Context: an optimization exercise on an open-source flow, tuned for small area, a short achievable clock period and few clock cycles. The choices shown serve that exercise and are no tape-out recipe. At most, simulation tests tie the RTL to the original design; equivalence was not proved. Some runs may be left out. An edit can pass the tests and still lose a function that they never use. Only the layout flow was run in runs 3, 4 and 9 to 12; the RTL was not checked for function there. Power and IR drop assume default switching activity.

<file path="flow/run.sh">
#!/bin/bash
# synth_recipe.tcl (not shown) runs the flow's synth.tcl, then flattens the netlist and writes it again
# the make line also repeats each setting of config.mk as NAME=value (left out here)
make -C /OpenROAD-flow-scripts/flow DESIGN_CONFIG=/design/flow/config.mk WORK_HOME=/design/flow/orfs CLKGATE_MAP_FILE= SYNTH_SCRIPT=/design/flow/synth_recipe.tcl finish
</file>
<file path="flow/config.mk">
export PLATFORM = sky130hd
export DESIGN_NAME = Data_selector
export DESIGN_NICKNAME = Data_selector
export VERILOG_FILES = /design/flow/design.v
export SDC_FILE = /design/flow/constraint.sdc
export NUM_CORES = 4
export LEC_CHECK = 0
export CAP_MARGIN = 20
export CORE_MARGIN = 2
export CORE_UTILIZATION = 40
export SETUP_SLACK_MARGIN = 3.2
export SLEW_MARGIN = 20
</file>
<file path="flow/constraint.sdc">
create_clock -name core_clock -period 5.5 [get_ports {clk}]
set_input_delay 1.1000 -clock core_clock [delete_from_list [all_inputs] [get_ports {clk}]]
set_output_delay 1.1000 -clock core_clock [all_outputs]
set_load 0.01 [all_outputs]
</file>
<file path="flow/design.v">
`timescale 1ns / 1ps
module Data_selector(
	input clk,
	input rst,
	input data_collect_finish,
	input [7:0] data_in,
	output reg [7:0] data_out,
	output reg [13:0] read_select,
	output reg [13:0] write_out_se,
	output reg data_process_finish,
	output reg wr_enable
    );
	localparam integer H   = 9;                     
	localparam integer K   = H - 2;                 
	localparam integer NB  = (98 + K - 1) / K;      
	localparam integer R0L = 100 - H;               
	localparam integer R0P = (NB - 2) * K;          
	localparam integer JW  = 4;                     
	localparam integer BW  = 4;                     
	localparam integer DN  = 100;                               
	localparam integer DC  = 1 - 100 * (H - 1);                 
	localparam integer DB  = -199;                              
	localparam integer DBL = (R0L - R0P - H + 1) * 100 - 99;    
	localparam integer DF  = -100 * (H - 1);                    
	localparam [13:0] A1  = -201;
	localparam [13:0] A2  = 100 * (H - 1) - 102;
	localparam [13:0] A3  = 98;
	localparam [13:0] A4  = -101 - DBL;
	localparam [13:0] A5  = -101 - DF;
	localparam [13:0] A6  = -100 * K - 101;
	localparam [13:0] A7  = -100 * (R0L - R0P) - 101;
	localparam [13:0] A8  = -100 * (R0L - R0P) - 2 + 100 * (H - 1);
	localparam [13:0] A9  = -200;
	localparam [13:0] A10 = 9899;
	localparam [13:0] A11 = 100 * (H - 2) - 1;
	localparam [13:0] A12 = 100 * (H - 2);
	localparam [1:0] S_NONE = 2'd0, S_BLUR = 2'd1, S_COLC = 2'd2, S_ROWC = 2'd3;
	reg running;
	reg p1, p2;                  
	reg [JW-1:0] j;              
	reg [6:0] c;                 
	reg [BW-1:0] b;              
	reg jl, j2, j1;              
	reg c0, c1, c99, cf;         
	reg bf, bl, bp;              
	reg [7:0] D [1:2*H-1];       
	reg [9:0] hp;                
	reg [9:0] h1, h2;            
	reg [11:0] q;                
	reg [1:0] src, src1;         
	reg [3:0] acode;             
	wire go = running | (data_collect_finish & ~data_process_finish & ~p1 & ~p2);
	wire [9:0] h0 = hp + {2'b0, data_in};
	wire [11:0] sum = q + {2'b0, h1};
	always @(*) begin
		src = S_NONE;
		acode = 4'd0;
		if (j2) begin
			if (c0) begin
				if (!bf) begin
					src = S_COLC;
					if (bl) acode = jl ? 4'd8 : 4'd7;
					else acode = jl ? 4'd3 : 4'd6;
				end
			end
			else if (cf) begin
				src = S_COLC;
				acode = jl ? 4'd10 : 4'd9;
			end
			else begin
				src = c1 ? S_COLC : S_BLUR;
				if (!jl) acode = 4'd1;
				else if (!c99) acode = 4'd2;
				else if (bl) acode = 4'd5;
				else if (bp) acode = 4'd4;
				else acode = 4'd3;
			end
		end
		else if (j1) begin
			if (bf && !cf) begin src = S_ROWC; acode = 4'd9; end
		end
		else begin
			if (cf) begin src = S_ROWC; acode = 4'd12; end
			else if (bl && !c0) begin src = S_ROWC; acode = 4'd11; end
		end
	end
	wire [13:0] aoff =
		(acode == 4'd1)  ? A1  :
		(acode == 4'd2)  ? A2  :
		(acode == 4'd3)  ? A3  :
		(acode == 4'd4)  ? A4  :
		(acode == 4'd5)  ? A5  :
		(acode == 4'd6)  ? A6  :
		(acode == 4'd7)  ? A7  :
		(acode == 4'd8)  ? A8  :
		(acode == 4'd9)  ? A9  :
		(acode == 4'd10) ? A10 :
		(acode == 4'd11) ? A11 : A12;
	reg [13:0] aoff1;
	wire [13:0] dsw = !c99 ? DC[13:0] : bl ? DF[13:0] : bp ? DBL[13:0] : DB[13:0];
	wire [13:0] a_row = read_select + 14'd100;
	wire [13:0] a_sw = read_select + dsw;
	always @(posedge clk or posedge rst) begin
		if (rst) begin
			running <= 1'b0;
			p1 <= 1'b0;
			p2 <= 1'b0;
			j <= 0;
			c <= 0;
			b <= 0;
			jl <= 1'b0;
			j2 <= 1'b0;
			j1 <= 1'b0;
			c0 <= 1'b1;
			c1 <= 1'b0;
			c99 <= 1'b0;
			cf <= 1'b0;
			bf <= 1'b1;
			bl <= 1'b0;
			bp <= (NB == 2);
			read_select <= 0;
			src1 <= S_NONE;
			wr_enable <= 1'b0;
			data_process_finish <= 1'b0;
		end
		else begin
			p2 <= p1;
			p1 <= 1'b0;
			src1 <= S_NONE;
			if (go) begin
				src1 <= src;
				running <= 1'b1;
				read_select <= !jl ? a_row : cf ? 14'd0 : a_sw;
				if (!jl) begin
					j <= j + 1'b1;
					jl <= (j == H - 2);
					j2 <= (j >= 1);
					j1 <= (j == 0);
				end
				else begin
					j <= 0;
					jl <= 1'b0;
					j2 <= 1'b0;
					j1 <= 1'b0;
					if (cf) begin
						c <= 0;
						b <= 0;
						c0 <= 1'b1;
						cf <= 1'b0;
						bf <= 1'b1;
						bl <= 1'b0;
						bp <= (NB == 2);
						running <= 1'b0;
						p1 <= 1'b1;
					end
					else if (c99) begin
						c99 <= 1'b0;
						if (bl) begin
							c <= 100;
							cf <= 1'b1;
						end
						else begin
							c <= 0;
							c0 <= 1'b1;
							b <= b + 1'b1;
							bf <= 1'b0;
							bl <= (b == NB - 2);
							bp <= (b == NB - 3);
						end
					end
					else begin
						c <= c + 1'b1;
						c0 <= 1'b0;
						c1 <= c0;
						c99 <= (c == 98);
					end
				end
			end
			wr_enable <= (src1 != S_NONE);
			if (p2) data_process_finish <= 1'b1;
			else if (!data_collect_finish) data_process_finish <= 1'b0;
		end
	end
	integer k;
	always @(posedge clk) begin
		aoff1 <= aoff;
		D[1] <= data_in;
		for (k = 2; k <= 2 * H - 1; k = k + 1) D[k] <= D[k-1];
		hp <= {2'b0, D[2*H-1]} + {1'b0, D[H-1], 1'b0};
		h1 <= h0;
		h2 <= h1;
		q <= {2'b0, h2} + {1'b0, h1, 1'b0};
		write_out_se <= read_select + aoff1;
		case (src1)
			S_BLUR: data_out <= sum[11:4];
			S_COLC: data_out <= D[H+2];
			default: data_out <= D[2];
		endcase
	end
endmodule
</file>
Run 1, met2 routing:
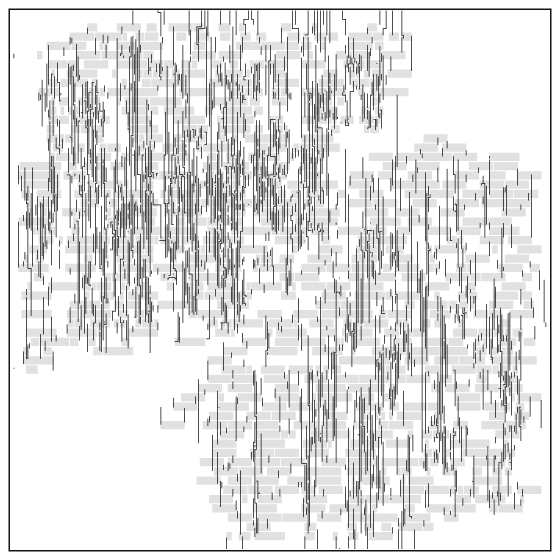
longest straight run: 54.7 um
wire length on this layer: 9500 um
nets with wire on the layer: 918
main direction: vertical
share of all routed wire: 47%
met2 Use GR: 27.05%
drt total wl: 20370 um
via count: 6667

Run 1, placed cells, one color a class:
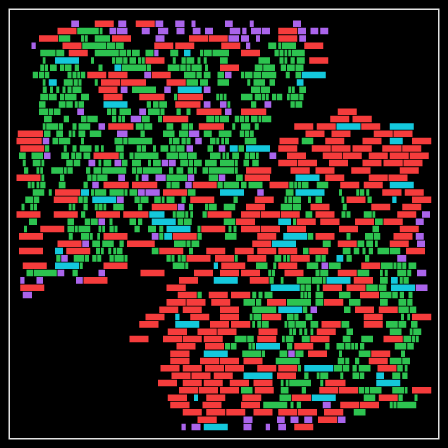
| class | color | cells | share of their area |
|---|---|---|---|
| all other logic | green | 611 | 38% |
| clock drivers and dummy loads | cyan | 48 | 8.0% |
| other buffers and delay cells | purple | 98 | 6.9% |
| flip-flops | red | 258 | 47% |
Design Area, Final: 12010 um2
# rows: 56

Run 1, selected gate families:
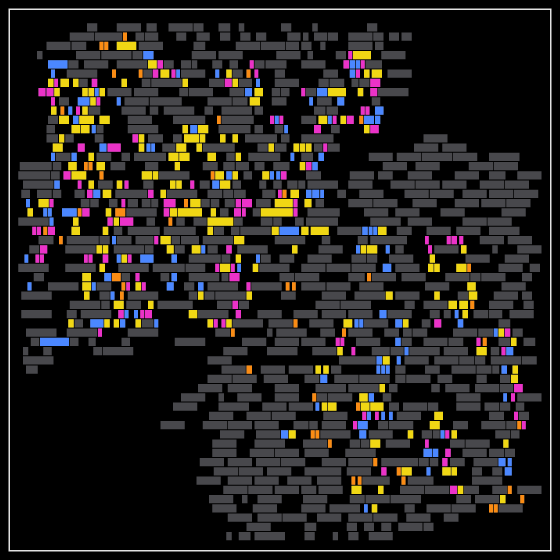
| family | color | cells |
|---|---|---|
| inverters | orange | 48 |
| NAND gates | magenta | 106 |
| NOR gates | blue | 110 |
| inverting AOI/OAI gates | yellow | 164 |
Finished Layout Cells: 1334
fraction of area in multi-input gates: 35.53%
most common cell after layout, fill and taps aside: dfxtp_1

==> summary.txt, run 1 <==
Critical path
  • Setup crit start kind: flop
  • Cell depth of the worst setup path: 2
  • Worst-path fanout max: 2
  • CP top delay family: flip-flops
  • CP arrival: 1.20 ns
  • Worst Path Required: 4.40 ns
  • Worst Setup SP: read_select[1]
  • Critical Path, Cell by Cell: buf_4 -> buf_6
  • Reg2Reg Depth: 8
  • Crit path capture: read_select[1]
  • Crit path buffers/inverters: 2
  • Critical path endpoint category: output port
  • CP max stage delay: 0.41 ns
  • Crit path kind: reg -> out
  • Flop2flop setup slack: about 3.2 ns
  • Reg2reg end: write_out_se[13]

Synthesis
  • Synth area leader: dfxtp_1
  • Largest family of logic cells by synthesized area: compound AO/OA/AOI/OAI gates
  • Syn nets: 972
  • Mapped Area: 9584 um2
  • Post-Synth XOR/XNOR Area: 3.930%
  • Synthesized area per cell: roughly 11 um2
  • Post-synthesis mux area share: 0.8486%
  • Top FF cell, synth: dfxtp_1
  • Synth Area in Compound Gates: 14.11%
  • Synth cell count leaders: 212 x dfxtp_1, 69 x ha_1, 63 x nand2_1
  • Post-synth ARST share: 17.83%
  • Synth area leaders: dfxtp_1 44%, dfrtp_1 11%, ha_1 9.0%
  • Post-Synthesis Cells: between 800 and 900
  • Post-synthesis adder-cell area fraction: about 9.8%
  • EDFF count, synth: 0
  • Sequential share of the synthesized area: 56.32%
  • Yosys reg bits: 258
  • Yosys cell types: 73
  • Area share of and/or/nand/nor cells after synthesis: around 12%
  • Yosys warnings: 2

Global routing
  • Top Usage Layer GRT: met2
  • GRT Residual Overflow: 0
  • Pin count of the biggest net entering global routing: 47
  • Initial antenna violation count: 0
  • Met3 usage: under 10%
  • Met1 Use GR: between 20% and 30%
  • Number of global-route vias before repair: 6624
  • Global router's overall resource usage: between 15 and 20%
  • First-pass GRT wire length: 33490 um

Power and ir drop
  • Switching Share: 35.44%
  • Clock power share: 24.3%
  • Power Sequential: 2.55 mW
  • Power Clock: approximately 1.9 mW
  • Total Power: roughly 7.7 mW
  • Seq pwr share: 33.2%
  • P per Cell Area: 638.3 nW/um2
  • Leak Pwr: about 5.1 nW
  • Pwr top: combinational logic
  • Logic power comb: between 3 and 4 mW
  • P_int: 4.950 mW
  • Comb power frac: 42.5%
  • Net Switching: 2.717 mW

Run status
  • Status: no timing/DRC/antenna violations

STA
  • Crit share post-route: 41.91%
  • Sum Neg Setup Slack: 0 ns
  • Final Hold Vio Count: 0
  • Hold slack: 0.3156 ns
  • Slew Viols, Final: 0
  • Rel. slew slack: 43.16%
  • Max Clock Skew: between 0.01 and 0.015 ns
  • RSZ-0062 raised after global routing: yes
  • Fmax: 0.4338 GHz
  • Setup ws final: 3.195 ns
  • Final setup vio count: 0
  • Worst Tran Pin Value: 0.8527 ns

Finish
  • Logic inverters: 48
  • FF/Latch Area: ~5400 um2
  • Max reg flops: roughly 140
  • Most frequent cells in the layout: 211 x dfxtp_1, 61 x nand2_1, 58 x nor2_1
  • Biggest register: D
  • # nets final: about 1.1k
  • Biggest regs: D: 136 flops, read_select: 14 flops, write_out_se: 14 flops
  • Clock buffers: 28
  • Share of layout cells above drive strength 1: 20.00%
  • Area taken by multi-input logic gates: 4268 um2
  • Fin util: 51.17%
  • Count of plain and timing-repair buffers: 98
  • Clk tree area frac: approximately 7.7%
  • Largest cell class by area: flip-flops and latches
  • Fillcell total: 2088
  • Area grow syn2layout: 25.33%
  • Multi-input gates: around 560
  • Data buffer area share: 6.708%
  • Antenna cells: 0
  • FFs & Latches: 258
  • Fraction of area in registers: 45.16%

CTS
  • H-tree depth: 1
  • Clock slew at reported path FFs: 0.07 ns
  • Post-CTS Hold Buffers: 0
  • Number of clock sinks: approximately 260
  • Worst-skew pair later-pin latency: 0.53 ns
  • # resized after CTS: 138
  • CTS tree: built
  • TritonCTS Buffers: 26
  • Clock tree buffer depth: 3
  • Postcts setup bufs: 40
  • Root Buffer: clkbuf_16

Floorplan
  • Die W: approximately 160 um
  • Number of tap instances: between 300 and 400
  • Initial core utilization: 40.83%
  • Boundary pin count: between 40 and 50
  • Die ar.: 25210 um2
  • Core Region: 23470 um2

Detailed routing
  • DR WL met3: roughly 800 um
  • WL met2: 9495 um
  • Iteration-0 DRC Markers: 252
  • DRT met1 WL: approximately 9500 um
  • Avg WL per Cell: 15.27 um
  • Top routing layer used: met4
  • DR pass1 iterations: 5
  • Final ANT Viol Nets: 0
  • DRC violations left: 0
  • Vias per cell: 4.998

Place
  • Port buffer count: between 40 and 50
  • Placed Cells: 1237
  • DP Worst Slack: about 2.1 ns
  • Placed Area: approximately 10000 um2

Worst hold path
  • WHS Endpoint: D[2][3]
  • Hold path startpoint: D[1][3]
  • Hold path depth: 0

Run
  • MaxCap Viol Count: 0
Testbench counts for the RTL of run 1, summed over its fixed seeds: cycles 302,736.
==> run 1 -> run 2 <==
--- a/flow/config.mk
+++ b/flow/config.mk
@@ -9,4 +9,4 @@
 export CORE_MARGIN = 2
 export CORE_UTILIZATION = 40
-export SETUP_SLACK_MARGIN = 3.2
+export SETUP_SLACK_MARGIN = 3.5
 export SLEW_MARGIN = 20
==> run 2 against run 1 <==
- wire length is 3.3% higher
- via count is 2.2% higher
- clock skew is 0.0011 ns lower
- design area is 6.2% higher
==> summary.txt, run 2 <==
Run status
  • Status: no timing/DRC/antenna violations

Synthesis
  • Largest family of logic cells by synthesized area: compound AO/OA/AOI/OAI gates
  • Synth area leader: dfxtp_1
  • Yosys reg bits: 258 (unchanged)
  • Post-synthesis adder-cell area fraction: 9.843% (unchanged)
  • Syn nets: 972 (unchanged)
  • Mapped Area: 9584 um2 (unchanged)
  • Post-synthesis mux area share: 0.8486% (unchanged)
  • Synth area leaders: dfxtp_1 44%, dfrtp_1 11%, ha_1 9.0%
  • Area share of and/or/nand/nor cells after synthesis: 12.26% (unchanged)
  • Post-synth ARST share: 17.83% (unchanged)
  • Post-Synthesis Cells: 888 (unchanged)
  • Synth cell count leaders: 212 x dfxtp_1, 69 x ha_1, 63 x nand2_1
  • EDFF count, synth: 0 (unchanged)
  • Synthesized area per cell: 10.79 um2 (unchanged)
  • Sequential share of the synthesized area: 56.32% (unchanged)

CTS
  • Clock slew at reported path FFs: 0.07 ns (about the same)
  • # resized after CTS: 278 (+100%)
  • Number of clock sinks: 258 (unchanged)
  • Clock tree buffer depth: 3 (unchanged)
  • H-tree depth: 1 (unchanged)
  • Root Buffer: clkbuf_16
  • CTS tree: built
  • Worst-skew pair later-pin latency: 0.52 ns (about the same)
  • Post-CTS Hold Buffers: 0 (unchanged)

Floorplan
  • # rows: 56 (unchanged)
  • Boundary pin count: 49 (unchanged)
  • Number of tap instances: 319 (unchanged)
  • Die W: 158.8 um (unchanged)
  • Core Region: 23470 um2 (unchanged)

Global routing
  • Pin count of the biggest net entering global routing: 47 (unchanged)
  • Top Usage Layer GRT: met2
  • Met1 Use GR: 22.79% (+1.4 points)
  • Met3 usage: 3.030% (+0.42 points)
  • Initial antenna violation count: 0 (unchanged)

Critical path
  • CP top delay family: flip-flops
  • Crit path capture: read_select[1]
  • Crit path kind: reg -> out
  • Crit path buffers/inverters: 2 (unchanged)
  • Worst Path Required: 4.40 ns (about the same)
  • Flop2flop setup slack: 3.26 ns (+0.03 ns)
  • Worst Setup SP: read_select[1]
  • Critical Path, Cell by Cell: buf_4 -> buf_6
  • Worst-path fanout max: 2 (unchanged)
  • CP arrival: 1.19 ns (about the same)
  • Critical path endpoint category: output port
  • Reg2reg end: write_out_se[13]
  • Setup crit start kind: flop
  • Cell depth of the worst setup path: 2 (unchanged)

Power and ir drop
  • Net Switching: 2.914 mW (+7.3%)
  • Seq pwr share: 32.0% (-1.2 points)
  • Switching Share: 35.89% (+0.45 points)
  • P per Cell Area: 636.5 nW/um2 (-0.27%)
  • P_int: 5.205 mW (+5.2%)
  • Logic power comb: 3.75 mW (+15%)
  • Pwr top: combinational logic
  • Comb power frac: 46.2% (+3.7 points)
  • Leak Pwr: 5.353 nW (+4.8%)
  • Clock power share: 21.9% (-2.4 points)

Finish
  • Finished Layout Cells: 1365 (+2.3%)
  • Clock buffers: 33 (+18%)
  • Logic inverters: 48 (unchanged)
  • Fillcell total: 1983 (-5.0%)
  • Multi-input gates: 562 (-0.18%)
  • Fin util: 54.34% (+3.2 points)
  • Share of layout cells above drive strength 1: 32.22% (+12 points)
  • # nets final: 1110 (+2.9%)
  • Largest cell class by area: flip-flops and latches
  • Area taken by multi-input logic gates: 4687 um2 (+9.8%)
  • Count of plain and timing-repair buffers: 129 (+32%)
  • Clk tree area frac: 6.925% (-0.77 points)
  • Design Area, Final: 12760 um2 (+6.2%)
  • Fraction of area in registers: 42.69% (-2.5 points)
  • Antenna cells: 0 (unchanged)
  • Most frequent cells in the layout: 198 x dfxtp_1, 59 x nand2_1, 59 x buf_4

Detailed routing
  • DRC violations left: 0 (unchanged)
  • Vias per cell: 4.990 (-0.16%)
  • DR WL met3: 752 um (-4.9%)
  • Final ANT Viol Nets: 0 (unchanged)
  • DRT met1 WL: 10170 um (+6.8%)
  • WL met2: 9607 um (+1.2%)
  • Top routing layer used: met4
  • DR pass1 iterations: 5 (unchanged)
  • Iteration-0 DRC Markers: 417 (+65%)

Run
  • MaxCap Viol Count: 0 (unchanged)

Place
  • Placed Cells: 1237 (unchanged)
  • DP Worst Slack: 2.303 ns (+0.1669 ns)
  • Placed Area: 10720 um2 (+2.5%)

STA
  • Worst Tran Pin Value: 0.5809 ns (-0.2717 ns)
  • Rel. slew slack: 61.27% (+18 points)
  • Max Clock Skew: 0.01053 ns (-0.001066 ns)
  • Final Hold Vio Count: 0 (unchanged)
  • Fmax: 0.4368 GHz (+0.67%)
  • Hold slack: 0.3202 ns (+0.004592 ns)
  • Sum Neg Setup Slack: 0 ns (unchanged)

Worst hold path
  • Hold path startpoint: D[10][3]
  • WHS Endpoint: D[11][3]
  • Hold path depth: 0 (unchanged)
Run 2, wiring by layer:
Only two layers are drawn.
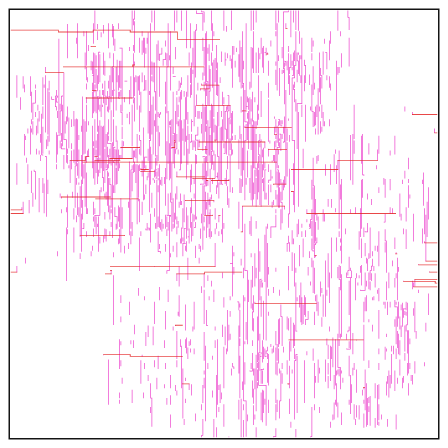
| layer | color | wire length |
|---|---|---|
| met3 | red | 753 um |
| met2 | magenta | 9610 um |
global router's overall resource usage: 16.51%
Avg WL per Cell: 15.41 um
drt total wl: 21030 um

Run 2, met2 routing:
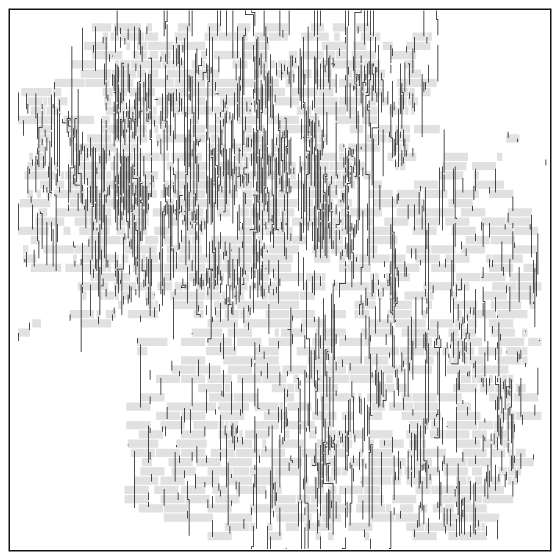
longest straight run: 43.4 um
nets with wire on the layer: 952
share of all routed wire: 46%
wire length on this layer: 9610 um
via count: 6811
met2 Use GR: 26.32%

==> run 2 -> run 3 <==
--- a/flow/design.v
+++ b/flow/design.v
@@ -16,6 +16,6 @@
 	localparam integer R0L = 100 - H;               
 	localparam integer R0P = (NB - 2) * K;          
-	localparam integer JW  = 4;                     
-	localparam integer BW  = 4;                     
+	localparam integer JW  = $clog2(H);
+	localparam integer BW  = $clog2(NB);
 	localparam integer DN  = 100;                               
 	localparam integer DC  = 1 - 100 * (H - 1);                 
--- a/flow/config.mk
+++ b/flow/config.mk
@@ -9,4 +9,4 @@
 export CORE_MARGIN = 2
 export CORE_UTILIZATION = 40
-export SETUP_SLACK_MARGIN = 3.5
+export SETUP_SLACK_MARGIN = 3.2
 export SLEW_MARGIN = 20
==> run 3 against run 2 <==
- final cell count fell by 2.3%
- utilization decreased by 3.2 points
- clock-buffer cell count fell by 5
- first-iteration DRC count shrank 40%
- highest routed layer unchanged
==> summary.txt, run 3 <==
Run status
  • Status: no timing/DRC/antenna violations

Critical path
  • Cell depth of the worst setup path: 2 (unchanged)
  • Worst Setup SP: read_select[1]
  • Critical path endpoint category: output port
  • Setup crit start kind: flop
  • Crit path kind: reg -> out
  • Reg2reg end: write_out_se[13]
  • Crit path capture: read_select[1]
  • Worst Path Required: 4.40 ns (about the same)
  • Crit path buffers/inverters: 2 (unchanged)
  • Critical Path, Cell by Cell: buf_4 -> buf_6
  • CP arrival: 1.20 ns (about the same)
  • CP top delay family: flip-flops

Floorplan
  • Number of tap instances: 319 (unchanged)
  • Core Region: 23470 um2 (unchanged)
  • # rows: 56 (unchanged)
  • Boundary pin count: 49 (unchanged)
  • Die W: 158.8 um (unchanged)

Place
  • Final GP Congestion: 0.7938
  • Placed Cells: 1237 (unchanged)
  • DP Worst Slack: 2.136 ns (-0.1669 ns)

Global routing
  • Met3 usage: 2.612% (-0.42 points)
  • Met1 Use GR: 21.38% (-1.4 points)
  • Initial antenna violation count: 0 (unchanged)
  • Pin count of the biggest net entering global routing: 47 (unchanged)
  • Top Usage Layer GRT: met2

Detailed routing
  • DR pass1 iterations: 5 (unchanged)
  • DRT met1 WL: 9515 um (-6.4%)
  • Via count: 6667 (-2.1%)
  • Vias per cell: 4.998 (+0.16%)
  • Top routing layer used: met4
  • Iteration-0 DRC Markers: 252 (-40%)
  • WL met2: 9495 um (-1.2%)
  • Final ANT Viol Nets: 0 (unchanged)
  • DRC violations left: 0 (unchanged)
  • DR WL met3: 791 um (+5.2%)

Synthesis
  • Post-synthesis mux area share: 0.8486% (unchanged)
  • Post-synthesis adder-cell area fraction: 9.843% (unchanged)
  • Synth area leaders: dfxtp_1 44%, dfrtp_1 11%, ha_1 9.0%
  • EDFF count, synth: 0 (unchanged)
  • Post-Synthesis Cells: 888 (unchanged)
  • Yosys reg bits: 258 (unchanged)
  • Area share of and/or/nand/nor cells after synthesis: 12.26% (unchanged)
  • Syn nets: 972 (unchanged)
  • Synth area leader: dfxtp_1
  • Mapped Area: 9584 um2 (unchanged)
  • Yosys cell types: 73
  • Post-synth ARST share: 17.83% (unchanged)
  • Largest family of logic cells by synthesized area: compound AO/OA/AOI/OAI gates

Power and ir drop
  • P_int: 4.950 mW (-4.9%)
  • Leak Pwr: 5.106 nW (-4.6%)
  • P per Cell Area: 638.3 nW/um2 (+0.27%)
  • Comb power frac: 42.5% (-3.7 points)
  • Logic power comb: 3.26 mW (-13%)
  • Pwr top: combinational logic
  • Switching Share: 35.44% (-0.45 points)
  • Seq pwr share: 33.2% (+1.2 points)
  • Clock power share: 24.3% (+2.4 points)

Worst hold path
  • Hold path startpoint: D[1][3]
  • Hold path depth: 0 (unchanged)
  • WHS Endpoint: D[2][3]

STA
  • Hold slack: 0.3156 ns (-0.004592 ns)
  • Fmax: 0.4338 GHz (-0.67%)
  • Final Hold Vio Count: 0 (unchanged)
  • Worst Tran Pin Value: 0.8527 ns (+0.2717 ns)
  • Max Clock Skew: 0.01159 ns (+0.001066 ns)
  • Sum Neg Setup Slack: 0 ns (unchanged)

Finish
  • # nets final: 1079 (-2.8%)
  • Area taken by multi-input logic gates: 4268 um2 (-8.9%)
  • Share of layout cells above drive strength 1: 20.00% (-12 points)
  • Count of plain and timing-repair buffers: 98 (-24%)
  • Most frequent cells in the layout: 211 x dfxtp_1, 61 x nand2_1, 58 x nor2_1
  • Antenna cells: 0 (unchanged)
  • Clock buffers: 28 (-15%)
  • Multi-input gates: 563 (+0.18%)
  • Finished Layout Cells: 1334 (-2.3%)
  • Largest cell class by area: flip-flops and latches
  • Logic inverters: 48 (unchanged)
  • Fin util: 51.17% (-3.2 points)
  • Clk tree area frac: 7.698% (+0.77 points)
  • Fillcell total: 2088 (+5.3%)

CTS
  • Clock tree buffer depth: 3 (unchanged)
  • Worst-skew pair later-pin latency: 0.53 ns (about the same)
  • Clock slew at reported path FFs: 0.07 ns (about the same)
  • Post-CTS Hold Buffers: 0 (unchanged)
  • # resized after CTS: 138 (-50%)
  • CTS tree: built

Run
  • MaxCap Viol Count: 0 (unchanged)
Run 3, wiring by layer:
Only two layers are drawn.
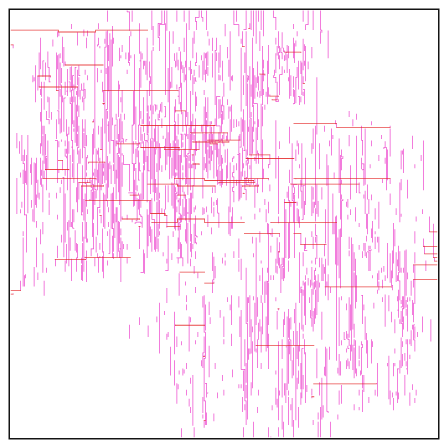
| layer | color | wire length |
|---|---|---|
| met2 | magenta | 9500 um |
| met3 | red | 791 um |
global router's overall resource usage: 16.10%
Avg WL per Cell: 15.27 um
drt total wl: 20370 um

Run 3, clock tree branches:
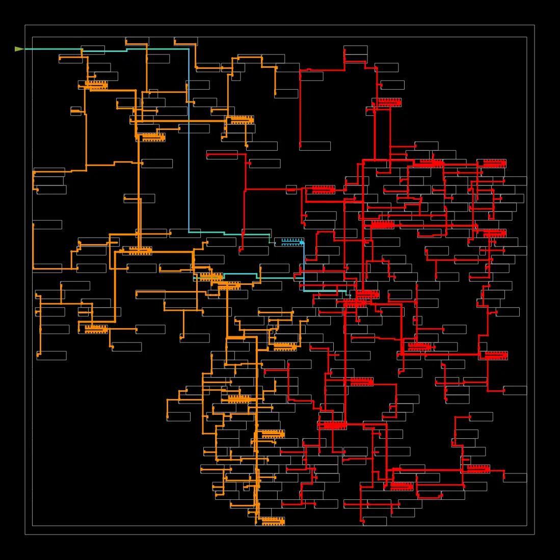
FFs & Latches: 258
H-tree depth: 1
Root Buffer: clkbuf_16
number of clock sinks: 258
TritonCTS Buffers: 26

==> run 3 -> run 4 <==
--- a/flow/config.mk
+++ b/flow/config.mk
@@ -9,4 +9,7 @@
 export CORE_MARGIN = 2
 export CORE_UTILIZATION = 40
+export CTS_BUF_LIST = sky130_fd_sc_hd__clkbuf_8
+export CTS_CLUSTER_DIAMETER = 60
+export CTS_CLUSTER_SIZE = 20
 export SETUP_SLACK_MARGIN = 3.2
 export SLEW_MARGIN = 20
==> run 4 against run 3 <==
- still clean
- area after synthesis unchanged
- clock-buffer cell count fell by 5
- worst setup slack worse by 0.098 ns
- first-iteration DRC count increased by 26%
- critical path type unchanged
==> summary.txt, run 4 <==
Floorplan
  • Core Region: 23470 um2 (unchanged)
  • # rows: 56 (unchanged)

Detailed routing
  • DRT met1 WL: 9590 um (+0.79%)
  • Vias per cell: 4.943 (-1.1%)
  • DR WL met3: 689 um (-13%)
  • DR pass1 iterations: 4 (-1)
  • Via count: 6560 (-1.6%)
  • Final ANT Viol Nets: 0 (unchanged)
  • Drt total wl: 20110 um (-1.3%)
  • WL met2: 9394 um (-1.1%)
  • Top routing layer used: met4
  • Avg WL per Cell: 15.15 um (-0.77%)

CTS
  • Post-CTS Hold Buffers: 0 (unchanged)
  • Clock slew at reported path FFs: 0.11 ns (+0.04 ns)
  • Number of clock sinks: 258 (unchanged)
  • Worst-skew pair later-pin latency: 0.55 ns (+0.02 ns)
  • H-tree depth: 1 (unchanged)
  • # resized after CTS: 147 (+6.5%)
  • Clock tree buffer depth: 3 (unchanged)
  • CTS tree: built

Critical path
  • Critical path endpoint category: output port
  • Crit path buffers/inverters: 3 (+1)
  • Critical Path, Cell by Cell: buf_6 -> buf_6 -> buf_6
  • CP most frequent cell: buf_6
  • Worst Setup SP: read_select[1]
  • CP arrival: 1.30 ns (+0.10 ns)
  • Crit path capture: read_select[1]
  • Reg2reg end: write_out_se[13]
  • Setup crit start kind: flop
  • Worst Path Required: 4.40 ns (about the same)

Place
  • Placed Cells: 1237 (unchanged)
  • Final GP Congestion: 0.7938 (unchanged)

Finish
  • Largest cell class by area: flip-flops and latches
  • # nets final: 1079 (unchanged)
  • Share of layout cells above drive strength 1: 19.44% (-0.56 points)
  • Clock buffers: 23 (-18%)
  • Logic inverters: 48 (unchanged)
  • Fillcell total: 2127 (+1.9%)
  • Antenna cells: 0 (unchanged)
  • Area taken by multi-input logic gates: 4289 um2 (+0.50%)
  • Fin util: 49.46% (-1.7 points)
  • Multi-input gates: 563 (unchanged)
  • Count of plain and timing-repair buffers: 102 (+4.1%)
  • Clk tree area frac: 4.084% (-3.6 points)
  • Most frequent cells in the layout: 211 x dfxtp_1, 61 x nand2_1, 58 x nor2_1

Synthesis
  • Yosys cell types: 73 (unchanged)
  • Syn nets: 972 (unchanged)
  • Post-synth ARST share: 17.83% (unchanged)
  • EDFF count, synth: 0 (unchanged)
  • Post-synthesis mux area share: 0.8486% (unchanged)
  • Largest family of logic cells by synthesized area: compound AO/OA/AOI/OAI gates
  • Yosys reg bits: 258 (unchanged)
  • Post-synthesis adder-cell area fraction: 9.843% (unchanged)
  • Mapped Area: 9584 um2 (unchanged)
  • Synth area leaders: dfxtp_1 44%, dfrtp_1 11%, ha_1 9.0%

STA
  • Max Clock Skew: 0.02592 ns (+0.01432 ns)
  • Fmax: 0.4161 GHz (-4.1%)
  • Worst Tran Pin Value: 0.8633 ns (+0.01063 ns)
  • Final Hold Vio Count: 0 (unchanged)
  • Sum Neg Setup Slack: 0 ns (unchanged)

Power and ir drop
  • P_int: 4.300 mW (-13%)
  • Logic power comb: 3.27 mW (about the same)
  • Pwr top: combinational logic
  • Leak Pwr: 4.925 nW (-3.6%)
  • Comb power frac: 47.0% (+4.5 points)
  • P per Cell Area: 599.9 nW/um2 (-6.0%)
  • Clock power share: 16.4% (-7.9 points)
  • Seq pwr share: 36.6% (+3.4 points)

Global routing
  • Met3 usage: 2.403% (-0.21 points)
  • Initial antenna violation count: 0 (unchanged)
  • Top Usage Layer GRT: met2
  • Global router's overall resource usage: 15.89% (-0.20 points)

Worst hold path
  • Hold path depth: 0 (unchanged)
  • Hold path startpoint: D[15][0]

Run status
  • Status: no timing/DRC/antenna violations

Run
  • MaxCap Viol Count: 0 (unchanged)
Run 4, clock tree branches:
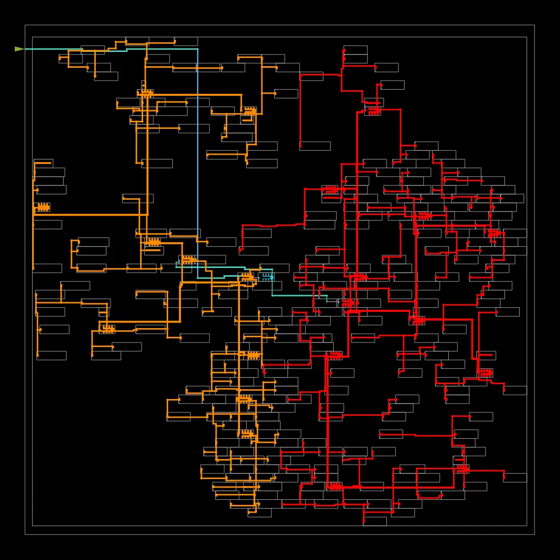
Root Buffer: clkbuf_8
TritonCTS Buffers: 22

Run 4, selected gate families:
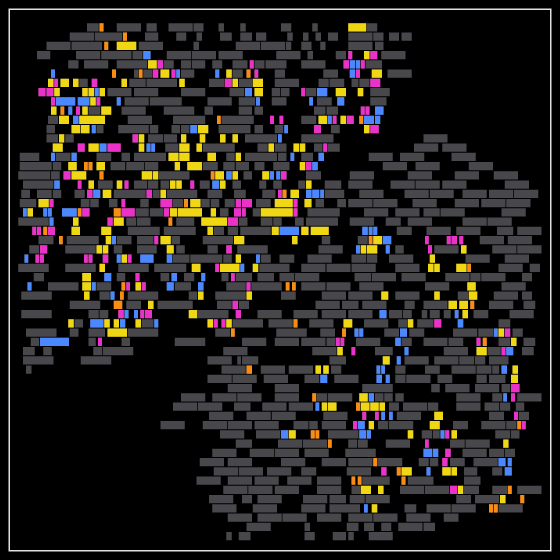
| family | color | cells |
|---|---|---|
| inverting AOI/OAI gates | yellow | 164 |
| inverters | orange | 48 |
| NOR gates | blue | 110 |
| NAND gates | magenta | 106 |
Finished Layout Cells: 1327
fraction of area in multi-input gates: 36.94%

==> run 4 -> run 5 <==
--- a/flow/design.v
+++ b/flow/design.v
@@ -16,6 +16,6 @@
 	localparam integer R0L = 100 - H;               
 	localparam integer R0P = (NB - 2) * K;          
-	localparam integer JW  = $clog2(H);
-	localparam integer BW  = $clog2(NB);
+	localparam integer JW  = 4;                     
+	localparam integer BW  = 4;                     
 	localparam integer DN  = 100;                               
 	localparam integer DC  = 1 - 100 * (H - 1);                 
==> flow/flow/run.sh (new file) <==
#!/bin/bash
# Standard ORFS layout (standard.sh), with two changes:
#  - port buffers are the smallest buffer (buf_1) instead of clkdlybuf4s50_1;
#  - clock tree built from clkbuf_8 in clusters of up to 20 sinks, without dummy loads.
set -euo pipefail
bash standard.sh \
  "BUFFER_PORTS_ARGS=-buffer_cell sky130_fd_sc_hd__buf_1" \
  "CTS_ARGS=-sink_clustering_enable -repair_clock_nets -dont_use_dummy_load -buf_list sky130_fd_sc_hd__clkbuf_8 -sink_clustering_size 20 -sink_clustering_max_diameter 60" \
  finish > standard_flow.log 2>&1
==> flow/standard.sh (new file) <==
#!/bin/bash
# synth_recipe.tcl (not shown) runs the flow's synth.tcl, then flattens the netlist and writes it again
# the make line also repeats each setting of config.mk as NAME=value (left out here)
make -C /OpenROAD-flow-scripts/flow DESIGN_CONFIG=/design/flow/config.mk WORK_HOME=/design/flow/orfs CLKGATE_MAP_FILE= SYNTH_SCRIPT=/design/flow/synth_recipe.tcl "${@:-finish}"
--- a/flow/config.mk
+++ b/flow/config.mk
@@ -9,7 +9,4 @@
 export CORE_MARGIN = 2
 export CORE_UTILIZATION = 40
-export CTS_BUF_LIST = sky130_fd_sc_hd__clkbuf_8
-export CTS_CLUSTER_DIAMETER = 60
-export CTS_CLUSTER_SIZE = 20
 export SETUP_SLACK_MARGIN = 3.2
 export SLEW_MARGIN = 20
removed: flow/run.sh
==> run 5 against run 4 <==
- wire length down 5.7%
- die area is the same
- worst hold slack worse by 0.052 ns
- critical path depth is 5 higher
- area after synthesis did not move
- sequential cell count is the same
- final cell count decreased by 2.0%
- via count fell by 1.7%
- global-route usage fell by 1.1 points
- register-to-register slack worse by 0.07 ns
- largest cell class unchanged
- non-clock buffer count shrank 11
- highest routed layer unchanged
- critical path type is now reg -> reg
==> summary.txt, run 5 <==
Run status
  • Status: no timing/DRC/antenna violations

Worst hold path
  • Hold path startpoint: D[4][2]
  • Hold path depth: 0 (unchanged)

Finish
  • FFs & Latches: approximately 260
  • Fraction of area in registers: 48.99%
  • Share of layout cells above drive strength 1: 15.17% (-4.3 points)
  • Area taken by multi-input logic gates: 4205 um2 (-2.0%)
  • Fin util: 47.18% (-2.3 points)
  • Fillcell total: 2201 (+3.5%)
  • Antenna cells: 0 (unchanged)
  • Most frequent cells in the layout: 211 x dfxtp_1, 61 x nand2_1, 61 x ha_1
  • Clk tree area frac: 2.858% (-1.2 points)
  • # nets final: 1068 (-1.0%)
  • Max reg flops: 136
  • Logic inverters: 48 (unchanged)
  • Data buffer area share: 4.881%
  • Count of plain and timing-repair buffers: 91 (-11%)
  • Multi-input gates: 562 (-0.18%)
  • Largest cell class by area: flip-flops and latches
  • Clock buffers: 23 (unchanged)

Critical path
  • Crit path buffers/inverters: 1 (-2)
  • CP top delay family: compound AO/OA/AOI/OAI gates
  • Worst Setup SP: read_select[1]
  • Worst-path fanout max: 4
  • CP arrival: 2.70 ns (+1.40 ns)
  • Reg2reg end: write_out_se[13]
  • Crit path capture: write_out_se[13]
  • Crit path kind: reg -> reg
  • Worst Path Required: 5.86 ns (+1.46 ns)
  • Setup crit start kind: flop
  • Critical Path, Cell by Cell: buf_6 -> ha_4 -> a21oi_4 -> o211ai_1 -> or4_4 -> a31o_4 -> mux2i_1 -> a2111oi_0
  • Critical path endpoint category: flop

Floorplan
  • # rows: 56 (unchanged)
  • Core Region: 23470 um2 (unchanged)
  • Die Span Y: 158.8 um
  • Number of tap instances: 319

Place
  • Placed Cells: 1238 (+0.081%)
  • Final GP Congestion: 0.7962 (+0.30%)

CTS
  • Number of clock sinks: 258 (unchanged)
  • TritonCTS Buffers: 23 (+4.5%)
  • CTS tree: built
  • Worst-skew pair later-pin latency: 0.55 ns (about the same)
  • H-tree depth: 1 (unchanged)
  • Clock tree buffer depth: 3 (unchanged)
  • # resized after CTS: 43 (-71%)
  • Root Buffer: clkbuf_8
  • Clock slew at reported path FFs: 0.10 ns (about the same)
  • Post-CTS Hold Buffers: 0 (unchanged)

Global routing
  • Pin count of the biggest net entering global routing: 47
  • Number of global-route vias before repair: just over 6k
  • Met2 Use GR: between 20% and 30%
  • Met3 usage: 2.194% (-0.21 points)
  • Top Usage Layer GRT: met2
  • Initial antenna violation count: 0 (unchanged)

STA
  • Final setup vio count: 0
  • Rel. slew slack: roughly 45%
  • Clock period minus worst slack: about 2.3 ns
  • Slew Viols, Final: 0
  • Max Clock Skew: 0.09058 ns (+0.06466 ns)
  • RSZ-0062 raised after global routing: yes
  • Worst Tran Pin Value: 0.8205 ns (-0.04284 ns)
  • Sum Neg Setup Slack: 0 ns (unchanged)
  • Fmax: 0.4256 GHz (+2.3%)
  • Final Hold Vio Count: 0 (unchanged)

Synthesis
  • EDFF count, synth: 0 (unchanged)
  • Yosys cell types: 73 (unchanged)
  • Post-synth ARST share: 17.83% (unchanged)
  • Syn nets: 972 (unchanged)
  • Yosys reg bits: 258 (unchanged)
  • Synth area leaders: dfxtp_1 44%, dfrtp_1 11%, ha_1 9.0%
  • Post-synthesis adder-cell area fraction: 9.843% (unchanged)
  • Post-Synthesis Cells: 888
  • Count leader, synth: dfxtp_1
  • Top FF cell, synth: dfxtp_1
  • Post-synthesis mux area share: 0.8486% (unchanged)
  • Largest family of logic cells by synthesized area: compound AO/OA/AOI/OAI gates
  • Mapped Area: 9584 um2 (unchanged)

Power and ir drop
  • Leak Pwr: 4.593 nW (-6.7%)
  • Comb power frac: 46.0% (-1.0 points)
  • Power Clock: 0.934 mW
  • Logic power comb: 3.01 mW (-8.0%)
  • Seq pwr share: 39.7% (+3.1 points)
  • Pwr top: combinational logic
  • Clock power share: 14.3% (-2.1 points)
  • P_int: 4.081 mW (-5.1%)
  • P per Cell Area: 590.9 nW/um2 (-1.5%)
  • Net Switching: 2.462 mW

Detailed routing
  • Vias per cell: 4.955 (+0.24%)
  • WL met2: 8796 um (-6.4%)
  • DRT met1 WL: 8976 um (-6.4%)
  • Via count: 6447 (-1.7%)
  • Top routing layer used: met4
  • Final ANT Viol Nets: 0 (unchanged)
  • DR pass1 iterations: 4 (unchanged)
  • DR WL met3: 622 um (-9.7%)

Run
  • MaxCap Viol Count: 0 (unchanged)
Testbench counts for the RTL of run 5, summed over its fixed seeds: cycles 302,736.
Run 5, selected gate families:
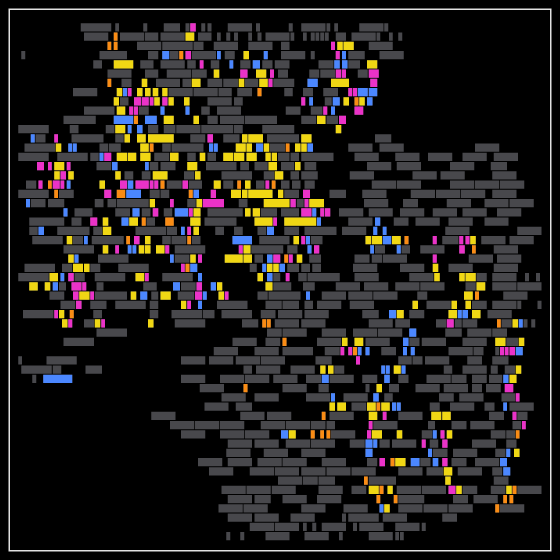
| family | color | cells |
|---|---|---|
| inverting AOI/OAI gates | yellow | 164 |
| NOR gates | blue | 109 |
| NAND gates | magenta | 106 |
| inverters | orange | 48 |
Finished Layout Cells: 1301
fraction of area in multi-input gates: 37.97%

Run 5, wiring by layer:
Only two layers are drawn.
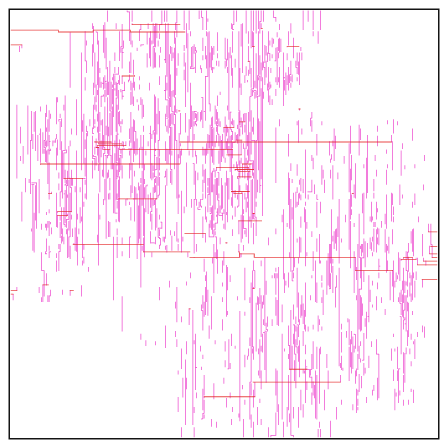
| layer | color | wire length |
|---|---|---|
| met3 | red | 623 um |
| met2 | magenta | 8800 um |
Avg WL per Cell: 14.57 um
global router's overall resource usage: 14.76%
drt total wl: 18950 um

==> run 5 -> run 6 <==
--- a/flow/config.mk
+++ b/flow/config.mk
@@ -6,4 +6,5 @@
 export NUM_CORES = 4
 export LEC_CHECK = 0
+export ABC_CLOCK_PERIOD_IN_PS = 1800
 export CAP_MARGIN = 20
 export CORE_MARGIN = 2
==> run 6 against run 5 <==
- still clean on timing, DRC and antenna
- clock power about the same
- die area unchanged
- worst hold slack unchanged
- final cell count unchanged
- critical path depth unchanged
- fmax unchanged
- wire length unchanged
- largest cell class unchanged
- largest power group unchanged
- highest routed layer unchanged
==> summary.txt, run 6 <==
CTS
  • Root Buffer: clkbuf_8
  • H-tree depth: 1 (unchanged)
  • # resized after CTS: 43 (unchanged)
  • Number of clock sinks: 258 (unchanged)
  • CTS tree: built
  • Clock tree buffer depth: 3 (unchanged)
  • Post-CTS Hold Buffers: 0 (unchanged)
  • Worst-skew pair later-pin latency: 0.55 ns (about the same)
  • Clock slew at reported path FFs: 0.10 ns (about the same)
  • Postcts setup bufs: 23

Critical path
  • Worst Path Required: 5.86 ns (about the same)
  • Crit path capture: write_out_se[13]
  • Cell depth of the worst setup path: 8
  • CP top delay family: compound AO/OA/AOI/OAI gates
  • Crit path kind: reg -> reg
  • Critical Path, Cell by Cell: buf_6 -> ha_4 -> a21oi_4 -> o211ai_1 -> or4_4 -> a31o_4 -> mux2i_1 -> a2111oi_0
  • Worst Setup SP: read_select[1]
  • Worst-path fanout max: 4 (unchanged)
  • CP arrival: 2.70 ns (about the same)
  • Critical path endpoint category: flop
  • Setup crit start kind: flop
  • Crit path buffers/inverters: 1 (unchanged)
  • Reg2reg end: write_out_se[13]

Place
  • DP Worst Slack: roughly 2.6 ns
  • Port buffer count: 48
  • Placed Cells: 1238 (unchanged)
  • Dpl hpwl: 12620 um
  • Placed Area: 10160 um2
  • Final GP Congestion: 0.7962 (unchanged)

Synthesis
  • Synth Area in Compound Gates: 14.11%
  • Post-synthesis mux area share: 0.8486% (unchanged)
  • Sequential share of the synthesized area: 56.32%
  • Yosys cell types: 73 (unchanged)
  • Post-synth ARST share: 17.83% (unchanged)
  • Synth area leader: dfxtp_1
  • Largest family of logic cells by synthesized area: compound AO/OA/AOI/OAI gates
  • Yosys reg bits: 258 (unchanged)
  • Synth area leaders: dfxtp_1 44%, dfrtp_1 11%, ha_1 9.0%
  • Mapped Area: 9584 um2 (unchanged)
  • Post-Synthesis Cells: 888 (unchanged)
  • Count leader, synth: dfxtp_1
  • EDFF count, synth: 0 (unchanged)
  • Top FF cell, synth: dfxtp_1
  • Synth cell count leaders: 212 x dfxtp_1, 69 x ha_1, 63 x nand2_1
  • Post-synth top area share: between 40% and 50%
  • Post-synthesis adder-cell area fraction: 9.843% (unchanged)
  • Yosys warnings: 2
  • Post-Synth XOR/XNOR Area: a little under 4%
  • Syn nets: 972 (unchanged)

Power and ir drop
  • Seq pwr share: 39.7% (about the same)
  • Pwr top: combinational logic
  • P_int: 4.081 mW (unchanged)
  • Leak Pwr: 4.593 nW (unchanged)
  • Logic power comb: 3.01 mW (about the same)
  • P per Cell Area: 590.9 nW/um2 (unchanged)
  • Total Power: 6.544 mW
  • Comb power frac: 46.0% (about the same)
  • Switching Share: 37.63%
  • Net Switching: 2.462 mW (unchanged)
  • Power Clock: 0.934 mW (about the same)
  • Clock power share: 14.3% (about the same)

Global routing
  • Met3 usage: 2.194% (unchanged)
  • Initial antenna violation count: 0 (unchanged)
  • Top Usage Layer GRT: met2
  • Met1 Use GR: between 15 and 20%
  • Met2 Use GR: 24.32% (unchanged)
  • Global router's overall resource usage: 14.76% (unchanged)
  • Pin count of the biggest net entering global routing: 47 (unchanged)
  • Number of global-route vias before repair: 6183 (unchanged)

Detailed routing
  • Top routing layer used: met4
  • DRT met1 WL: 8976 um (unchanged)
  • DR WL met3: 622 um (unchanged)
  • Final ANT Viol Nets: 0 (unchanged)
  • DR pass1 iterations: 4 (unchanged)
  • Avg WL per Cell: 14.57 um (unchanged)
  • Drt total wl: 18950 um (unchanged)
  • Vias per cell: 4.955 (unchanged)
  • Via count: 6447 (unchanged)
  • WL met2: 8796 um (unchanged)

Finish
  • Data buffer area share: 4.881% (unchanged)
  • Largest cell class by area: flip-flops and latches
  • Most frequent cells in the layout: 211 x dfxtp_1, 61 x nand2_1, 61 x ha_1
  • Fillcell total: 2201 (unchanged)
  • Fraction of area in multi-input gates: 37.97% (unchanged)
  • Clock buffers: 23 (unchanged)
  • FF/Latch Area: 5425 um2
  • Area taken by multi-input logic gates: 4205 um2 (unchanged)
  • Finished Layout Cells: 1301 (unchanged)
  • Logic inverters: 48 (unchanged)
  • Count of plain and timing-repair buffers: 91 (unchanged)
  • Max reg flops: 136 (unchanged)
  • Multi-input gates: 562 (unchanged)
  • Antenna cells: 0 (unchanged)
  • Most common cell after layout, fill and taps aside: dfxtp_1
  • FFs & Latches: 258 (unchanged)
  • Share of layout cells above drive strength 1: 15.17% (unchanged)
  • Clk tree area frac: 2.858% (unchanged)
  • # nets final: 1068 (unchanged)

Floorplan
  • Initial core utilization: 40.83%
  • # rows: 56 (unchanged)
  • Die Span Y: 158.8 um (unchanged)
  • Die ar.: 25210 um2
  • Die W: 158.8 um
  • Number of tap instances: 319 (unchanged)

STA
  • RSZ-0062 raised after global routing: yes
  • Fmax: 0.4256 GHz (unchanged)
  • Final setup vio count: 0 (unchanged)
  • Rel. slew slack: 44.93% (unchanged)
  • Setup ws final: 3.151 ns
  • Max Clock Skew: 0.09058 ns (unchanged)
  • Slew Viols, Final: 0 (unchanged)
  • Sum Neg Setup Slack: 0 ns (unchanged)
  • Clock period minus worst slack: 2.349 ns (unchanged)
  • Worst Tran Pin Value: 0.8205 ns (unchanged)
  • Final Hold Vio Count: 0 (unchanged)

Worst hold path
  • Hold path startpoint: D[4][2]
  • WHS Endpoint: D[5][2]
  • Hold path depth: 0 (unchanged)

Run
  • MaxCap Viol Count: 0 (unchanged)

Run status
  • Status: no timing/DRC/antenna violations
Run 6, clock tree branches:
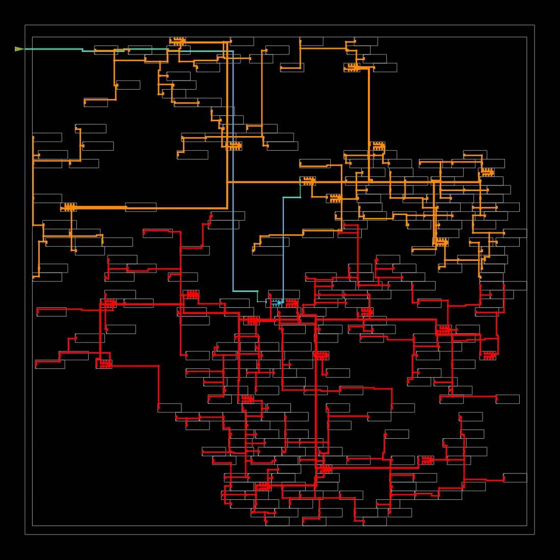
TritonCTS Buffers: 23

Run 6, placed cells, one color a class:
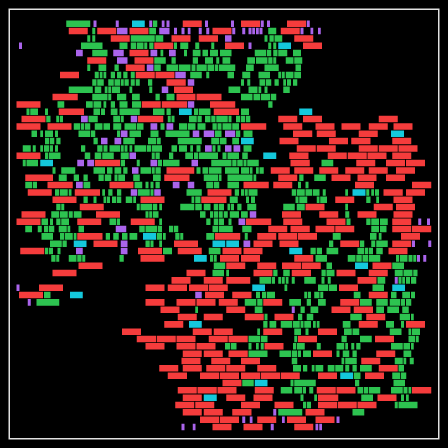
| class | color | cells | share of their area |
|---|---|---|---|
| cells driving clock nets | cyan | 23 | 3.0% |
| other buffers and delay cells | purple | 91 | 5.1% |
| all other logic | green | 610 | 41% |
| flip-flops | red | 258 | 51% |
fin util: 47.18%
fraction of area in registers: 48.99%
Design Area, Final: 11070 um2
Core Region: 23470 um2

==> run 6 -> run 7 <==
--- a/flow/config.mk
+++ b/flow/config.mk
@@ -10,4 +10,4 @@
 export CORE_MARGIN = 2
 export CORE_UTILIZATION = 40
-export SETUP_SLACK_MARGIN = 3.2
+export SETUP_SLACK_MARGIN = 3.4
 export SLEW_MARGIN = 20
==> run 7 against run 6 <==
- still clean on timing, DRC and antenna
- non-clock buffer count is 16 higher
- synthesized cell count unchanged
- first-iteration DRC count shrank 6.8%
- clock skew decreased by 0.028 ns
- register-to-register slack improved by 0.16 ns
- utilization grew 2.7 points
- sequential share of layout area is 2.6 points lower
- via count up 2.7%
- sequential cell count unchanged
- global-route usage is 0.65 points higher
- design area grew 5.8%
- final cell count increased by 1.4%
- largest power group unchanged
==> summary.txt, run 7 <==
CTS
  • Root Buffer: clkbuf_8
  • H-tree depth: 1 (unchanged)
  • CTS tree: built
  • Post-CTS Hold Buffers: 0 (unchanged)
  • Number of clock sinks: 258 (unchanged)
  • # resized after CTS: 81 (+88%)

Global routing
  • Met3 usage: 2.273% (+0.078 points)
  • Global router's overall resource usage: 15.41% (+0.65 points)
  • Pin count of the biggest net entering global routing: 47 (unchanged)
  • Initial antenna violation count: 0 (unchanged)
  • Top Usage Layer GRT: met2

Run
  • MaxCap Viol Count: 0 (unchanged)

Finish
  • Largest cell class by area: flip-flops and latches
  • Most common cell after layout, fill and taps aside: dfxtp_1
  • Share of layout cells above drive strength 1: 24.70% (+9.5 points)
  • Logic inverters: 48 (unchanged)
  • FF/Latch Area: 5434 um2 (+0.16%)
  • Data buffer area share: 7.019% (+2.1 points)
  • Fillcell total: 2078 (-5.6%)
  • Clk tree area frac: 2.938% (+0.080 points)

Synthesis
  • Count leader, synth: dfxtp_1
  • Sequential share of the synthesized area: 56.32% (unchanged)
  • Post-Synthesis Cells: 888 (unchanged)
  • Post-synth top area share: 44.28% (unchanged)
  • Synth cell count leaders: 212 x dfxtp_1, 69 x ha_1, 63 x nand2_1
  • Synth area leaders: dfxtp_1 44%, dfrtp_1 11%, ha_1 9.0%
  • Mapped Area: 9584 um2 (unchanged)
  • Yosys reg bits: 258 (unchanged)
  • EDFF count, synth: 0 (unchanged)
  • Yosys cell types: 73 (unchanged)
  • Syn nets: 972 (unchanged)
  • Synth area leader: dfxtp_1

Power and ir drop
  • Comb power frac: 48.4% (+2.4 points)
  • P per Cell Area: 592.3 nW/um2 (+0.24%)
  • Total Power: 6.937 mW (+6.0%)
  • Power Clock: 0.981 mW (+5.0%)
  • Leak Pwr: 4.897 nW (+6.6%)
  • P_int: 4.330 mW (+6.1%)
  • Logic power comb: 3.36 mW (+12%)

Place
  • Port buffer count: 48 (unchanged)
  • Placed Area: 10370 um2 (+2.1%)
  • Dpl hpwl: 13080 um (+3.6%)

Detailed routing
  • DRT met1 WL: 9908 um (+10%)
  • Avg WL per Cell: 15.04 um (+3.2%)
  • DR WL met3: 674 um (+8.4%)
  • Final ANT Viol Nets: 0 (unchanged)
  • Top routing layer used: met4
  • WL met2: 8834 um (+0.43%)

STA
  • RSZ-0062 raised after global routing: yes
  • Fmax: 0.4458 GHz (+4.7%)
  • Sum Neg Setup Slack: 0 ns (unchanged)
  • Clock period minus worst slack: 2.243 ns (-0.1062 ns)
  • Slew Viols, Final: 0 (unchanged)
  • Worst Tran Pin Value: 0.6057 ns (-0.2147 ns)
  • Max Clock Skew: 0.06210 ns (-0.02847 ns)
  • Setup ws final: 3.257 ns (+0.1062 ns)

Floorplan
  • Die ar.: 25210 um2 (unchanged)
  • Die W: 158.8 um (unchanged)
  • Initial core utilization: 40.83% (unchanged)

Critical path
  • Crit path buffers/inverters: 2 (+1)
  • CP top delay family: compound AO/OA/AOI/OAI gates
  • Worst-path fanout max: 8 (+4)
  • Worst Path Required: 5.88 ns (+0.02 ns)
  • Crit path capture: read_select[10]

Run status
  • Status: no timing/DRC/antenna violations

Worst hold path
  • Hold path depth: 0 (unchanged)
  • WHS Endpoint: D[14][2]
Run 7, met2 routing:
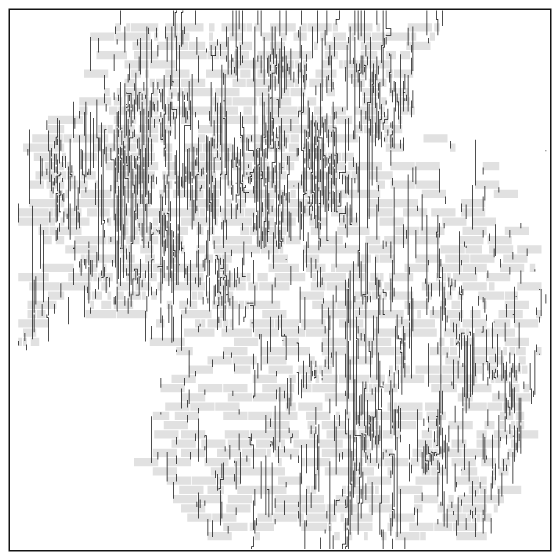
main direction: vertical
wire length on this layer: 8830 um
longest straight run: 60.2 um
via count: 6624
drt total wl: 19840 um
met2 Use GR: 24.32%

Run 7, selected gate families:
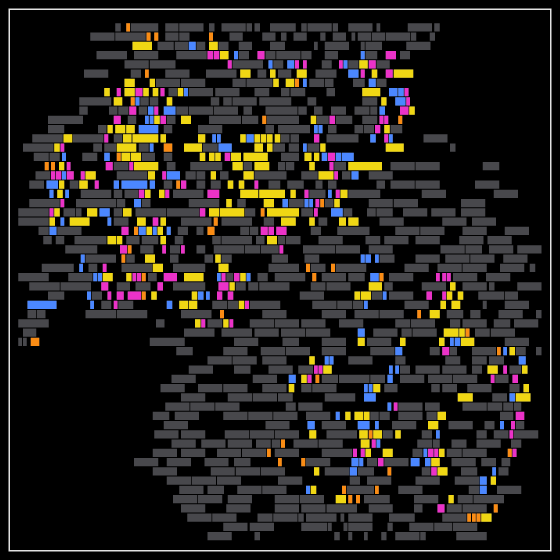
| family | color | cells |
|---|---|---|
| NAND gates | magenta | 106 |
| inverting AOI/OAI gates | yellow | 164 |
| NOR gates | blue | 109 |
| inverters | orange | 48 |
fraction of area in multi-input gates: 38.61%
Finished Layout Cells: 1319

==> run 7 -> run 8 <==
--- a/flow/config.mk
+++ b/flow/config.mk
@@ -6,8 +6,7 @@
 export NUM_CORES = 4
 export LEC_CHECK = 0
-export ABC_CLOCK_PERIOD_IN_PS = 1800
 export CAP_MARGIN = 20
 export CORE_MARGIN = 2
 export CORE_UTILIZATION = 40
-export SETUP_SLACK_MARGIN = 3.4
+export SETUP_SLACK_MARGIN = 3.0
 export SLEW_MARGIN = 20
==> run 8 against run 7 <==
- critical path depth rose by 1
- clock power fell by 6.9%
- sequential share of layout area up 4.8 points
- final cell count is 3.7% lower
- power down 11%
- die area stayed put
- worst setup slack got worse by 0.21 ns
- wire length fell by 8.4%
- synthesized cell count unchanged
- critical path type unchanged
- critical endpoint is now read_select[13]
- largest cell class unchanged
==> summary.txt, run 8 <==
Global routing
  • GRT Residual Overflow: 0
  • Initial antenna violation count: 0 (unchanged)
  • Number of global-route vias before repair: 6159
  • Met2 Use GR: 23.80% (-0.52 points)
  • Top Usage Layer GRT: met2
  • Global router's overall resource usage: 14.37% (-1.0 points)
  • Pin count of the biggest net entering global routing: 47 (unchanged)
  • Met3 usage: 2.508% (+0.24 points)
  • Met1 Use GR: between 15 and 20%
  • First-pass GRT wire length: 30220 um

Detailed routing
  • Vias per cell: ~5
  • Via count: 6350 (-4.1%)
  • Avg WL per Cell: 14.31 um (-4.9%)
  • DRC violations left: 0
  • WL met2: 8330 um (-5.7%)
  • DRT met1 WL: 8712 um (-12%)
  • DR WL met3: 751 um (+11%)
  • Drt total wl: 18170 um (-8.4%)
  • Final ANT Viol Nets: 0 (unchanged)
  • Top routing layer used: met4

Floorplan
  • Boundary pin count: 49
  • Core Region: 23470 um2
  • # rows: 56
  • Die W: 158.8 um (unchanged)
  • Initial core utilization: 40.83% (unchanged)
  • Die ar.: 25210 um2 (unchanged)

STA
  • Max Clock Skew: 0.05805 ns (-0.004052 ns)
  • Final Hold Vio Count: 0
  • Hold slack: just under 0.3 ns
  • Worst Tran Pin Value: 0.8349 ns (+0.2292 ns)
  • Sum Neg Setup Slack: 0 ns (unchanged)
  • Setup ws final: 3.047 ns (-0.2097 ns)
  • RSZ-0062 raised after global routing: no
  • Clock period minus worst slack: 2.453 ns (+0.2097 ns)
  • Crit share post-route: 44.60%
  • Slew Viols, Final: 0 (unchanged)
  • Fmax: 0.4077 GHz (-8.5%)

Critical path
  • CP arrival: around 2.9 ns
  • FF-to-FF Start: bl
  • Crit path buffers/inverters: 2 (unchanged)
  • Critical path endpoint category: flop
  • Worst Path Required: 5.93 ns (+0.05 ns)
  • Slowest-stage cell, CP: or4b_4
  • Setup crit start kind: primary input
  • Flop2flop setup slack: ~3 ns
  • Critical Path, Cell by Cell: buf_1 -> nor4b_4 -> nor2_2 -> buf_4 -> or4b_4 -> nor3_1 -> a311oi_1 -> a31oi_1
  • CP top delay family: simple AND/OR/NAND/NOR gates
  • Cell depth of the worst setup path: 8
  • Crit path capture: read_select[13]
  • Reg2reg end: read_select[10]
  • CP max stage delay: between 0.5 and 0.6 ns
  • Crit path kind: in -> reg
  • Worst Setup SP: data_collect_finish
  • Worst-path fanout max: 29 (+21)

Synthesis
  • Count leader, synth: dfxtp_1
  • Largest family of logic cells by synthesized area: compound AO/OA/AOI/OAI gates
  • Synthesized area per cell: 10.79 um2
  • Mapped Area: 9584 um2 (unchanged)
  • Synth area leaders: dfxtp_1 44%, dfrtp_1 11%, ha_1 9.0%
  • Synth area leader: dfxtp_1
  • Yosys reg bits: 258 (unchanged)
  • Sequential share of the synthesized area: 56.32% (unchanged)
  • Synth Area in Compound Gates: 14.11%
  • Yosys cell types: 73 (unchanged)
  • EDFF count, synth: 0 (unchanged)
  • Post-synth ARST share: 17.83%
  • Syn nets: 972 (unchanged)
  • Post-synth top area share: 44.28% (unchanged)
  • Synth cell count leaders: 212 x dfxtp_1, 69 x ha_1, 63 x nand2_1
  • Post-synthesis mux area share: 0.8486%
  • Post-Synthesis Cells: 888 (unchanged)
  • Top FF cell, synth: dfxtp_1
  • Post-synthesis adder-cell area fraction: 9.843%
  • Area share of and/or/nand/nor cells after synthesis: 12.26%

Finish
  • Data buffer area share: 2.629% (-4.4 points)
  • Logic inverters: 48 (unchanged)
  • Largest cell class by area: flip-flops and latches
  • Fillcell total: 2197 (+5.7%)
  • Most frequent cells in the layout: 212 x dfxtp_1, 68 x ha_1, 61 x nand2_1
  • Biggest register: D
  • Clk tree area frac: 2.866% (-0.072 points)
  • Share of layout cells above drive strength 1: 8.307% (-16 points)
  • Area grow syn2layout: 10.23%
  • Biggest regs: D: 136 flops, read_select: 14 flops, write_out_se: 14 flops
  • Count of plain and timing-repair buffers: 61
  • Antenna cells: 0
  • Clock buffers: 22
  • Most common cell after layout, fill and taps aside: dfxtp_1
  • Area taken by multi-input logic gates: roughly 4000 um2
  • FF/Latch Area: 5411 um2 (-0.41%)

CTS
  • CTS tree: built
  • Post-CTS Hold Buffers: 0 (unchanged)
  • H-tree depth: 1 (unchanged)
  • TritonCTS Buffers: 22
  • Root Buffer: clkbuf_8
  • Worst-skew pair later-pin latency: 0.55 ns
  • Clock tree buffer depth: 3
  • Number of clock sinks: 258 (unchanged)
  • # resized after CTS: 14 (-83%)
  • Postcts setup bufs: 8

Place
  • Dpl hpwl: 12770 um (-2.4%)
  • Port buffer count: 48 (unchanged)
  • Placed Cells: 1237
  • DP Worst Slack: 2.467 ns
  • Placed Area: 10100 um2 (-2.6%)

Power and ir drop
  • Power Sequential: about 2.6 mW
  • Clock power share: between 10% and 20%
  • Power Clock: 0.913 mW (-6.9%)
  • Peak supply drop: 0.1771 mV
  • P per Cell Area: 586.5 nW/um2 (-0.99%)
  • Leak Pwr: 4.423 nW (-9.7%)
  • Total Power: 6.196 mW (-11%)
  • Logic power comb: 2.67 mW (-21%)
  • Net Switching: 2.338 mW
  • Pwr top: combinational logic
  • Comb power frac: 43.1% (-5.3 points)
  • Seq pwr share: 42.2%
  • P_int: 3.859 mW (-11%)

Worst hold path
  • Hold path depth: 0 (unchanged)
  • WHS Endpoint: D[5][3]
  • Hold path startpoint: D[4][3]

Run
  • MaxCap Viol Count: 0 (unchanged)

Run status
  • Status: no timing/DRC/antenna violations
Run 8, placed cells, one color a class:
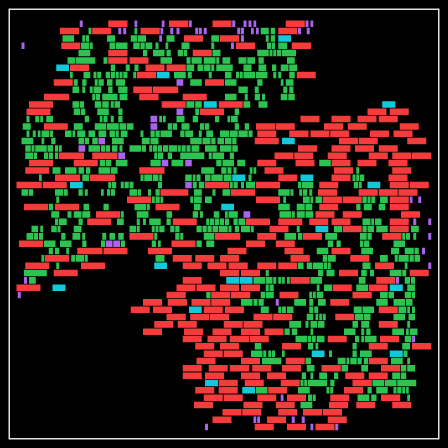
| class | color | cells | share of their area |
|---|---|---|---|
| all other logic | green | 610 | 41% |
| flip-flops | red | 258 | 53% |
| cells driving clock nets | cyan | 22 | 3.0% |
| other buffers and delay cells | purple | 61 | 2.7% |
Design Area, Final: 10570 um2
fraction of area in registers: 51.22%
fin util: 45.01%

Run 8, selected gate families:
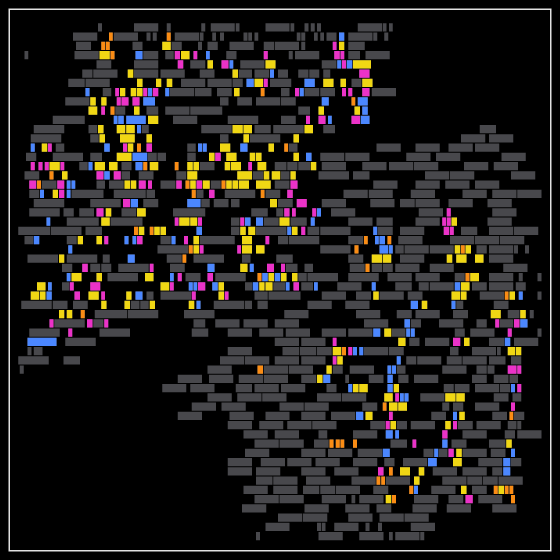
| family | color | cells |
|---|---|---|
| NOR gates | blue | 109 |
| inverters | orange | 48 |
| NAND gates | magenta | 106 |
| inverting AOI/OAI gates | yellow | 164 |
Finished Layout Cells: 1270
fraction of area in multi-input gates: 37.79%

==> run 8 -> run 9 <==
--- a/flow/design.v
+++ b/flow/design.v
@@ -11,11 +11,11 @@
 	output reg wr_enable
     );
-	localparam integer H   = 9;                     
+	localparam integer H   = 7;                     
 	localparam integer K   = H - 2;                 
 	localparam integer NB  = (98 + K - 1) / K;      
 	localparam integer R0L = 100 - H;               
 	localparam integer R0P = (NB - 2) * K;          
-	localparam integer JW  = 4;                     
-	localparam integer BW  = 4;                     
+	localparam integer JW  = $clog2(H);
+	localparam integer BW  = $clog2(NB);
 	localparam integer DN  = 100;                               
 	localparam integer DC  = 1 - 100 * (H - 1);                 
@@ -44,14 +44,22 @@
 	reg c0, c1, c99, cf;         
 	reg bf, bl, bp;              
-	reg [7:0] D [1:2*H-1];       
-	reg [9:0] hp;                
-	reg [9:0] h1, h2;            
-	reg [11:0] q;                
+	reg [7:0] D [1:2*H];         
+	reg [9:0] h1, h2, h3;        
 	reg [1:0] src, src1;         
-	reg [3:0] acode;             
+	reg [3:0] acode, acode1;     
+	reg [13:0] delta;            
+	reg zero;                    
 	wire go = running | (data_collect_finish & ~data_process_finish & ~p1 & ~p2);
+	wire [9:0] hp = {2'b0, D[2*H]} + {1'b0, D[H], 1'b0};
 	wire [9:0] h0 = hp + {2'b0, data_in};
-	wire [11:0] sum = q + {2'b0, h1};
+	wire [11:0] sum = ({2'b0, h3} + {1'b0, h2, 1'b0}) + {2'b0, h1};
 	always @(*) begin
+		zero = 1'b0;
+		if (!jl) delta = DN;
+		else if (cf) begin delta = 0; zero = 1'b1; end
+		else if (!c99) delta = DC;
+		else if (bl) delta = DF;
+		else if (bp) delta = DBL;
+		else delta = DB;
 		src = S_NONE;
 		acode = 4'd0;
@@ -85,20 +93,21 @@
 		end
 	end
-	wire [13:0] aoff =
-		(acode == 4'd1)  ? A1  :
-		(acode == 4'd2)  ? A2  :
-		(acode == 4'd3)  ? A3  :
-		(acode == 4'd4)  ? A4  :
-		(acode == 4'd5)  ? A5  :
-		(acode == 4'd6)  ? A6  :
-		(acode == 4'd7)  ? A7  :
-		(acode == 4'd8)  ? A8  :
-		(acode == 4'd9)  ? A9  :
-		(acode == 4'd10) ? A10 :
-		(acode == 4'd11) ? A11 : A12;
-	reg [13:0] aoff1;
-	wire [13:0] dsw = !c99 ? DC[13:0] : bl ? DF[13:0] : bp ? DBL[13:0] : DB[13:0];
-	wire [13:0] a_row = read_select + 14'd100;
-	wire [13:0] a_sw = read_select + dsw;
+	reg [13:0] aoff;
+	always @(*) begin
+		case (acode1)
+			4'd1: aoff = A1;
+			4'd2: aoff = A2;
+			4'd3: aoff = A3;
+			4'd4: aoff = A4;
+			4'd5: aoff = A5;
+			4'd6: aoff = A6;
+			4'd7: aoff = A7;
+			4'd8: aoff = A8;
+			4'd9: aoff = A9;
+			4'd10: aoff = A10;
+			4'd11: aoff = A11;
+			default: aoff = A12;
+		endcase
+	end
 	always @(posedge clk or posedge rst) begin
 		if (rst) begin
@@ -131,5 +140,5 @@
 				src1 <= src;
 				running <= 1'b1;
-				read_select <= !jl ? a_row : cf ? 14'd0 : a_sw;
+				read_select <= zero ? 14'd0 : read_select + delta;
 				if (!jl) begin
 					j <= j + 1'b1;
@@ -184,12 +193,11 @@
 	integer k;
 	always @(posedge clk) begin
-		aoff1 <= aoff;
+		acode1 <= acode;
 		D[1] <= data_in;
-		for (k = 2; k <= 2 * H - 1; k = k + 1) D[k] <= D[k-1];
-		hp <= {2'b0, D[2*H-1]} + {1'b0, D[H-1], 1'b0};
+		for (k = 2; k <= 2 * H; k = k + 1) D[k] <= D[k-1];
 		h1 <= h0;
 		h2 <= h1;
-		q <= {2'b0, h2} + {1'b0, h1, 1'b0};
-		write_out_se <= read_select + aoff1;
+		h3 <= h2;
+		write_out_se <= read_select + aoff;
 		case (src1)
 			S_BLUR: data_out <= sum[11:4];
==> flow/run.sh (new file) <==
#!/bin/bash
# synth_recipe.tcl (not shown) runs the flow's synth.tcl, then flattens the netlist and writes it again
# the make line also repeats each setting of config.mk as NAME=value (left out here)
make -C /OpenROAD-flow-scripts/flow DESIGN_CONFIG=/design/flow/config.mk WORK_HOME=/design/flow/orfs CLKGATE_MAP_FILE= SYNTH_SCRIPT=/design/flow/synth_recipe.tcl finish
removed: flow/flow/run.sh
removed: flow/standard.sh
==> run 9 against run 8 <==
- clock skew decreased by 0.047 ns
- power is 26% higher
- clock power is 100% higher
- still clean
- utilization up 6.8 points
- critical path depth grew 2
- critical endpoint is now data_out[7]
==> summary.txt, run 9 <==
Floorplan
  • Initial core utilization: 40.34% (-0.49 points)
  • Die W: 148.9 um (-6.2%)
  • Boundary pin count: 49 (unchanged)
  • # rows: 53 (-5.4%)
  • Core Region: 20820 um2 (-11%)
  • Die ar.: 22170 um2 (-12%)

Critical path
  • Crit path buffers/inverters: 2 (unchanged)
  • Worst Setup SP: h1[2]
  • Reg2reg end: data_out[7]
  • CP max stage delay: 0.52 ns (-0.07 ns)
  • Crit path kind: reg -> reg
  • Critical Path, Cell by Cell: inv_2 -> fa_1 -> inv_1 -> ha_1 -> a41o_1 -> or4_4 -> a31o_1 -> a21o_1 -> a21oi_2 -> o221ai_2
  • Cell depth of the worst setup path: 10 (+2)
  • Slowest-stage cell, CP: fa_1
  • FF-to-FF Start: h1[2]
  • Critical path endpoint category: flop
  • Worst Path Required: 5.86 ns (-0.07 ns)
  • Flop2flop setup slack: 2.72 ns (-0.35 ns)
  • CP arrival: 3.13 ns (+0.25 ns)
  • Setup crit start kind: flop

Global routing
  • GRT Residual Overflow: 0 (unchanged)
  • Met1 Use GR: 20.65% (+1.2 points)
  • Number of global-route vias before repair: 5499 (-11%)
  • Pin count of the biggest net entering global routing: 47 (unchanged)
  • Initial antenna violation count: 0 (unchanged)
  • Met3 usage: 2.446% (-0.061 points)

Power and ir drop
  • Pwr top: combinational logic
  • Leak Pwr: 4.765 nW (+7.7%)
  • Clock power share: 23.4% (+8.7 points)
  • P_int: 4.992 mW (+29%)
  • Total Power: 7.834 mW (+26%)
  • P per Cell Area: 726.2 nW/um2 (+24%)
  • Seq pwr share: 29.4% (-13 points)
  • Net Switching: 2.842 mW (+22%)
  • Logic power comb: 3.70 mW (+39%)
  • Power Sequential: 2.30 mW (-12%)
  • Power Clock: 1.83 mW (+100%)
  • Comb power frac: 47.2% (+4.1 points)
  • Peak supply drop: 0.4701 mV (+170%)

Finish
  • FF/Latch Area: 4672 um2 (-14%)
  • Count of plain and timing-repair buffers: 98 (+61%)
  • Logic inverters: 49 (+2.1%)
  • Most common cell after layout, fill and taps aside: dfxtp_1
  • Fin util: 51.81% (+6.8 points)
  • Clk tree area frac: 8.606% (+5.7 points)
  • Area grow syn2layout: 28.44%
  • Design Area, Final: 10790 um2 (+2.1%)
  • Share of layout cells above drive strength 1: 19.52% (+11 points)
  • Area taken by multi-input logic gates: 3814 um2 (-4.5%)
  • Biggest regs: D: 112 flops, read_select: 14 flops, write_out_se: 14 flops
  • Data buffer area share: 7.759% (+5.1 points)
  • Finished Layout Cells: 1141 (-10%)
  • Fillcell total: 1844 (-16%)
  • Antenna cells: 0 (unchanged)
  • Fraction of area in registers: 43.31% (-7.9 points)
  • Clock buffers: 30 (+36%)
  • Fraction of area in multi-input gates: 35.35% (-2.4 points)
  • Biggest register: D
  • Largest cell class by area: flip-flops and latches

STA
  • Hold slack: 0.3232 ns (+0.02525 ns)
  • Fmax: 0.3602 GHz (-12%)
  • RSZ-0062 raised after global routing: yes
  • Worst Tran Pin Value: 0.6644 ns (-0.1705 ns)
  • Slew Viols, Final: 0 (unchanged)
  • Crit share post-route: 50.47% (+5.9 points)
  • Sum Neg Setup Slack: 0 ns (unchanged)
  • Clock period minus worst slack: 2.776 ns (+0.3231 ns)
  • Final Hold Vio Count: 0 (unchanged)
  • Setup ws final: 2.724 ns (-0.3231 ns)
  • Max Clock Skew: 0.01075 ns (-0.04730 ns)

Synthesis
  • Post-synthesis adder-cell area fraction: 14.42% (+4.6 points)
  • Synthesized area per cell: 11.34 um2 (+5.0%)
  • Mapped Area: 8399 um2 (-12%)
  • Syn nets: 838 (-14%)
  • Post-synth ARST share: 20.81% (+3.0 points)
  • Largest family of logic cells by synthesized area: adder cells
  • Synth Area in Compound Gates: 13.27% (-0.84 points)
  • Yosys reg bits: 221 (-14%)
  • Count leader, synth: dfxtp_1
  • Top FF cell, synth: dfxtp_1
  • Synth area leaders: dfxtp_1 42%, dfrtp_1 13%, ha_1 10%
  • Post-synthesis mux area share: 0.7448% (-0.10 points)
  • Sequential share of the synthesized area: 55.44% (-0.87 points)
  • Area share of and/or/nand/nor cells after synthesis: 9.355% (-2.9 points)
  • Yosys cell types: 66 (-9.6%)
  • Post-synth top area share: 41.71% (-2.6 points)
  • Synth area leader: dfxtp_1
  • EDFF count, synth: 0 (unchanged)

Run
  • MaxCap Viol Count: 0 (unchanged)

CTS
  • TritonCTS Buffers: 24 (+9.1%)
  • # resized after CTS: 70 (+56)
  • Root Buffer: clkbuf_16
  • H-tree depth: 1 (unchanged)
  • Post-CTS Hold Buffers: 0 (unchanged)
  • Clock tree buffer depth: 3 (unchanged)
  • Postcts setup bufs: 22 (+14)
  • CTS tree: built
  • Number of clock sinks: 221 (-14%)

Place
  • Dpl hpwl: 11010 um (-14%)
  • Port buffer count: 48 (unchanged)
  • DP Worst Slack: 2.011 ns (-0.4560 ns)
  • Placed Cells: 1052 (-15%)
  • Placed Area: 9198 um2 (-9.0%)

Detailed routing
  • DRC violations left: 0 (unchanged)
  • Vias per cell: 4.874 (-2.5%)
  • DR WL met3: 633 um (-16%)
  • Top routing layer used: met4
  • DRT met1 WL: 8029 um (-7.8%)
  • WL met2: 7982 um (-4.2%)

Worst hold path
  • WHS Endpoint: D[4][1]
  • Hold path startpoint: D[3][1]
  • Hold path depth: 0 (unchanged)

Run status
  • Status: no timing/DRC/antenna violations
Run 9, met2 routing:
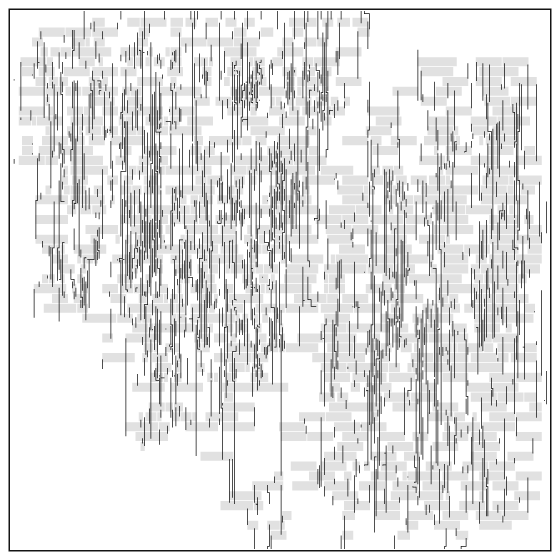
nets with wire on the layer: 790
longest straight run: 53.7 um
main direction: vertical
wire length on this layer: 7980 um
drt total wl: 16950 um
via count: 5561
met2 Use GR: 25.23%

Run 9, wiring by layer:
Only two layers are drawn.
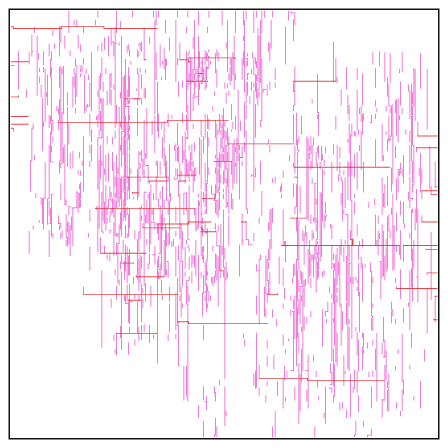
| layer | color | wire length |
|---|---|---|
| met3 | red | 633 um |
| met2 | magenta | 7980 um |
Avg WL per Cell: 14.85 um
global router's overall resource usage: 15.27%

==> run 9 -> run 10 <==
--- a/flow/config.mk
+++ b/flow/config.mk
@@ -9,4 +9,3 @@
 export CORE_MARGIN = 2
 export CORE_UTILIZATION = 40
-export SETUP_SLACK_MARGIN = 3.0
 export SLEW_MARGIN = 20
==> run 10 against run 9 <==
- fmax decreased by 10%
- critical path depth fell by 1
- worst hold slack got worse by 0.0078 ns
- non-clock buffer count down 48
- largest cell class unchanged
- utilization decreased by 3.9 points
- power is 9.0% lower
- combinational power fell by 13%
==> summary.txt, run 10 <==
Synthesis
  • Post-synthesis adder-cell area fraction: 14.42% (unchanged)
  • Count leader, synth: dfxtp_1
  • Largest family of logic cells by synthesized area: adder cells
  • EDFF count, synth: 0 (unchanged)
  • Post-synth top area share: 41.71% (unchanged)
  • Area share of and/or/nand/nor cells after synthesis: 9.355% (unchanged)
  • Synthesized area per cell: 11.34 um2 (unchanged)
  • Syn nets: 838 (unchanged)
  • Mapped Area: 8399 um2 (unchanged)
  • Yosys cell types: 66 (unchanged)
  • Synth Area in Compound Gates: 13.27% (unchanged)

CTS
  • Post-CTS Hold Buffers: 0 (unchanged)
  • TritonCTS Buffers: 23 (-4.2%)
  • H-tree depth: 1 (unchanged)
  • Clock tree buffer depth: 3 (unchanged)
  • Number of clock sinks: 221 (unchanged)

Place
  • Port buffer count: 48 (unchanged)
  • DP Worst Slack: 1.874 ns (-0.1375 ns)
  • Placed Area: 9170 um2 (-0.30%)
  • Dpl hpwl: 10850 um (-1.5%)

Detailed routing
  • WL met2: 6865 um (-14%)
  • DRT met1 WL: 7558 um (-5.9%)
  • Top routing layer used: met4
  • DRC violations left: 0 (unchanged)

Power and ir drop
  • Pwr top: combinational logic
  • Leak Pwr: 4.390 nW (-7.9%)
  • Total Power: 7.126 mW (-9.0%)
  • Comb power frac: 45.2% (-2.0 points)
  • P per Cell Area: 714.5 nW/um2 (-1.6%)
  • Net Switching: 2.604 mW (-8.4%)
  • Peak supply drop: 0.3534 mV (-25%)

Global routing
  • Met1 Use GR: 20.05% (-0.60 points)
  • Met3 usage: 2.783% (+0.34 points)
  • Global router's overall resource usage: 14.38% (-0.89 points)
  • GRT Residual Overflow: 0 (unchanged)
  • Number of global-route vias before repair: 5163 (-6.1%)

Finish
  • Largest cell class by area: flip-flops and latches
  • Clk tree area frac: 8.042% (-0.56 points)
  • Antenna cells: 0 (unchanged)
  • Area grow syn2layout: 18.74%
  • Logic inverters: 49 (unchanged)
  • Biggest regs: D: 112 flops, read_select: 14 flops, write_out_se: 14 flops
  • Clock buffers: 32 (+6.7%)
  • FF/Latch Area: 4657 um2 (-0.32%)
  • Biggest register: D

STA
  • Sum Neg Setup Slack: 0 ns (unchanged)
  • Slew Viols, Final: 0 (unchanged)
  • Setup ws final: 2.403 ns (-0.3207 ns)
  • Crit share post-route: 56.30% (+5.8 points)
  • RSZ-0062 raised after global routing: no
  • Worst Tran Pin Value: 0.8941 ns (+0.2297 ns)
  • Clock period minus worst slack: 3.097 ns (+0.3207 ns)
  • Hold slack: 0.3154 ns (-0.007763 ns)
  • Max Clock Skew: 0.01737 ns (+0.006626 ns)
  • Final Hold Vio Count: 0 (unchanged)

Floorplan
  • Die ar.: 22170 um2 (unchanged)

Critical path
  • Crit path kind: reg -> reg
  • CP max stage delay: 0.56 ns (+0.04 ns)
  • Critical Path, Cell by Cell: clkinv_1 -> nor2_1 -> inv_1 -> ha_1 -> o221ai_2 -> o2111ai_2 -> a21oi_1 -> a311o_1 -> o21ai_1
  • Worst Path Required: 5.94 ns (+0.08 ns)
  • Worst Setup SP: jl
  • Critical path endpoint category: flop

Run
  • MaxCap Viol Count: 0 (unchanged)

Run status
  • Status: no timing/DRC/antenna violations
Run 10, selected gate families:
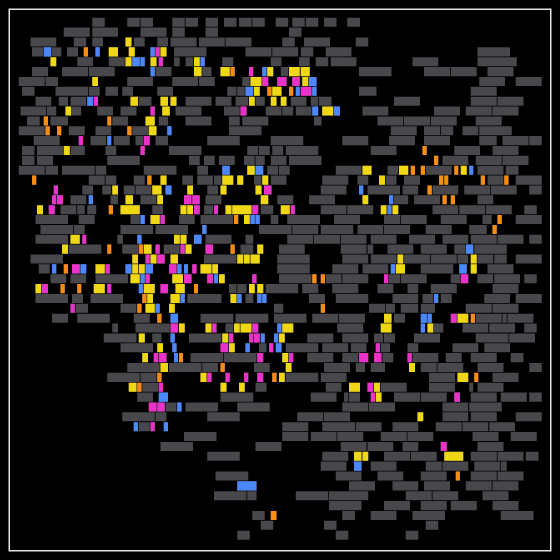
| family | color | cells |
|---|---|---|
| inverting AOI/OAI gates | yellow | 127 |
| NAND gates | magenta | 74 |
| inverters | orange | 49 |
| NOR gates | blue | 67 |
Finished Layout Cells: 1092
fraction of area in multi-input gates: 34.99%

Run 10, met2 routing:
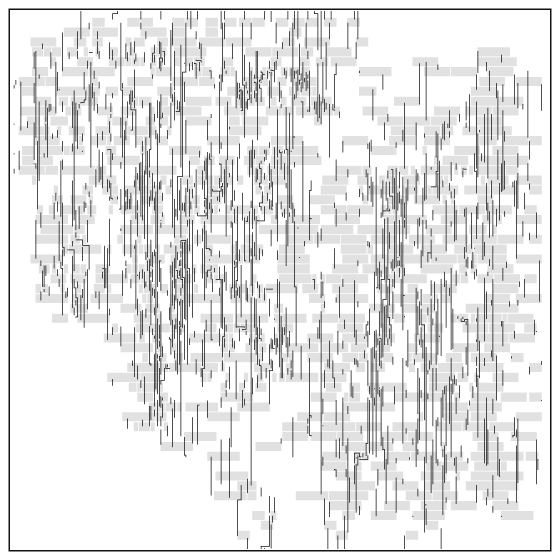
wire length on this layer: 6870 um
share of all routed wire: 44%
nets with wire on the layer: 731
via count: 5354
drt total wl: 15500 um
met2 Use GR: 22.65%

==> run 10 -> run 11 <==
--- a/flow/design.v
+++ b/flow/design.v
@@ -45,5 +45,6 @@
 	reg bf, bl, bp;              
 	reg [7:0] D [1:2*H];         
-	reg [9:0] h1, h2, h3;        
+	reg [9:0] h1, h2;            
+	reg [11:0] q;                
 	reg [1:0] src, src1;         
 	reg [3:0] acode, acode1;     
@@ -53,5 +54,5 @@
 	wire [9:0] hp = {2'b0, D[2*H]} + {1'b0, D[H], 1'b0};
 	wire [9:0] h0 = hp + {2'b0, data_in};
-	wire [11:0] sum = ({2'b0, h3} + {1'b0, h2, 1'b0}) + {2'b0, h1};
+	wire [11:0] sum = q + {2'b0, h1};
 	always @(*) begin
 		zero = 1'b0;
@@ -93,21 +94,16 @@
 		end
 	end
-	reg [13:0] aoff;
-	always @(*) begin
-		case (acode1)
-			4'd1: aoff = A1;
-			4'd2: aoff = A2;
-			4'd3: aoff = A3;
-			4'd4: aoff = A4;
-			4'd5: aoff = A5;
-			4'd6: aoff = A6;
-			4'd7: aoff = A7;
-			4'd8: aoff = A8;
-			4'd9: aoff = A9;
-			4'd10: aoff = A10;
-			4'd11: aoff = A11;
-			default: aoff = A12;
-		endcase
-	end
+	wire [13:0] aoff =
+		(acode1 == 4'd1)  ? A1  :
+		(acode1 == 4'd2)  ? A2  :
+		(acode1 == 4'd3)  ? A3  :
+		(acode1 == 4'd4)  ? A4  :
+		(acode1 == 4'd5)  ? A5  :
+		(acode1 == 4'd6)  ? A6  :
+		(acode1 == 4'd7)  ? A7  :
+		(acode1 == 4'd8)  ? A8  :
+		(acode1 == 4'd9)  ? A9  :
+		(acode1 == 4'd10) ? A10 :
+		(acode1 == 4'd11) ? A11 : A12;
 	always @(posedge clk or posedge rst) begin
 		if (rst) begin
@@ -198,5 +194,5 @@
 		h1 <= h0;
 		h2 <= h1;
-		h3 <= h2;
+		q <= {2'b0, h2} + {1'b0, h1, 1'b0};
 		write_out_se <= read_select + aoff;
 		case (src1)
--- a/flow/config.mk
+++ b/flow/config.mk
@@ -9,3 +9,4 @@
 export CORE_MARGIN = 2
 export CORE_UTILIZATION = 40
+export SETUP_SLACK_MARGIN = 3.2
 export SLEW_MARGIN = 20
==> run 11 against run 10 <==
- worst hold slack better by 0.0080 ns
- fmax up 16%
- wire length up 19%
- design area up 11%
- clock-buffer cell count down 6
- power up 2.6%
- utilization up 7.2 points
- largest cell class unchanged
- still clean on timing, DRC and antenna
- worst setup slack better by 0.44 ns
- synthesized cell count up 0.81%
- critical path type unchanged
- sequential power down 6%
- first-iteration DRC count down 1.9%
==> summary.txt, run 11 <==
Detailed routing
  • DRT met1 WL: 7978 um (+5.6%)
  • Top routing layer used: met4
  • WL met2: 9177 um (+34%)
  • DRC violations left: 0 (unchanged)
  • Vias per cell: between 5 and 6
  • Final ANT Viol Nets: 0

Critical path
  • Critical path endpoint category: flop
  • Reg2reg end: read_select[13]
  • Critical Path, Cell by Cell: nor2b_4 -> buf_12 -> a21oi_2 -> ha_4 -> a21oi_2 -> a21oi_2 -> o22a_1 -> a211o_1 -> a21oi_2 -> mux2i_1 -> o221ai_2
  • Crit path kind: reg -> reg
  • Flop2flop setup slack: 2.84 ns
  • CP max stage delay: 0.45 ns (-0.11 ns)
  • Worst Setup SP: c99
  • Crit path buffers/inverters: 1
  • Worst Path Required: 5.88 ns (-0.06 ns)

Synthesis
  • Count leader, synth: dfxtp_1
  • Post-synth ARST share: 21.30%
  • Synthesized area per cell: 10.97 um2 (-3.2%)
  • Top FF cell, synth: dfxtp_1
  • Yosys cell types: 54 (-18%)
  • EDFF count, synth: 0 (unchanged)
  • Mapped Area: 8197 um2 (-2.4%)
  • Synth Area in Compound Gates: 14.20% (+0.92 points)
  • Post-synthesis mux area share: 0.7938%
  • Sequential share of the synthesized area: 55.59%
  • Post-synthesis adder-cell area fraction: 12.67% (-1.7 points)
  • Post-synth top area share: 41.52% (-0.19 points)
  • Syn nets: 835 (-0.36%)
  • Area share of and/or/nand/nor cells after synthesis: 9.770% (+0.41 points)
  • Largest family of logic cells by synthesized area: compound AO/OA/AOI/OAI gates
  • Synth area leaders: dfxtp_1 42%, dfrtp_1 13%, ha_1 10%
  • Synth area leader: dfxtp_1

CTS
  • Worst-skew pair later-pin latency: 0.51 ns
  • TritonCTS Buffers: 24 (+4.3%)
  • Clock tree buffer depth: 3 (unchanged)
  • Number of clock sinks: 216 (-2.3%)
  • H-tree depth: 1 (unchanged)
  • Post-CTS Hold Buffers: 0 (unchanged)

Worst hold path
  • Hold path startpoint: D[11][2]

Run
  • MaxCap Viol Count: 0 (unchanged)

Power and ir drop
  • P per Cell Area: 658.5 nW/um2 (-7.8%)
  • P_int: between 4 and 5 mW
  • Pwr top: combinational logic
  • Peak supply drop: 0.3588 mV (+1.5%)
  • Total Power: 7.312 mW (+2.6%)
  • Seq pwr share: 29.6%
  • Comb power frac: 48.7% (+3.5 points)
  • Net Switching: 2.614 mW (+0.41%)
  • Leak Pwr: 4.929 nW (+12%)

STA
  • Setup ws final: 2.841 ns (+0.4380 ns)
  • Slew Viols, Final: 0 (unchanged)
  • Final Hold Vio Count: 0 (unchanged)
  • Max Clock Skew: 0.01812 ns (+0.0007464 ns)
  • Sum Neg Setup Slack: 0 ns (unchanged)
  • Worst Tran Pin Value: 0.6257 ns (-0.2684 ns)
  • Fmax: roughly 0.38 GHz
  • Crit share post-route: 48.34% (-8.0 points)
  • Hold slack: 0.3234 ns (+0.007982 ns)
  • RSZ-0062 raised after global routing: yes
  • Clock period minus worst slack: 2.659 ns (-0.4380 ns)

Global routing
  • Number of global-route vias before repair: 6053 (+17%)
  • Met3 usage: 2.702% (-0.081 points)
  • Met2 Use GR: 29.00% (+6.3 points)
  • Met1 Use GR: 21.18% (+1.1 points)
  • First-pass GRT wire length: 29840 um
  • GRT Residual Overflow: 0 (unchanged)

Finish
  • Logic inverters: 35 (-29%)
  • Fillcell total: 1694
  • Biggest register: D
  • Area grow syn2layout: 35.48%
  • Largest cell class by area: flip-flops and latches
  • Data buffer area share: a little over a tenth
  • Fraction of area in registers: about two fifths
  • Clock buffers: 26 (-19%)
  • Area taken by multi-input logic gates: 4010 um2
  • Antenna cells: 0 (unchanged)
  • Biggest regs: D: 112 flops, read_select: 14 flops, write_out_se: 14 flops
  • Most frequent cells in the layout: 164 x dfxtp_1, 77 x buf_4, 54 x nand2_1
  • FF/Latch Area: 4599 um2 (-1.2%)
  • Most common cell after layout, fill and taps aside: dfxtp_1
  • Clk tree area frac: 7.189% (-0.85 points)
  • # nets final: a little under 1k

Floorplan
  • Initial core utilization: between 40 and 50%
  • Die ar.: 21650 um2 (-2.3%)

Place
  • DP Worst Slack: 1.916 ns (+0.04278 ns)
  • Dpl hpwl: 11580 um (+6.8%)
  • Placed Cells: 1050
  • Port buffer count: 48 (unchanged)
  • Placed Area: 9148 um2 (-0.25%)

Run status
  • Status: no timing/DRC/antenna violations
Run 11, wiring by layer:
Only two layers are drawn.
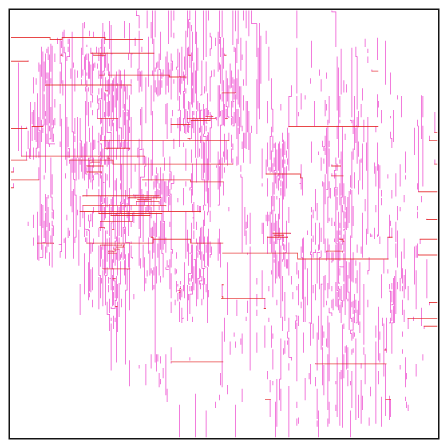
| layer | color | wire length |
|---|---|---|
| met3 | red | 891 um |
| met2 | magenta | 9180 um |
drt total wl: 18520 um
global router's overall resource usage: 16.77%
via count: 5971
Avg WL per Cell: 15.63 um

Run 11, selected gate families:
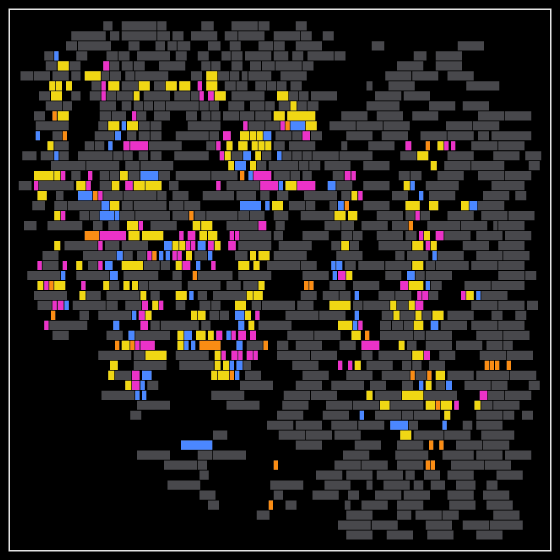
| family | color | cells |
|---|---|---|
| NAND gates | magenta | 92 |
| inverting AOI/OAI gates | yellow | 138 |
| NOR gates | blue | 71 |
| inverters | orange | 35 |
Finished Layout Cells: 1185
fraction of area in multi-input gates: 36.11%

--- run 12 (changed files replaced; the others as in run 11) ---
==> flow/design.v <==
`timescale 1ns / 1ps
module Data_selector(
	input clk,
	input rst,
	input data_collect_finish,
	input [7:0] data_in,
	output reg [7:0] data_out,
	output reg [13:0] read_select,
	output reg [13:0] write_out_se,
	output reg data_process_finish,
	output reg wr_enable
    );
	localparam integer H   = 7;                     
	localparam integer K   = H - 2;                 
	localparam integer NB  = (98 + K - 1) / K;      
	localparam integer R0L = 100 - H;               
	localparam integer R0P = (NB - 2) * K;          
	localparam integer DN  = 100;                               
	localparam integer DC  = 1 - 100 * (H - 1);                 
	localparam integer DB  = -199;                              
	localparam integer DBL = (R0L - R0P - H + 1) * 100 - 99;    
	localparam integer DF  = -100 * (H - 1);                    
	localparam [13:0] A1  = -201;
	localparam [13:0] A2  = 100 * (H - 1) - 102;
	localparam [13:0] A3  = 98;
	localparam [13:0] A4  = -101 - DBL;
	localparam [13:0] A5  = -101 - DF;
	localparam [13:0] A6  = -100 * K - 101;
	localparam [13:0] A7  = -100 * (R0L - R0P) - 101;
	localparam [13:0] A8  = -100 * (R0L - R0P) - 2 + 100 * (H - 1);
	localparam [13:0] A9  = -200;
	localparam [13:0] A10 = 9899;
	localparam [13:0] A11 = 100 * (H - 2) - 1;
	localparam [13:0] A12 = 100 * (H - 2);
	localparam [1:0] S_NONE = 2'd0, S_BLUR = 2'd1, S_COLC = 2'd2, S_ROWC = 2'd3;
	reg running;
	reg p1, p2;                  
	reg [2:0] j;                 
	reg [6:0] c;                 
	reg [4:0] b;                 
	reg [7:0] D [1:2*H];         
	reg [9:0] h1, h2, h3;        
	reg [1:0] src, src1;         
	reg [3:0] acode, acode1;     
	reg [13:0] delta;            
	reg zero;                    
	wire go = running | (data_collect_finish & ~data_process_finish & ~p1 & ~p2);
	wire jl = (j == H - 1);
	wire c0 = (c == 0);
	wire c1 = (c == 1);
	wire c99 = (c == 99);
	wire cf = (c == 100);
	wire bf = (b == 0);
	wire bl = (b == NB - 1);
	wire bp = (b == NB - 2);
	wire [9:0] h0 = ({2'b0, D[2*H]} + {1'b0, D[H], 1'b0}) + {2'b0, data_in};
	wire [11:0] sum = ({2'b0, h3} + {1'b0, h2, 1'b0}) + {2'b0, h1};
	always @(*) begin
		zero = 1'b0;
		if (!jl) delta = DN;
		else if (cf) begin delta = 0; zero = 1'b1; end
		else if (!c99) delta = DC;
		else if (bl) delta = DF;
		else if (bp) delta = DBL;
		else delta = DB;
		src = S_NONE;
		acode = 4'd0;
		if (j >= 2) begin
			if (c0) begin
				if (!bf) begin
					src = S_COLC;
					if (bl) acode = jl ? 4'd8 : 4'd7;
					else acode = jl ? 4'd3 : 4'd6;
				end
			end
			else if (cf) begin
				src = S_COLC;
				acode = jl ? 4'd10 : 4'd9;
			end
			else begin
				src = c1 ? S_COLC : S_BLUR;
				if (!jl) acode = 4'd1;
				else if (!c99) acode = 4'd2;
				else if (bl) acode = 4'd5;
				else if (bp) acode = 4'd4;
				else acode = 4'd3;
			end
		end
		else if (j == 1) begin
			if (bf && !cf) begin src = S_ROWC; acode = 4'd9; end
		end
		else begin
			if (cf) begin src = S_ROWC; acode = 4'd12; end
			else if (bl && !c0) begin src = S_ROWC; acode = 4'd11; end
		end
	end
	reg [13:0] aoff;
	always @(*) begin
		case (acode1)
			4'd1: aoff = A1;
			4'd2: aoff = A2;
			4'd3: aoff = A3;
			4'd4: aoff = A4;
			4'd5: aoff = A5;
			4'd6: aoff = A6;
			4'd7: aoff = A7;
			4'd8: aoff = A8;
			4'd9: aoff = A9;
			4'd10: aoff = A10;
			4'd11: aoff = A11;
			default: aoff = A12;
		endcase
	end
	always @(posedge clk or posedge rst) begin
		if (rst) begin
			running <= 1'b0;
			p1 <= 1'b0;
			p2 <= 1'b0;
			j <= 0;
			c <= 0;
			b <= 0;
			read_select <= 0;
			src1 <= S_NONE;
			acode1 <= 0;
			wr_enable <= 1'b0;
			data_process_finish <= 1'b0;
		end
		else begin
			p2 <= p1;
			p1 <= 1'b0;
			src1 <= S_NONE;
			if (go) begin
				src1 <= src;
				acode1 <= acode;
				running <= 1'b1;
				read_select <= zero ? 14'd0 : read_select + delta;
				if (!jl) j <= j + 1;
				else begin
					j <= 0;
					if (cf) begin
						c <= 0;
						b <= 0;
						running <= 1'b0;
						p1 <= 1'b1;
					end
					else if (c99) begin
						if (bl) c <= 100;
						else begin c <= 0; b <= b + 1; end
					end
					else c <= c + 1;
				end
			end
			wr_enable <= (src1 != S_NONE);
			if (p2) data_process_finish <= 1'b1;
			else if (!data_collect_finish) data_process_finish <= 1'b0;
		end
	end
	integer k;
	always @(posedge clk) begin
		D[1] <= data_in;
		for (k = 2; k <= 2 * H; k = k + 1) D[k] <= D[k-1];
		h1 <= h0;
		h2 <= h1;
		h3 <= h2;
		write_out_se <= read_select + aoff;
		case (src1)
			S_BLUR: data_out <= sum[11:4];
			S_COLC: data_out <= D[H+2];
			default: data_out <= D[2];
		endcase
	end
endmodule
==> flow/config.mk <==
export PLATFORM = sky130hd
export DESIGN_NAME = Data_selector
export DESIGN_NICKNAME = Data_selector
export VERILOG_FILES = /design/flow/design.v
export SDC_FILE = /design/flow/constraint.sdc
export NUM_CORES = 4
export LEC_CHECK = 0
export CAP_MARGIN = 20
export CORE_MARGIN = 2
export CORE_UTILIZATION = 40
export SLEW_MARGIN = 20
==> run 12 against run 11 <==
- area after synthesis fell by 4.9%
- final cell count fell by 14%
- worst hold slack about the same
- utilization shrank 6.7 points
- fmax shrank 22%
- sequential share of layout area rose by 4.5 points
- via count shrank 16%
- clock skew decreased by 0.0057 ns
- non-clock buffer count down 90
- die area shrank 4.7%
- clock power down 4%
- critical endpoint unchanged
- largest cell class unchanged
- largest power group unchanged
- highest routed layer unchanged
==> summary.txt, run 12 <==
Critical path
  • Crit path capture: read_select[13]
  • Worst-path fanout max: 12
  • Crit path buffers/inverters: 3 (+2)
  • CP max stage delay: 0.43 ns (-0.02 ns)
  • Setup crit start kind: flop
  • CP top delay family: simple AND/OR/NAND/NOR gates
  • Crit path kind: reg -> reg
  • Critical Path, Cell by Cell: inv_1 -> ha_1 -> and4_1 -> nand2_1 -> nand2_2 -> inv_2 -> nand2_1 -> inv_1 -> ha_1 -> nand3_1 -> o21ai_2 -> a31oi_2 -> mux2i_1 -> a22o_1
  • CP arrival: 3.79 ns
  • FF-to-FF Start: c[0]
  • Flop2flop setup slack: 2.10 ns (-0.75 ns)
  • Worst Setup SP: c[0]
  • Slowest-stage cell, CP: dfrtp_1
  • Cell depth of the worst setup path: 14
  • Reg2Reg Depth: 14
  • Worst Path Required: 5.89 ns (about the same)
  • Critical path endpoint category: flop
  • Reg2reg end: read_select[13]

Run
  • MaxCap Viol Count: 0 (unchanged)

STA
  • RSZ-0062 raised after global routing: no
  • Clock period minus worst slack: 3.405 ns (+0.7459 ns)
  • Max Clock Skew: 0.01244 ns (-0.005684 ns)
  • Hold slack: 0.3232 ns (-0.0001650 ns)
  • Crit share post-route: 61.90% (+14 points)
  • Worst Tran Pin Value: 0.9231 ns (+0.2974 ns)
  • Sum Neg Setup Slack: 0 ns (unchanged)
  • Slew Viols, Final: 0 (unchanged)
  • Setup ws final: 2.095 ns (-0.7459 ns)
  • Final setup vio count: 0
  • Final Hold Vio Count: 0 (unchanged)
  • Fmax: 0.2937 GHz (-22%)
  • Rel. slew slack: a little under two fifths

Power and ir drop
  • Net Switching: 2.439 mW (-6.7%)
  • Peak supply drop: 0.4379 mV (+22%)
  • Power Sequential: ~2.1 mW
  • Logic power comb: slightly above 3 mW
  • Total Power: 6.673 mW (-8.7%)
  • Power Clock: 1.52 mW
  • Leak Pwr: 4.055 nW (-18%)
  • Pwr top: combinational logic
  • Switching Share: 36.55%
  • Clock power share: around 23%
  • Seq pwr share: 31.7% (+2.1 points)
  • P per Cell Area: 715.5 nW/um2 (+8.7%)
  • Comb power frac: 45.6% (-3.1 points)
  • P_int: 4.234 mW (-9.9%)

Synthesis
  • Area share of and/or/nand/nor cells after synthesis: 9.113% (-0.66 points)
  • Post-Synth XOR/XNOR Area: 3.594%
  • Synth cell count leaders: 164 x dfxtp_1, 62 x ha_1, 40 x dfrtp_1
  • Mapped Area: 7799 um2 (-4.9%)
  • Largest family of logic cells by synthesized area: compound AO/OA/AOI/OAI gates
  • Post-synth top area share: 42.10% (+0.58 points)
  • Synthesized area per cell: 11.49 um2 (+4.7%)
  • Yosys cell types: 67 (+24%)
  • Top FF cell, synth: dfxtp_1
  • Yosys reg bits: slightly above 200
  • Synth Area in Compound Gates: 14.57% (+0.37 points)
  • Count leader, synth: dfxtp_1
  • Sequential share of the synthesized area: 54.93% (-0.66 points)
  • EDFF count, synth: 0 (unchanged)
  • Synth area leader: dfxtp_1
  • Post-Synthesis Cells: 679
  • Synth area leaders: dfxtp_1 42%, dfrtp_1 13%, ha_1 9.9%
  • Post-synth ARST share: 19.61% (-1.7 points)
  • Syn nets: 770 (-7.8%)
  • Post-synthesis mux area share: 0.6417% (-0.15 points)
  • Post-synthesis adder-cell area fraction: 14.57% (+1.9 points)
  • Yosys warnings: 2

Detailed routing
  • Drt total wl: 15310 um (-17%)
  • DR pass1 iterations: 4
  • Via count: 5043 (-16%)
  • Vias per cell: 4.959 (-1.6%)
  • Final ANT Viol Nets: 0 (unchanged)
  • DR WL met3: 588 um
  • Iteration-0 DRC Markers: 244
  • DRC violations left: 0 (unchanged)
  • Avg WL per Cell: 15.05 um (-3.7%)
  • WL met2: 7338 um (-20%)
  • DRT met1 WL: 7058 um (-12%)
  • Top routing layer used: met4

Floorplan
  • Die ar.: 20630 um2 (-4.7%)
  • Number of tap instances: 265
  • Core Region: 19270 um2
  • Die W: ~140 um
  • Boundary pin count: a little under 50
  • Die Span Y: 143.6 um
  • # rows: 51
  • Initial core utilization: 40.47% (-0.17 points)

Place
  • Placed Area: 8569 um2 (-6.3%)
  • Placed Cells: 980 (-6.7%)
  • Dpl hpwl: 10820 um (-6.6%)
  • Port buffer count: 48 (unchanged)
  • DP Worst Slack: 1.847 ns (-0.06933 ns)
  • Final GP Congestion: 0.8493

Finish
  • Fraction of area in multi-input gates: 35.55% (-0.56 points)
  • Most frequent cells in the layout: 164 x dfxtp_1, 62 x ha_1, 48 x clkdlybuf4s50_1
  • Max reg flops: approximately 110
  • Clock buffers: 33 (+27%)
  • Area grow syn2layout: 19.59%
  • # nets final: 830 (-16%)
  • Biggest register: D
  • Fillcell total: 1742 (+2.8%)
  • Count of plain and timing-repair buffers: 50
  • Largest cell class by area: flip-flops and latches
  • Share of layout cells above drive strength 1: 6.782%
  • Area taken by multi-input logic gates: 3316 um2 (-17%)
  • Finished Layout Cells: 1017 (-14%)
  • Antenna cells: 0 (unchanged)
  • Multi-input gates: 423
  • Logic inverters: 38 (+8.6%)
  • Biggest regs: D: 112 flops, read_select: 14 flops, write_out_se: 14 flops
  • FF/Latch Area: 4284 um2 (-6.9%)
  • Clk tree area frac: 8.116% (+0.93 points)
  • Fin util: 48.40%
  • Data buffer area share: 5.313% (-5.6 points)
  • Most common cell after layout, fill and taps aside: dfxtp_1

Worst hold path
  • Hold path startpoint: D[11][2]
  • Hold path depth: 0
  • WHS Endpoint: D[12][2]
  • Hold Crit Class: reg -> reg

Global routing
  • Initial antenna violation count: 0
  • GRT Residual Overflow: 0 (unchanged)
  • Global router's overall resource usage: 15.08% (-1.7 points)
  • Number of global-route vias before repair: 5119 (-15%)
  • First-pass GRT wire length: 24960 um (-16%)
  • Met1 Use GR: 19.21% (-2.0 points)
  • Pin count of the biggest net entering global routing: 41
  • Met3 usage: 2.799% (+0.097 points)
  • Met2 Use GR: 25.71% (-3.3 points)
  • Top Usage Layer GRT: met2

CTS
  • H-tree depth: 1 (unchanged)
  • CTS tree: built
  • Clock tree buffer depth: 3 (unchanged)
  • # resized after CTS: 0
  • Clock slew at reported path FFs: 0.06 ns
  • Postcts setup bufs: 0
  • Post-CTS Hold Buffers: 0 (unchanged)
  • Worst-skew pair later-pin latency: 0.50 ns (about the same)

Run status
  • Status: no timing/DRC/antenna violations
Run 12, clock tree branches:
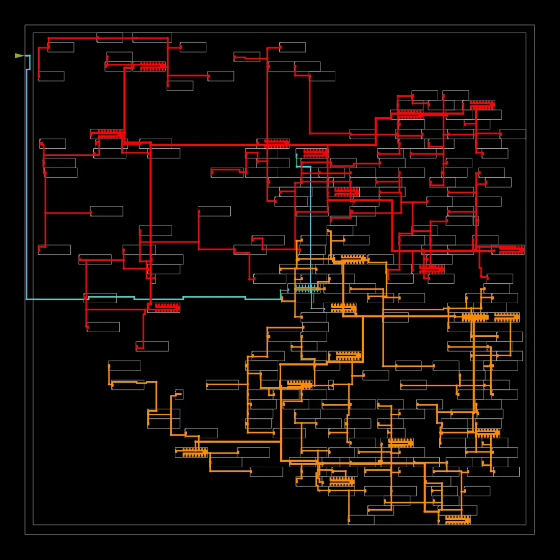
number of clock sinks: 204
Root Buffer: clkbuf_16
FFs & Latches: 204
TritonCTS Buffers: 22

Run 12, placed cells, one color a class:
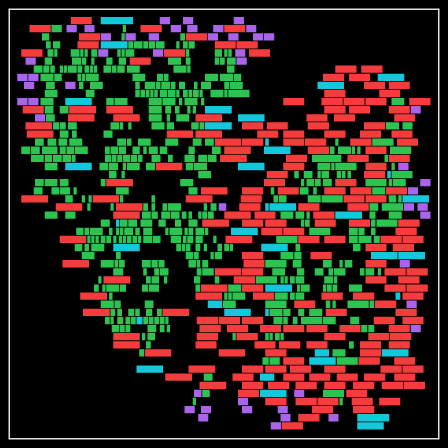
| class | color | cells | share of their area |
|---|---|---|---|
| all other logic | green | 461 | 38% |
| other buffers and delay cells | purple | 50 | 5.5% |
| clock drivers and dummy loads | cyan | 37 | 8.4% |
| flip-flops | red | 204 | 48% |
fraction of area in registers: 45.94%
Design Area, Final: 9326 um2

--- run 13: outline of the changes from run 12 ---
flow/design.v: 172 -> 170 lines; modules unchanged: 0
  Data_selector: edited, 171 -> 169 lines
==> flow/flow/run.sh (new file) <==
#!/bin/bash
# Standard ORFS layout (standard.sh), with two changes:
#  - port buffers are the smallest buffer (buf_1) instead of clkdlybuf4s50_1;
#  - clock tree built from clkbuf_8 in clusters of up to 16 sinks, without dummy loads.
set -euo pipefail
bash standard.sh \
  "BUFFER_PORTS_ARGS=-buffer_cell sky130_fd_sc_hd__buf_1" \
  "CTS_ARGS=-sink_clustering_enable -repair_clock_nets -dont_use_dummy_load -buf_list sky130_fd_sc_hd__clkbuf_8 -sink_clustering_size 16 -sink_clustering_max_diameter 50" \
  finish > standard_flow.log 2>&1
==> flow/standard.sh (new file) <==
#!/bin/bash
# synth_recipe.tcl (not shown) runs the flow's synth.tcl, then flattens the netlist and writes it again
# the make line also repeats each setting of config.mk as NAME=value (left out here)
make -C /OpenROAD-flow-scripts/flow DESIGN_CONFIG=/design/flow/config.mk WORK_HOME=/design/flow/orfs CLKGATE_MAP_FILE= SYNTH_SCRIPT=/design/flow/synth_recipe.tcl "${@:-finish}"
--- a/flow/config.mk
+++ b/flow/config.mk
@@ -6,6 +6,8 @@
 export NUM_CORES = 4
 export LEC_CHECK = 0
+export ABC_AREA = 1
 export CAP_MARGIN = 20
 export CORE_MARGIN = 2
 export CORE_UTILIZATION = 40
+export SETUP_SLACK_MARGIN = 3.4
 export SLEW_MARGIN = 20
removed: flow/run.sh
==> run 13 against run 12 <==
- critical path type is now reg -> out
- worst hold slack lost 0.051 ns
- largest cell class unchanged
- die area grew 17%
- synthesized cell count grew 39%
- highest routed layer unchanged
- clock skew grew 0.066 ns
- via count grew 29%
- sequential share of layout area grew 4.1 points
- first-iteration DRC count grew 44%
==> summary.txt, run 13 <==
Run status
  • Status: no timing/DRC/antenna violations

STA
  • Final Hold Vio Count: 0 (unchanged)
  • Crit share post-route: 39.83% (-22 points)
  • Max Clock Skew: 0.07877 ns (+0.06633 ns)
  • Worst Tran Pin Value: 0.9059 ns (-0.01717 ns)
  • Hold slack: 0.2727 ns (-0.05054 ns)
  • Rel. slew slack: 39.52% (+1.3 points)
  • RSZ-0062 raised after global routing: yes
  • Final setup vio count: 0 (unchanged)
  • Slew Viols, Final: 0 (unchanged)
  • Setup ws final: 3.310 ns (+1.214 ns)
  • Clock period minus worst slack: 2.190 ns (-1.214 ns)

Power and ir drop
  • Logic power comb: 3.04 mW (about the same)
  • P per Cell Area: 628.3 nW/um2 (-12%)
  • Switching Share: 39.57% (+3.0 points)
  • Comb power frac: 45.6% (about the same)
  • Power Clock: 1.03 mW (-32%)
  • Total Power: 6.677 mW (about the same)
  • P_int: 4.034 mW (-4.7%)
  • Clock power share: 15.4% (-7.3 points)

Detailed routing
  • DRT met1 WL: 9165 um (+30%)
  • DR WL met3: 819 um (+39%)
  • WL met2: 9343 um (+27%)
  • Iteration-0 DRC Markers: 352 (+44%)
  • DRC violations left: 0 (unchanged)
  • Top routing layer used: met4

Synthesis
  • Mapped Area: 9191 um2 (+18%)
  • Post-synthesis adder-cell area fraction: 8.767% (-5.8 points)
  • Post-synth top area share: 46.17% (+4.1 points)
  • Synth cell count leaders: 212 x dfxtp_1, 147 x nand2_1, 92 x inv_1
  • Post-Synth XOR/XNOR Area: 4.097% (+0.50 points)
  • Syn nets: 1019 (+32%)
  • Synth area leaders: dfxtp_1 46%, dfrtp_1 10%, ha_1 7.9%
  • Largest family of logic cells by synthesized area: simple AND/OR/NAND/NOR gates
  • Synthesized area per cell: 9.716 um2 (-15%)
  • Yosys warnings: 2 (unchanged)
  • Top FF cell, synth: dfxtp_1
  • Yosys reg bits: 253 (+24%)
  • EDFF count, synth: 0 (unchanged)
  • Yosys cell types: 51 (-24%)

Critical path
  • CP arrival: 1.09 ns (-2.70 ns)
  • Setup crit start kind: flop
  • CP max stage delay: 0.45 ns (+0.02 ns)
  • Reg2reg end: read_select[10]
  • Cell depth of the worst setup path: 1 (-13)
  • CP top delay family: flip-flops
  • Critical path endpoint category: output port
  • Crit path kind: reg -> out
  • Critical Path, Cell by Cell: buf_6
  • Crit path buffers/inverters: 1 (-2)
  • FF-to-FF Start: read_select[0]

Finish
  • Most frequent cells in the layout: 198 x dfxtp_1, 142 x nand2_1, 88 x inv_1
  • Clock buffers: 28 (-15%)
  • Fillcell total: 2124 (+22%)
  • Clk tree area frac: 3.627% (-4.5 points)
  • Design Area, Final: 10630 um2 (+14%)
  • Area grow syn2layout: 15.61%
  • Multi-input gates: 584 (+38%)
  • Biggest regs: D: 136 flops, read_select: 14 flops, write_out_se: 14 flops
  • Fin util: 47.08% (-1.3 points)
  • Area taken by multi-input logic gates: 3674 um2 (+11%)
  • Max reg flops: 136 (+21%)
  • Fraction of area in multi-input gates: 34.57% (-0.98 points)
  • Logic inverters: 95 (+150%)
  • Antenna cells: 0 (unchanged)
  • Most common cell after layout, fill and taps aside: dfxtp_1
  • Biggest register: D
  • Largest cell class by area: flip-flops and latches
  • # nets final: 1105 (+33%)
  • FFs & Latches: 253 (+24%)
  • Count of plain and timing-repair buffers: 70 (+40%)

Global routing
  • Pin count of the biggest net entering global routing: 42 (+2.4%)
  • Met2 Use GR: 27.52% (+1.8 points)
  • GRT Residual Overflow: 0 (unchanged)
  • Met3 usage: 3.139% (+0.34 points)
  • Top Usage Layer GRT: met2
  • First-pass GRT wire length: 32000 um (+28%)
  • Initial antenna violation count: 0 (unchanged)

Place
  • Placed Area: 9733 um2 (+14%)
  • Placed Cells: 1265 (+29%)
  • Port buffer count: 48 (unchanged)
  • Dpl hpwl: 13790 um (+28%)
  • Final GP Congestion: 0.8565 (+0.85%)

CTS
  • Clock slew at reported path FFs: 0.09 ns (+0.03 ns)
  • Postcts setup bufs: 18 (+18)
  • Clock tree buffer depth: 3 (unchanged)
  • TritonCTS Buffers: 28 (+27%)
  • H-tree depth: 1 (unchanged)
  • Worst-skew pair later-pin latency: 0.57 ns (+0.07 ns)
  • CTS tree: built
  • Number of clock sinks: 253 (+24%)
  • Root Buffer: clkbuf_8
  • Post-CTS Hold Buffers: 0 (unchanged)
  • # resized after CTS: 70 (+70)

Run
  • MaxCap Viol Count: 0 (unchanged)

Worst hold path
  • Hold path depth: 0 (unchanged)
  • WHS Endpoint: D[2][0]
  • Hold path startpoint: D[1][0]

Floorplan
  • Core Region: 22570 um2 (+17%)
  • Die ar.: 24210 um2 (+17%)
  • Initial core utilization: 40.72% (+0.25 points)
  • # rows: 55 (+7.8%)
Testbench counts for the RTL of run 13, summed over its fixed seeds: cycles 302,736.
Run 13, met2 routing:
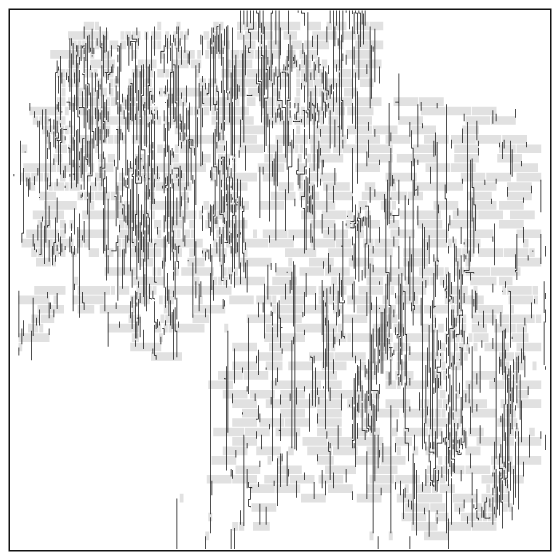
share of all routed wire: 47%
nets with wire on the layer: 929
drt total wl: 19830 um
via count: 6523

Run 13, wiring by layer:
Only two layers are drawn.
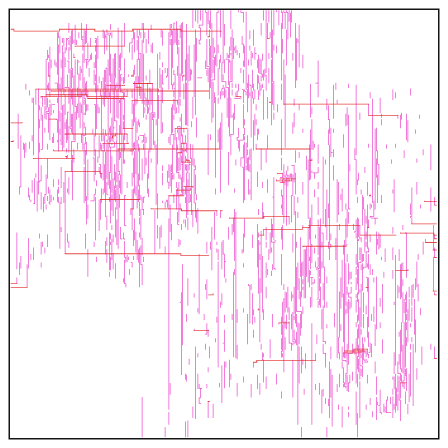
| layer | color | wire length |
|---|---|---|
| met3 | red | 820 um |
| met2 | magenta | 9340 um |
global router's overall resource usage: 16.53%
Avg WL per Cell: 15.08 um

==> run 13 -> run 14 <==
--- a/flow/config.mk
+++ b/flow/config.mk
@@ -10,4 +10,4 @@
 export CORE_MARGIN = 2
 export CORE_UTILIZATION = 40
-export SETUP_SLACK_MARGIN = 3.4
+export SETUP_SLACK_MARGIN = 3.2
 export SLEW_MARGIN = 20
==> run 14 against run 13 <==
- still clean
- sequential power about the same
- first-iteration DRC count decreased by 2.6%
- critical path depth unchanged
- sequential cell count did not move
- register-to-register slack worse by 0.10 ns
- largest power group unchanged
==> summary.txt, run 14 <==
Critical path
  • Critical path endpoint category: output port
  • CP arrival: 1.14 ns (+0.05 ns)
  • Slowest-stage cell, CP: dfrtp_2
  • FF-to-FF Start: bl
  • Worst Setup SP: read_select[6]
  • Reg2reg end: read_select[10]
  • Cell depth of the worst setup path: 1 (unchanged)
  • CP max stage delay: 0.46 ns (about the same)
  • Flop2flop setup slack: 3.37 ns
  • Critical Path, Cell by Cell: buf_1
  • CP top delay family: flip-flops
  • Setup crit start kind: flop
  • Crit path kind: reg -> out
  • Crit path buffers/inverters: 1 (unchanged)
  • Worst Path Required: approximately 4.4 ns

Place
  • Final GP Congestion: 0.8546 (-0.22%)
  • Placed Cells: 1266 (+0.079%)
  • Dpl hpwl: 13560 um (-1.7%)
  • Placed Area: 9659 um2 (-0.76%)
  • DP Worst Slack: 2.107 ns
  • Port buffer count: 48 (unchanged)

Finish
  • Fraction of area in registers: 51.78%
  • Clock buffers: 27 (-3.6%)
  • Multi-input gates: 584 (unchanged)
  • Logic inverters: 95 (unchanged)
  • Biggest regs: D: 136 flops, read_select: 14 flops, write_out_se: 14 flops
  • Finished Layout Cells: ~1.3k
  • Antenna cells: 0 (unchanged)
  • Area grow syn2layout: 11.23%
  • Fillcell total: 2193 (+3.2%)
  • Largest cell class by area: flip-flops and latches
  • # nets final: 1101 (-0.36%)
  • Max reg flops: 136 (unchanged)
  • Biggest register: D
  • Count of plain and timing-repair buffers: 67 (-4.3%)
  • Fin util: 45.29% (-1.8 points)
  • FF/Latch Area: 5294 um2
  • Area taken by multi-input logic gates: 3505 um2 (-4.6%)
  • Most frequent cells in the layout: 212 x dfxtp_1, 147 x nand2_1, 91 x inv_1
  • Most common cell after layout, fill and taps aside: dfxtp_1
  • Fraction of area in multi-input gates: 34.28% (-0.29 points)
  • Clk tree area frac: 3.635% (+0.0083 points)
  • Design Area, Final: 10220 um2 (-3.8%)
  • FFs & Latches: 253 (unchanged)

Detailed routing
  • Top routing layer used: met4
  • Final ANT Viol Nets: 0
  • WL met2: 8482 um (-9.2%)
  • DR pass1 iterations: 5
  • Iteration-0 DRC Markers: 343 (-2.6%)
  • DR WL met3: 777 um (-5.1%)
  • DRC violations left: 0 (unchanged)
  • Vias per cell: 4.884
  • DRT met1 WL: 8824 um (-3.7%)

STA
  • Hold slack: 0.2723 ns (-0.0003460 ns)
  • Fmax: ~0.45 GHz
  • Setup ws final: 3.256 ns (-0.05357 ns)
  • Final Hold Vio Count: 0 (unchanged)
  • RSZ-0062 raised after global routing: no
  • Rel. slew slack: 63.95% (+24 points)
  • Crit share post-route: 40.80% (+0.97 points)
  • Clock period minus worst slack: 2.244 ns (+0.05357 ns)
  • Final setup vio count: 0 (unchanged)
  • Slew Viols, Final: 0 (unchanged)
  • Max Clock Skew: 0.07736 ns (-0.001406 ns)
  • Sum Neg Setup Slack: 0 ns
  • Worst Tran Pin Value: 0.5407 ns (-0.3652 ns)

Synthesis
  • Yosys reg bits: 253 (unchanged)
  • Synth area leaders: dfxtp_1 46%, dfrtp_1 10%, ha_1 7.9%
  • EDFF count, synth: 0 (unchanged)
  • Synth Area in Compound Gates: about a tenth
  • Yosys cell types: 51 (unchanged)
  • Post-synth top area share: 46.17% (unchanged)
  • Mapped Area: 9191 um2 (unchanged)
  • Synth area leader: dfxtp_1
  • Post-synthesis adder-cell area fraction: 8.767% (unchanged)
  • Post-synthesis mux area share: 0%
  • Sequential share of the synthesized area: 57.39%
  • Synth cell count leaders: 212 x dfxtp_1, 147 x nand2_1, 92 x inv_1
  • Post-Synthesis Cells: approximately 950
  • Largest family of logic cells by synthesized area: simple AND/OR/NAND/NOR gates
  • Post-Synth XOR/XNOR Area: 4.097% (unchanged)
  • Syn nets: 1019 (unchanged)
  • Synthesized area per cell: 9.716 um2 (unchanged)
  • Count leader, synth: dfxtp_1
  • Top FF cell, synth: dfxtp_1
  • Yosys warnings: 2 (unchanged)

Power and ir drop
  • Logic power comb: 2.72 mW (-11%)
  • P_int: 3.810 mW (-5.6%)
  • Seq pwr share: 41.4%
  • Total Power: 6.337 mW (-5.1%)
  • Comb power frac: 42.9% (-2.7 points)
  • Peak supply drop: about 0.25 mV
  • Power Clock: 0.996 mW (about the same)
  • P per Cell Area: 619.8 nW/um2 (-1.4%)
  • Switching Share: 39.87% (+0.30 points)
  • Clock power share: 15.7% (+0.3 points)

Global routing
  • Initial antenna violation count: 0 (unchanged)
  • GRT Residual Overflow: 0 (unchanged)
  • Met3 usage: 2.944% (-0.19 points)
  • Number of global-route vias before repair: ~6.2k
  • Pin count of the biggest net entering global routing: 42 (unchanged)
  • First-pass GRT wire length: 30630 um (-4.3%)
  • Top Usage Layer GRT: met2

CTS
  • Clock tree buffer depth: 3 (unchanged)
  • Root Buffer: clkbuf_8
  • Post-CTS Hold Buffers: 0 (unchanged)
  • # resized after CTS: 19 (-73%)
  • Postcts setup bufs: 1 (-17)
  • Worst-skew pair later-pin latency: 0.57 ns (about the same)
  • TritonCTS Buffers: 27 (-3.6%)
  • Number of clock sinks: 253 (unchanged)
  • H-tree depth: 1 (unchanged)
  • Clock slew at reported path FFs: 0.09 ns (about the same)
  • CTS tree: built

Run status
  • Status: no timing/DRC/antenna violations

Floorplan
  • Core Region: 22570 um2 (unchanged)
  • Die Span Y: 155.6 um
  • # rows: 55 (unchanged)
  • Die ar.: 24210 um2 (unchanged)
  • Initial core utilization: 40.72% (unchanged)

Worst hold path
  • WHS Endpoint: D[17][0]
  • Hold Crit Class: reg -> reg
  • Hold path startpoint: D[16][0]
  • Hold path depth: 0 (unchanged)

Run
  • MaxCap Viol Count: 0 (unchanged)
Run 14, wiring by layer:
Only two layers are drawn.
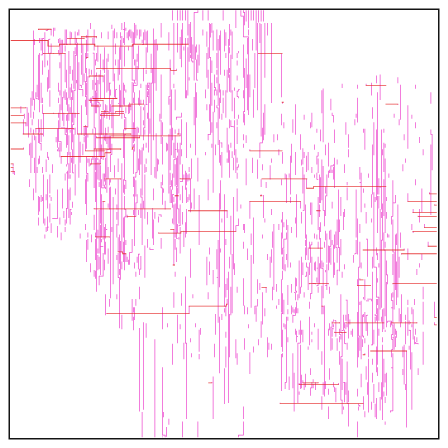
| layer | color | wire length |
|---|---|---|
| met2 | magenta | 8480 um |
| met3 | red | 778 um |
drt total wl: 18600 um
Avg WL per Cell: 14.19 um
via count: 6403
global router's overall resource usage: 15.62%

Run 14, met2 routing:
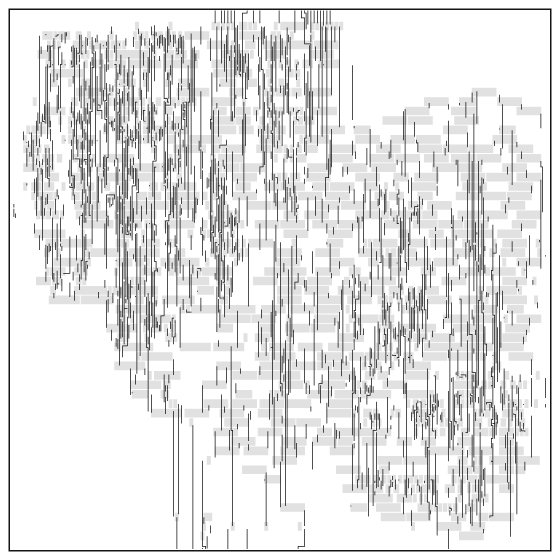
longest straight run: 51.7 um
share of all routed wire: 46%
wire length on this layer: 8480 um
nets with wire on the layer: 902
met2 Use GR: 25.71%


==> layout pictures side by side <==
Met2 routing.
(a)
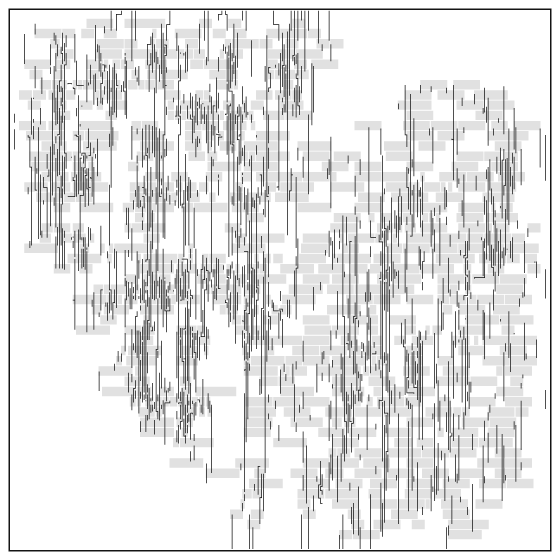
(b)
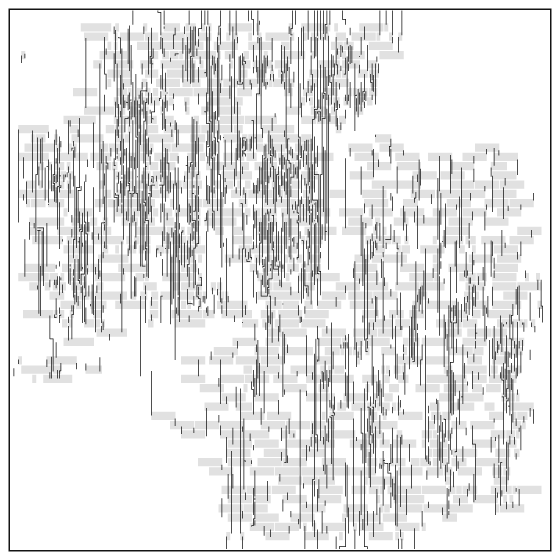
run 12 -> (a)
run 6 -> (b)

Key to (b):
share of all routed wire: 46%
longest straight run: 51.3 um
nets with wire on the layer: 874


==> notes/layouts.md <==
Pictures saved along the way, in no particular order.

Wiring by layer.
Only two layers are drawn.
picture 1
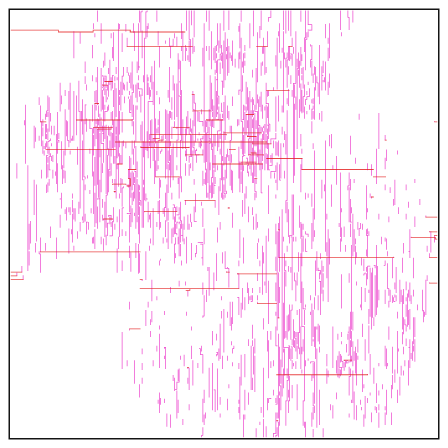
picture 2
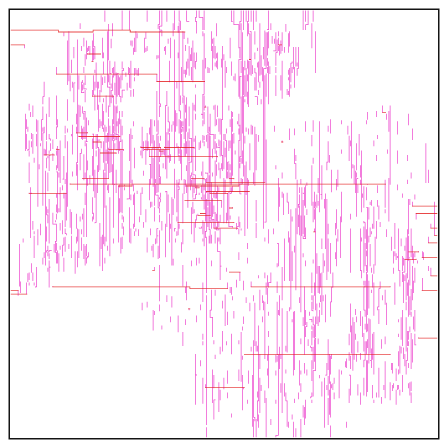
picture 3
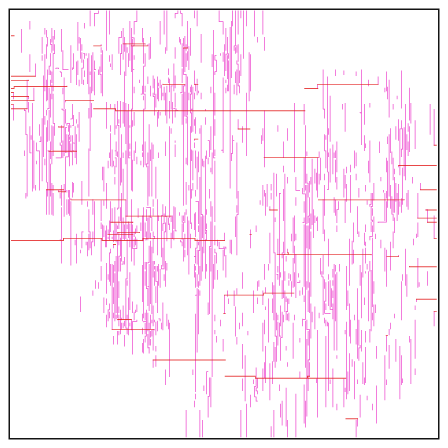
Picture 2 comes from run 8.
Picture 3 comes from run 12.
Picture 1 comes from run 7.
Of these, least wire: picture 3

-- what the ideal ports hide --
The results above use ideal ports. As a check the final layouts listed here were re-extracted and re-timed, cells and wires unchanged. Step 1: set_driving_cell puts a clkbuf_16 on clk and a buf_2 on each other input, an assumption about the parent block. Step 2 adds t to the input delays and takes it off the output delays; t is the mean of the earliest and latest rising clock arrival at the registers after step 1. Input paths then give back, and output paths get back, about the clock's delay inside the block. a / b / c = ideal / step 1 / step 2; a / b = the first two.
run | t, ns | slack for setup (ns) | worst setup path after step 2
run 1 | 0.572 | 3.195 / 3.148 / 2.682 | input to register
run 2 | 0.563 | 3.210 / 3.163 / 2.759 | input to register
run 3 | 0.572 | 3.195 / 3.148 / 2.682 | input to register
run 4 | 0.580 | 3.097 / 3.055 / 2.666 | input to register
run 5 | 0.551 | 3.151 / 3.121 / 2.676 | input to register
run 6 | 0.551 | 3.151 / 3.121 / 2.676 | input to register
run 7 | 0.574 | 3.257 / 3.217 / 2.694 | input to register
run 8 | 0.560 | 3.047 / 3.068 / 2.507 | input to register
run 9 | 0.540 | 2.724 / 2.724 / 2.382 | input to register
run 10 | 0.556 | 2.403 / 2.403 / 1.880 | input to register
run 11 | 0.547 | 2.841 / 2.841 / 2.354 | input to register
run 12 | 0.533 | 2.095 / 2.095 / 1.843 | input to register
run 13 | 0.577 | 3.310 / 3.266 / 2.984 | input to register
run 14 | 0.575 | 3.256 / 3.212 / 2.918 | input to register
After both steps every run listed still meets setup and hold. For run 7, which loses most, drivers alone change the setup slack by -0.040 ns; drivers and shift together by -0.563 ns.
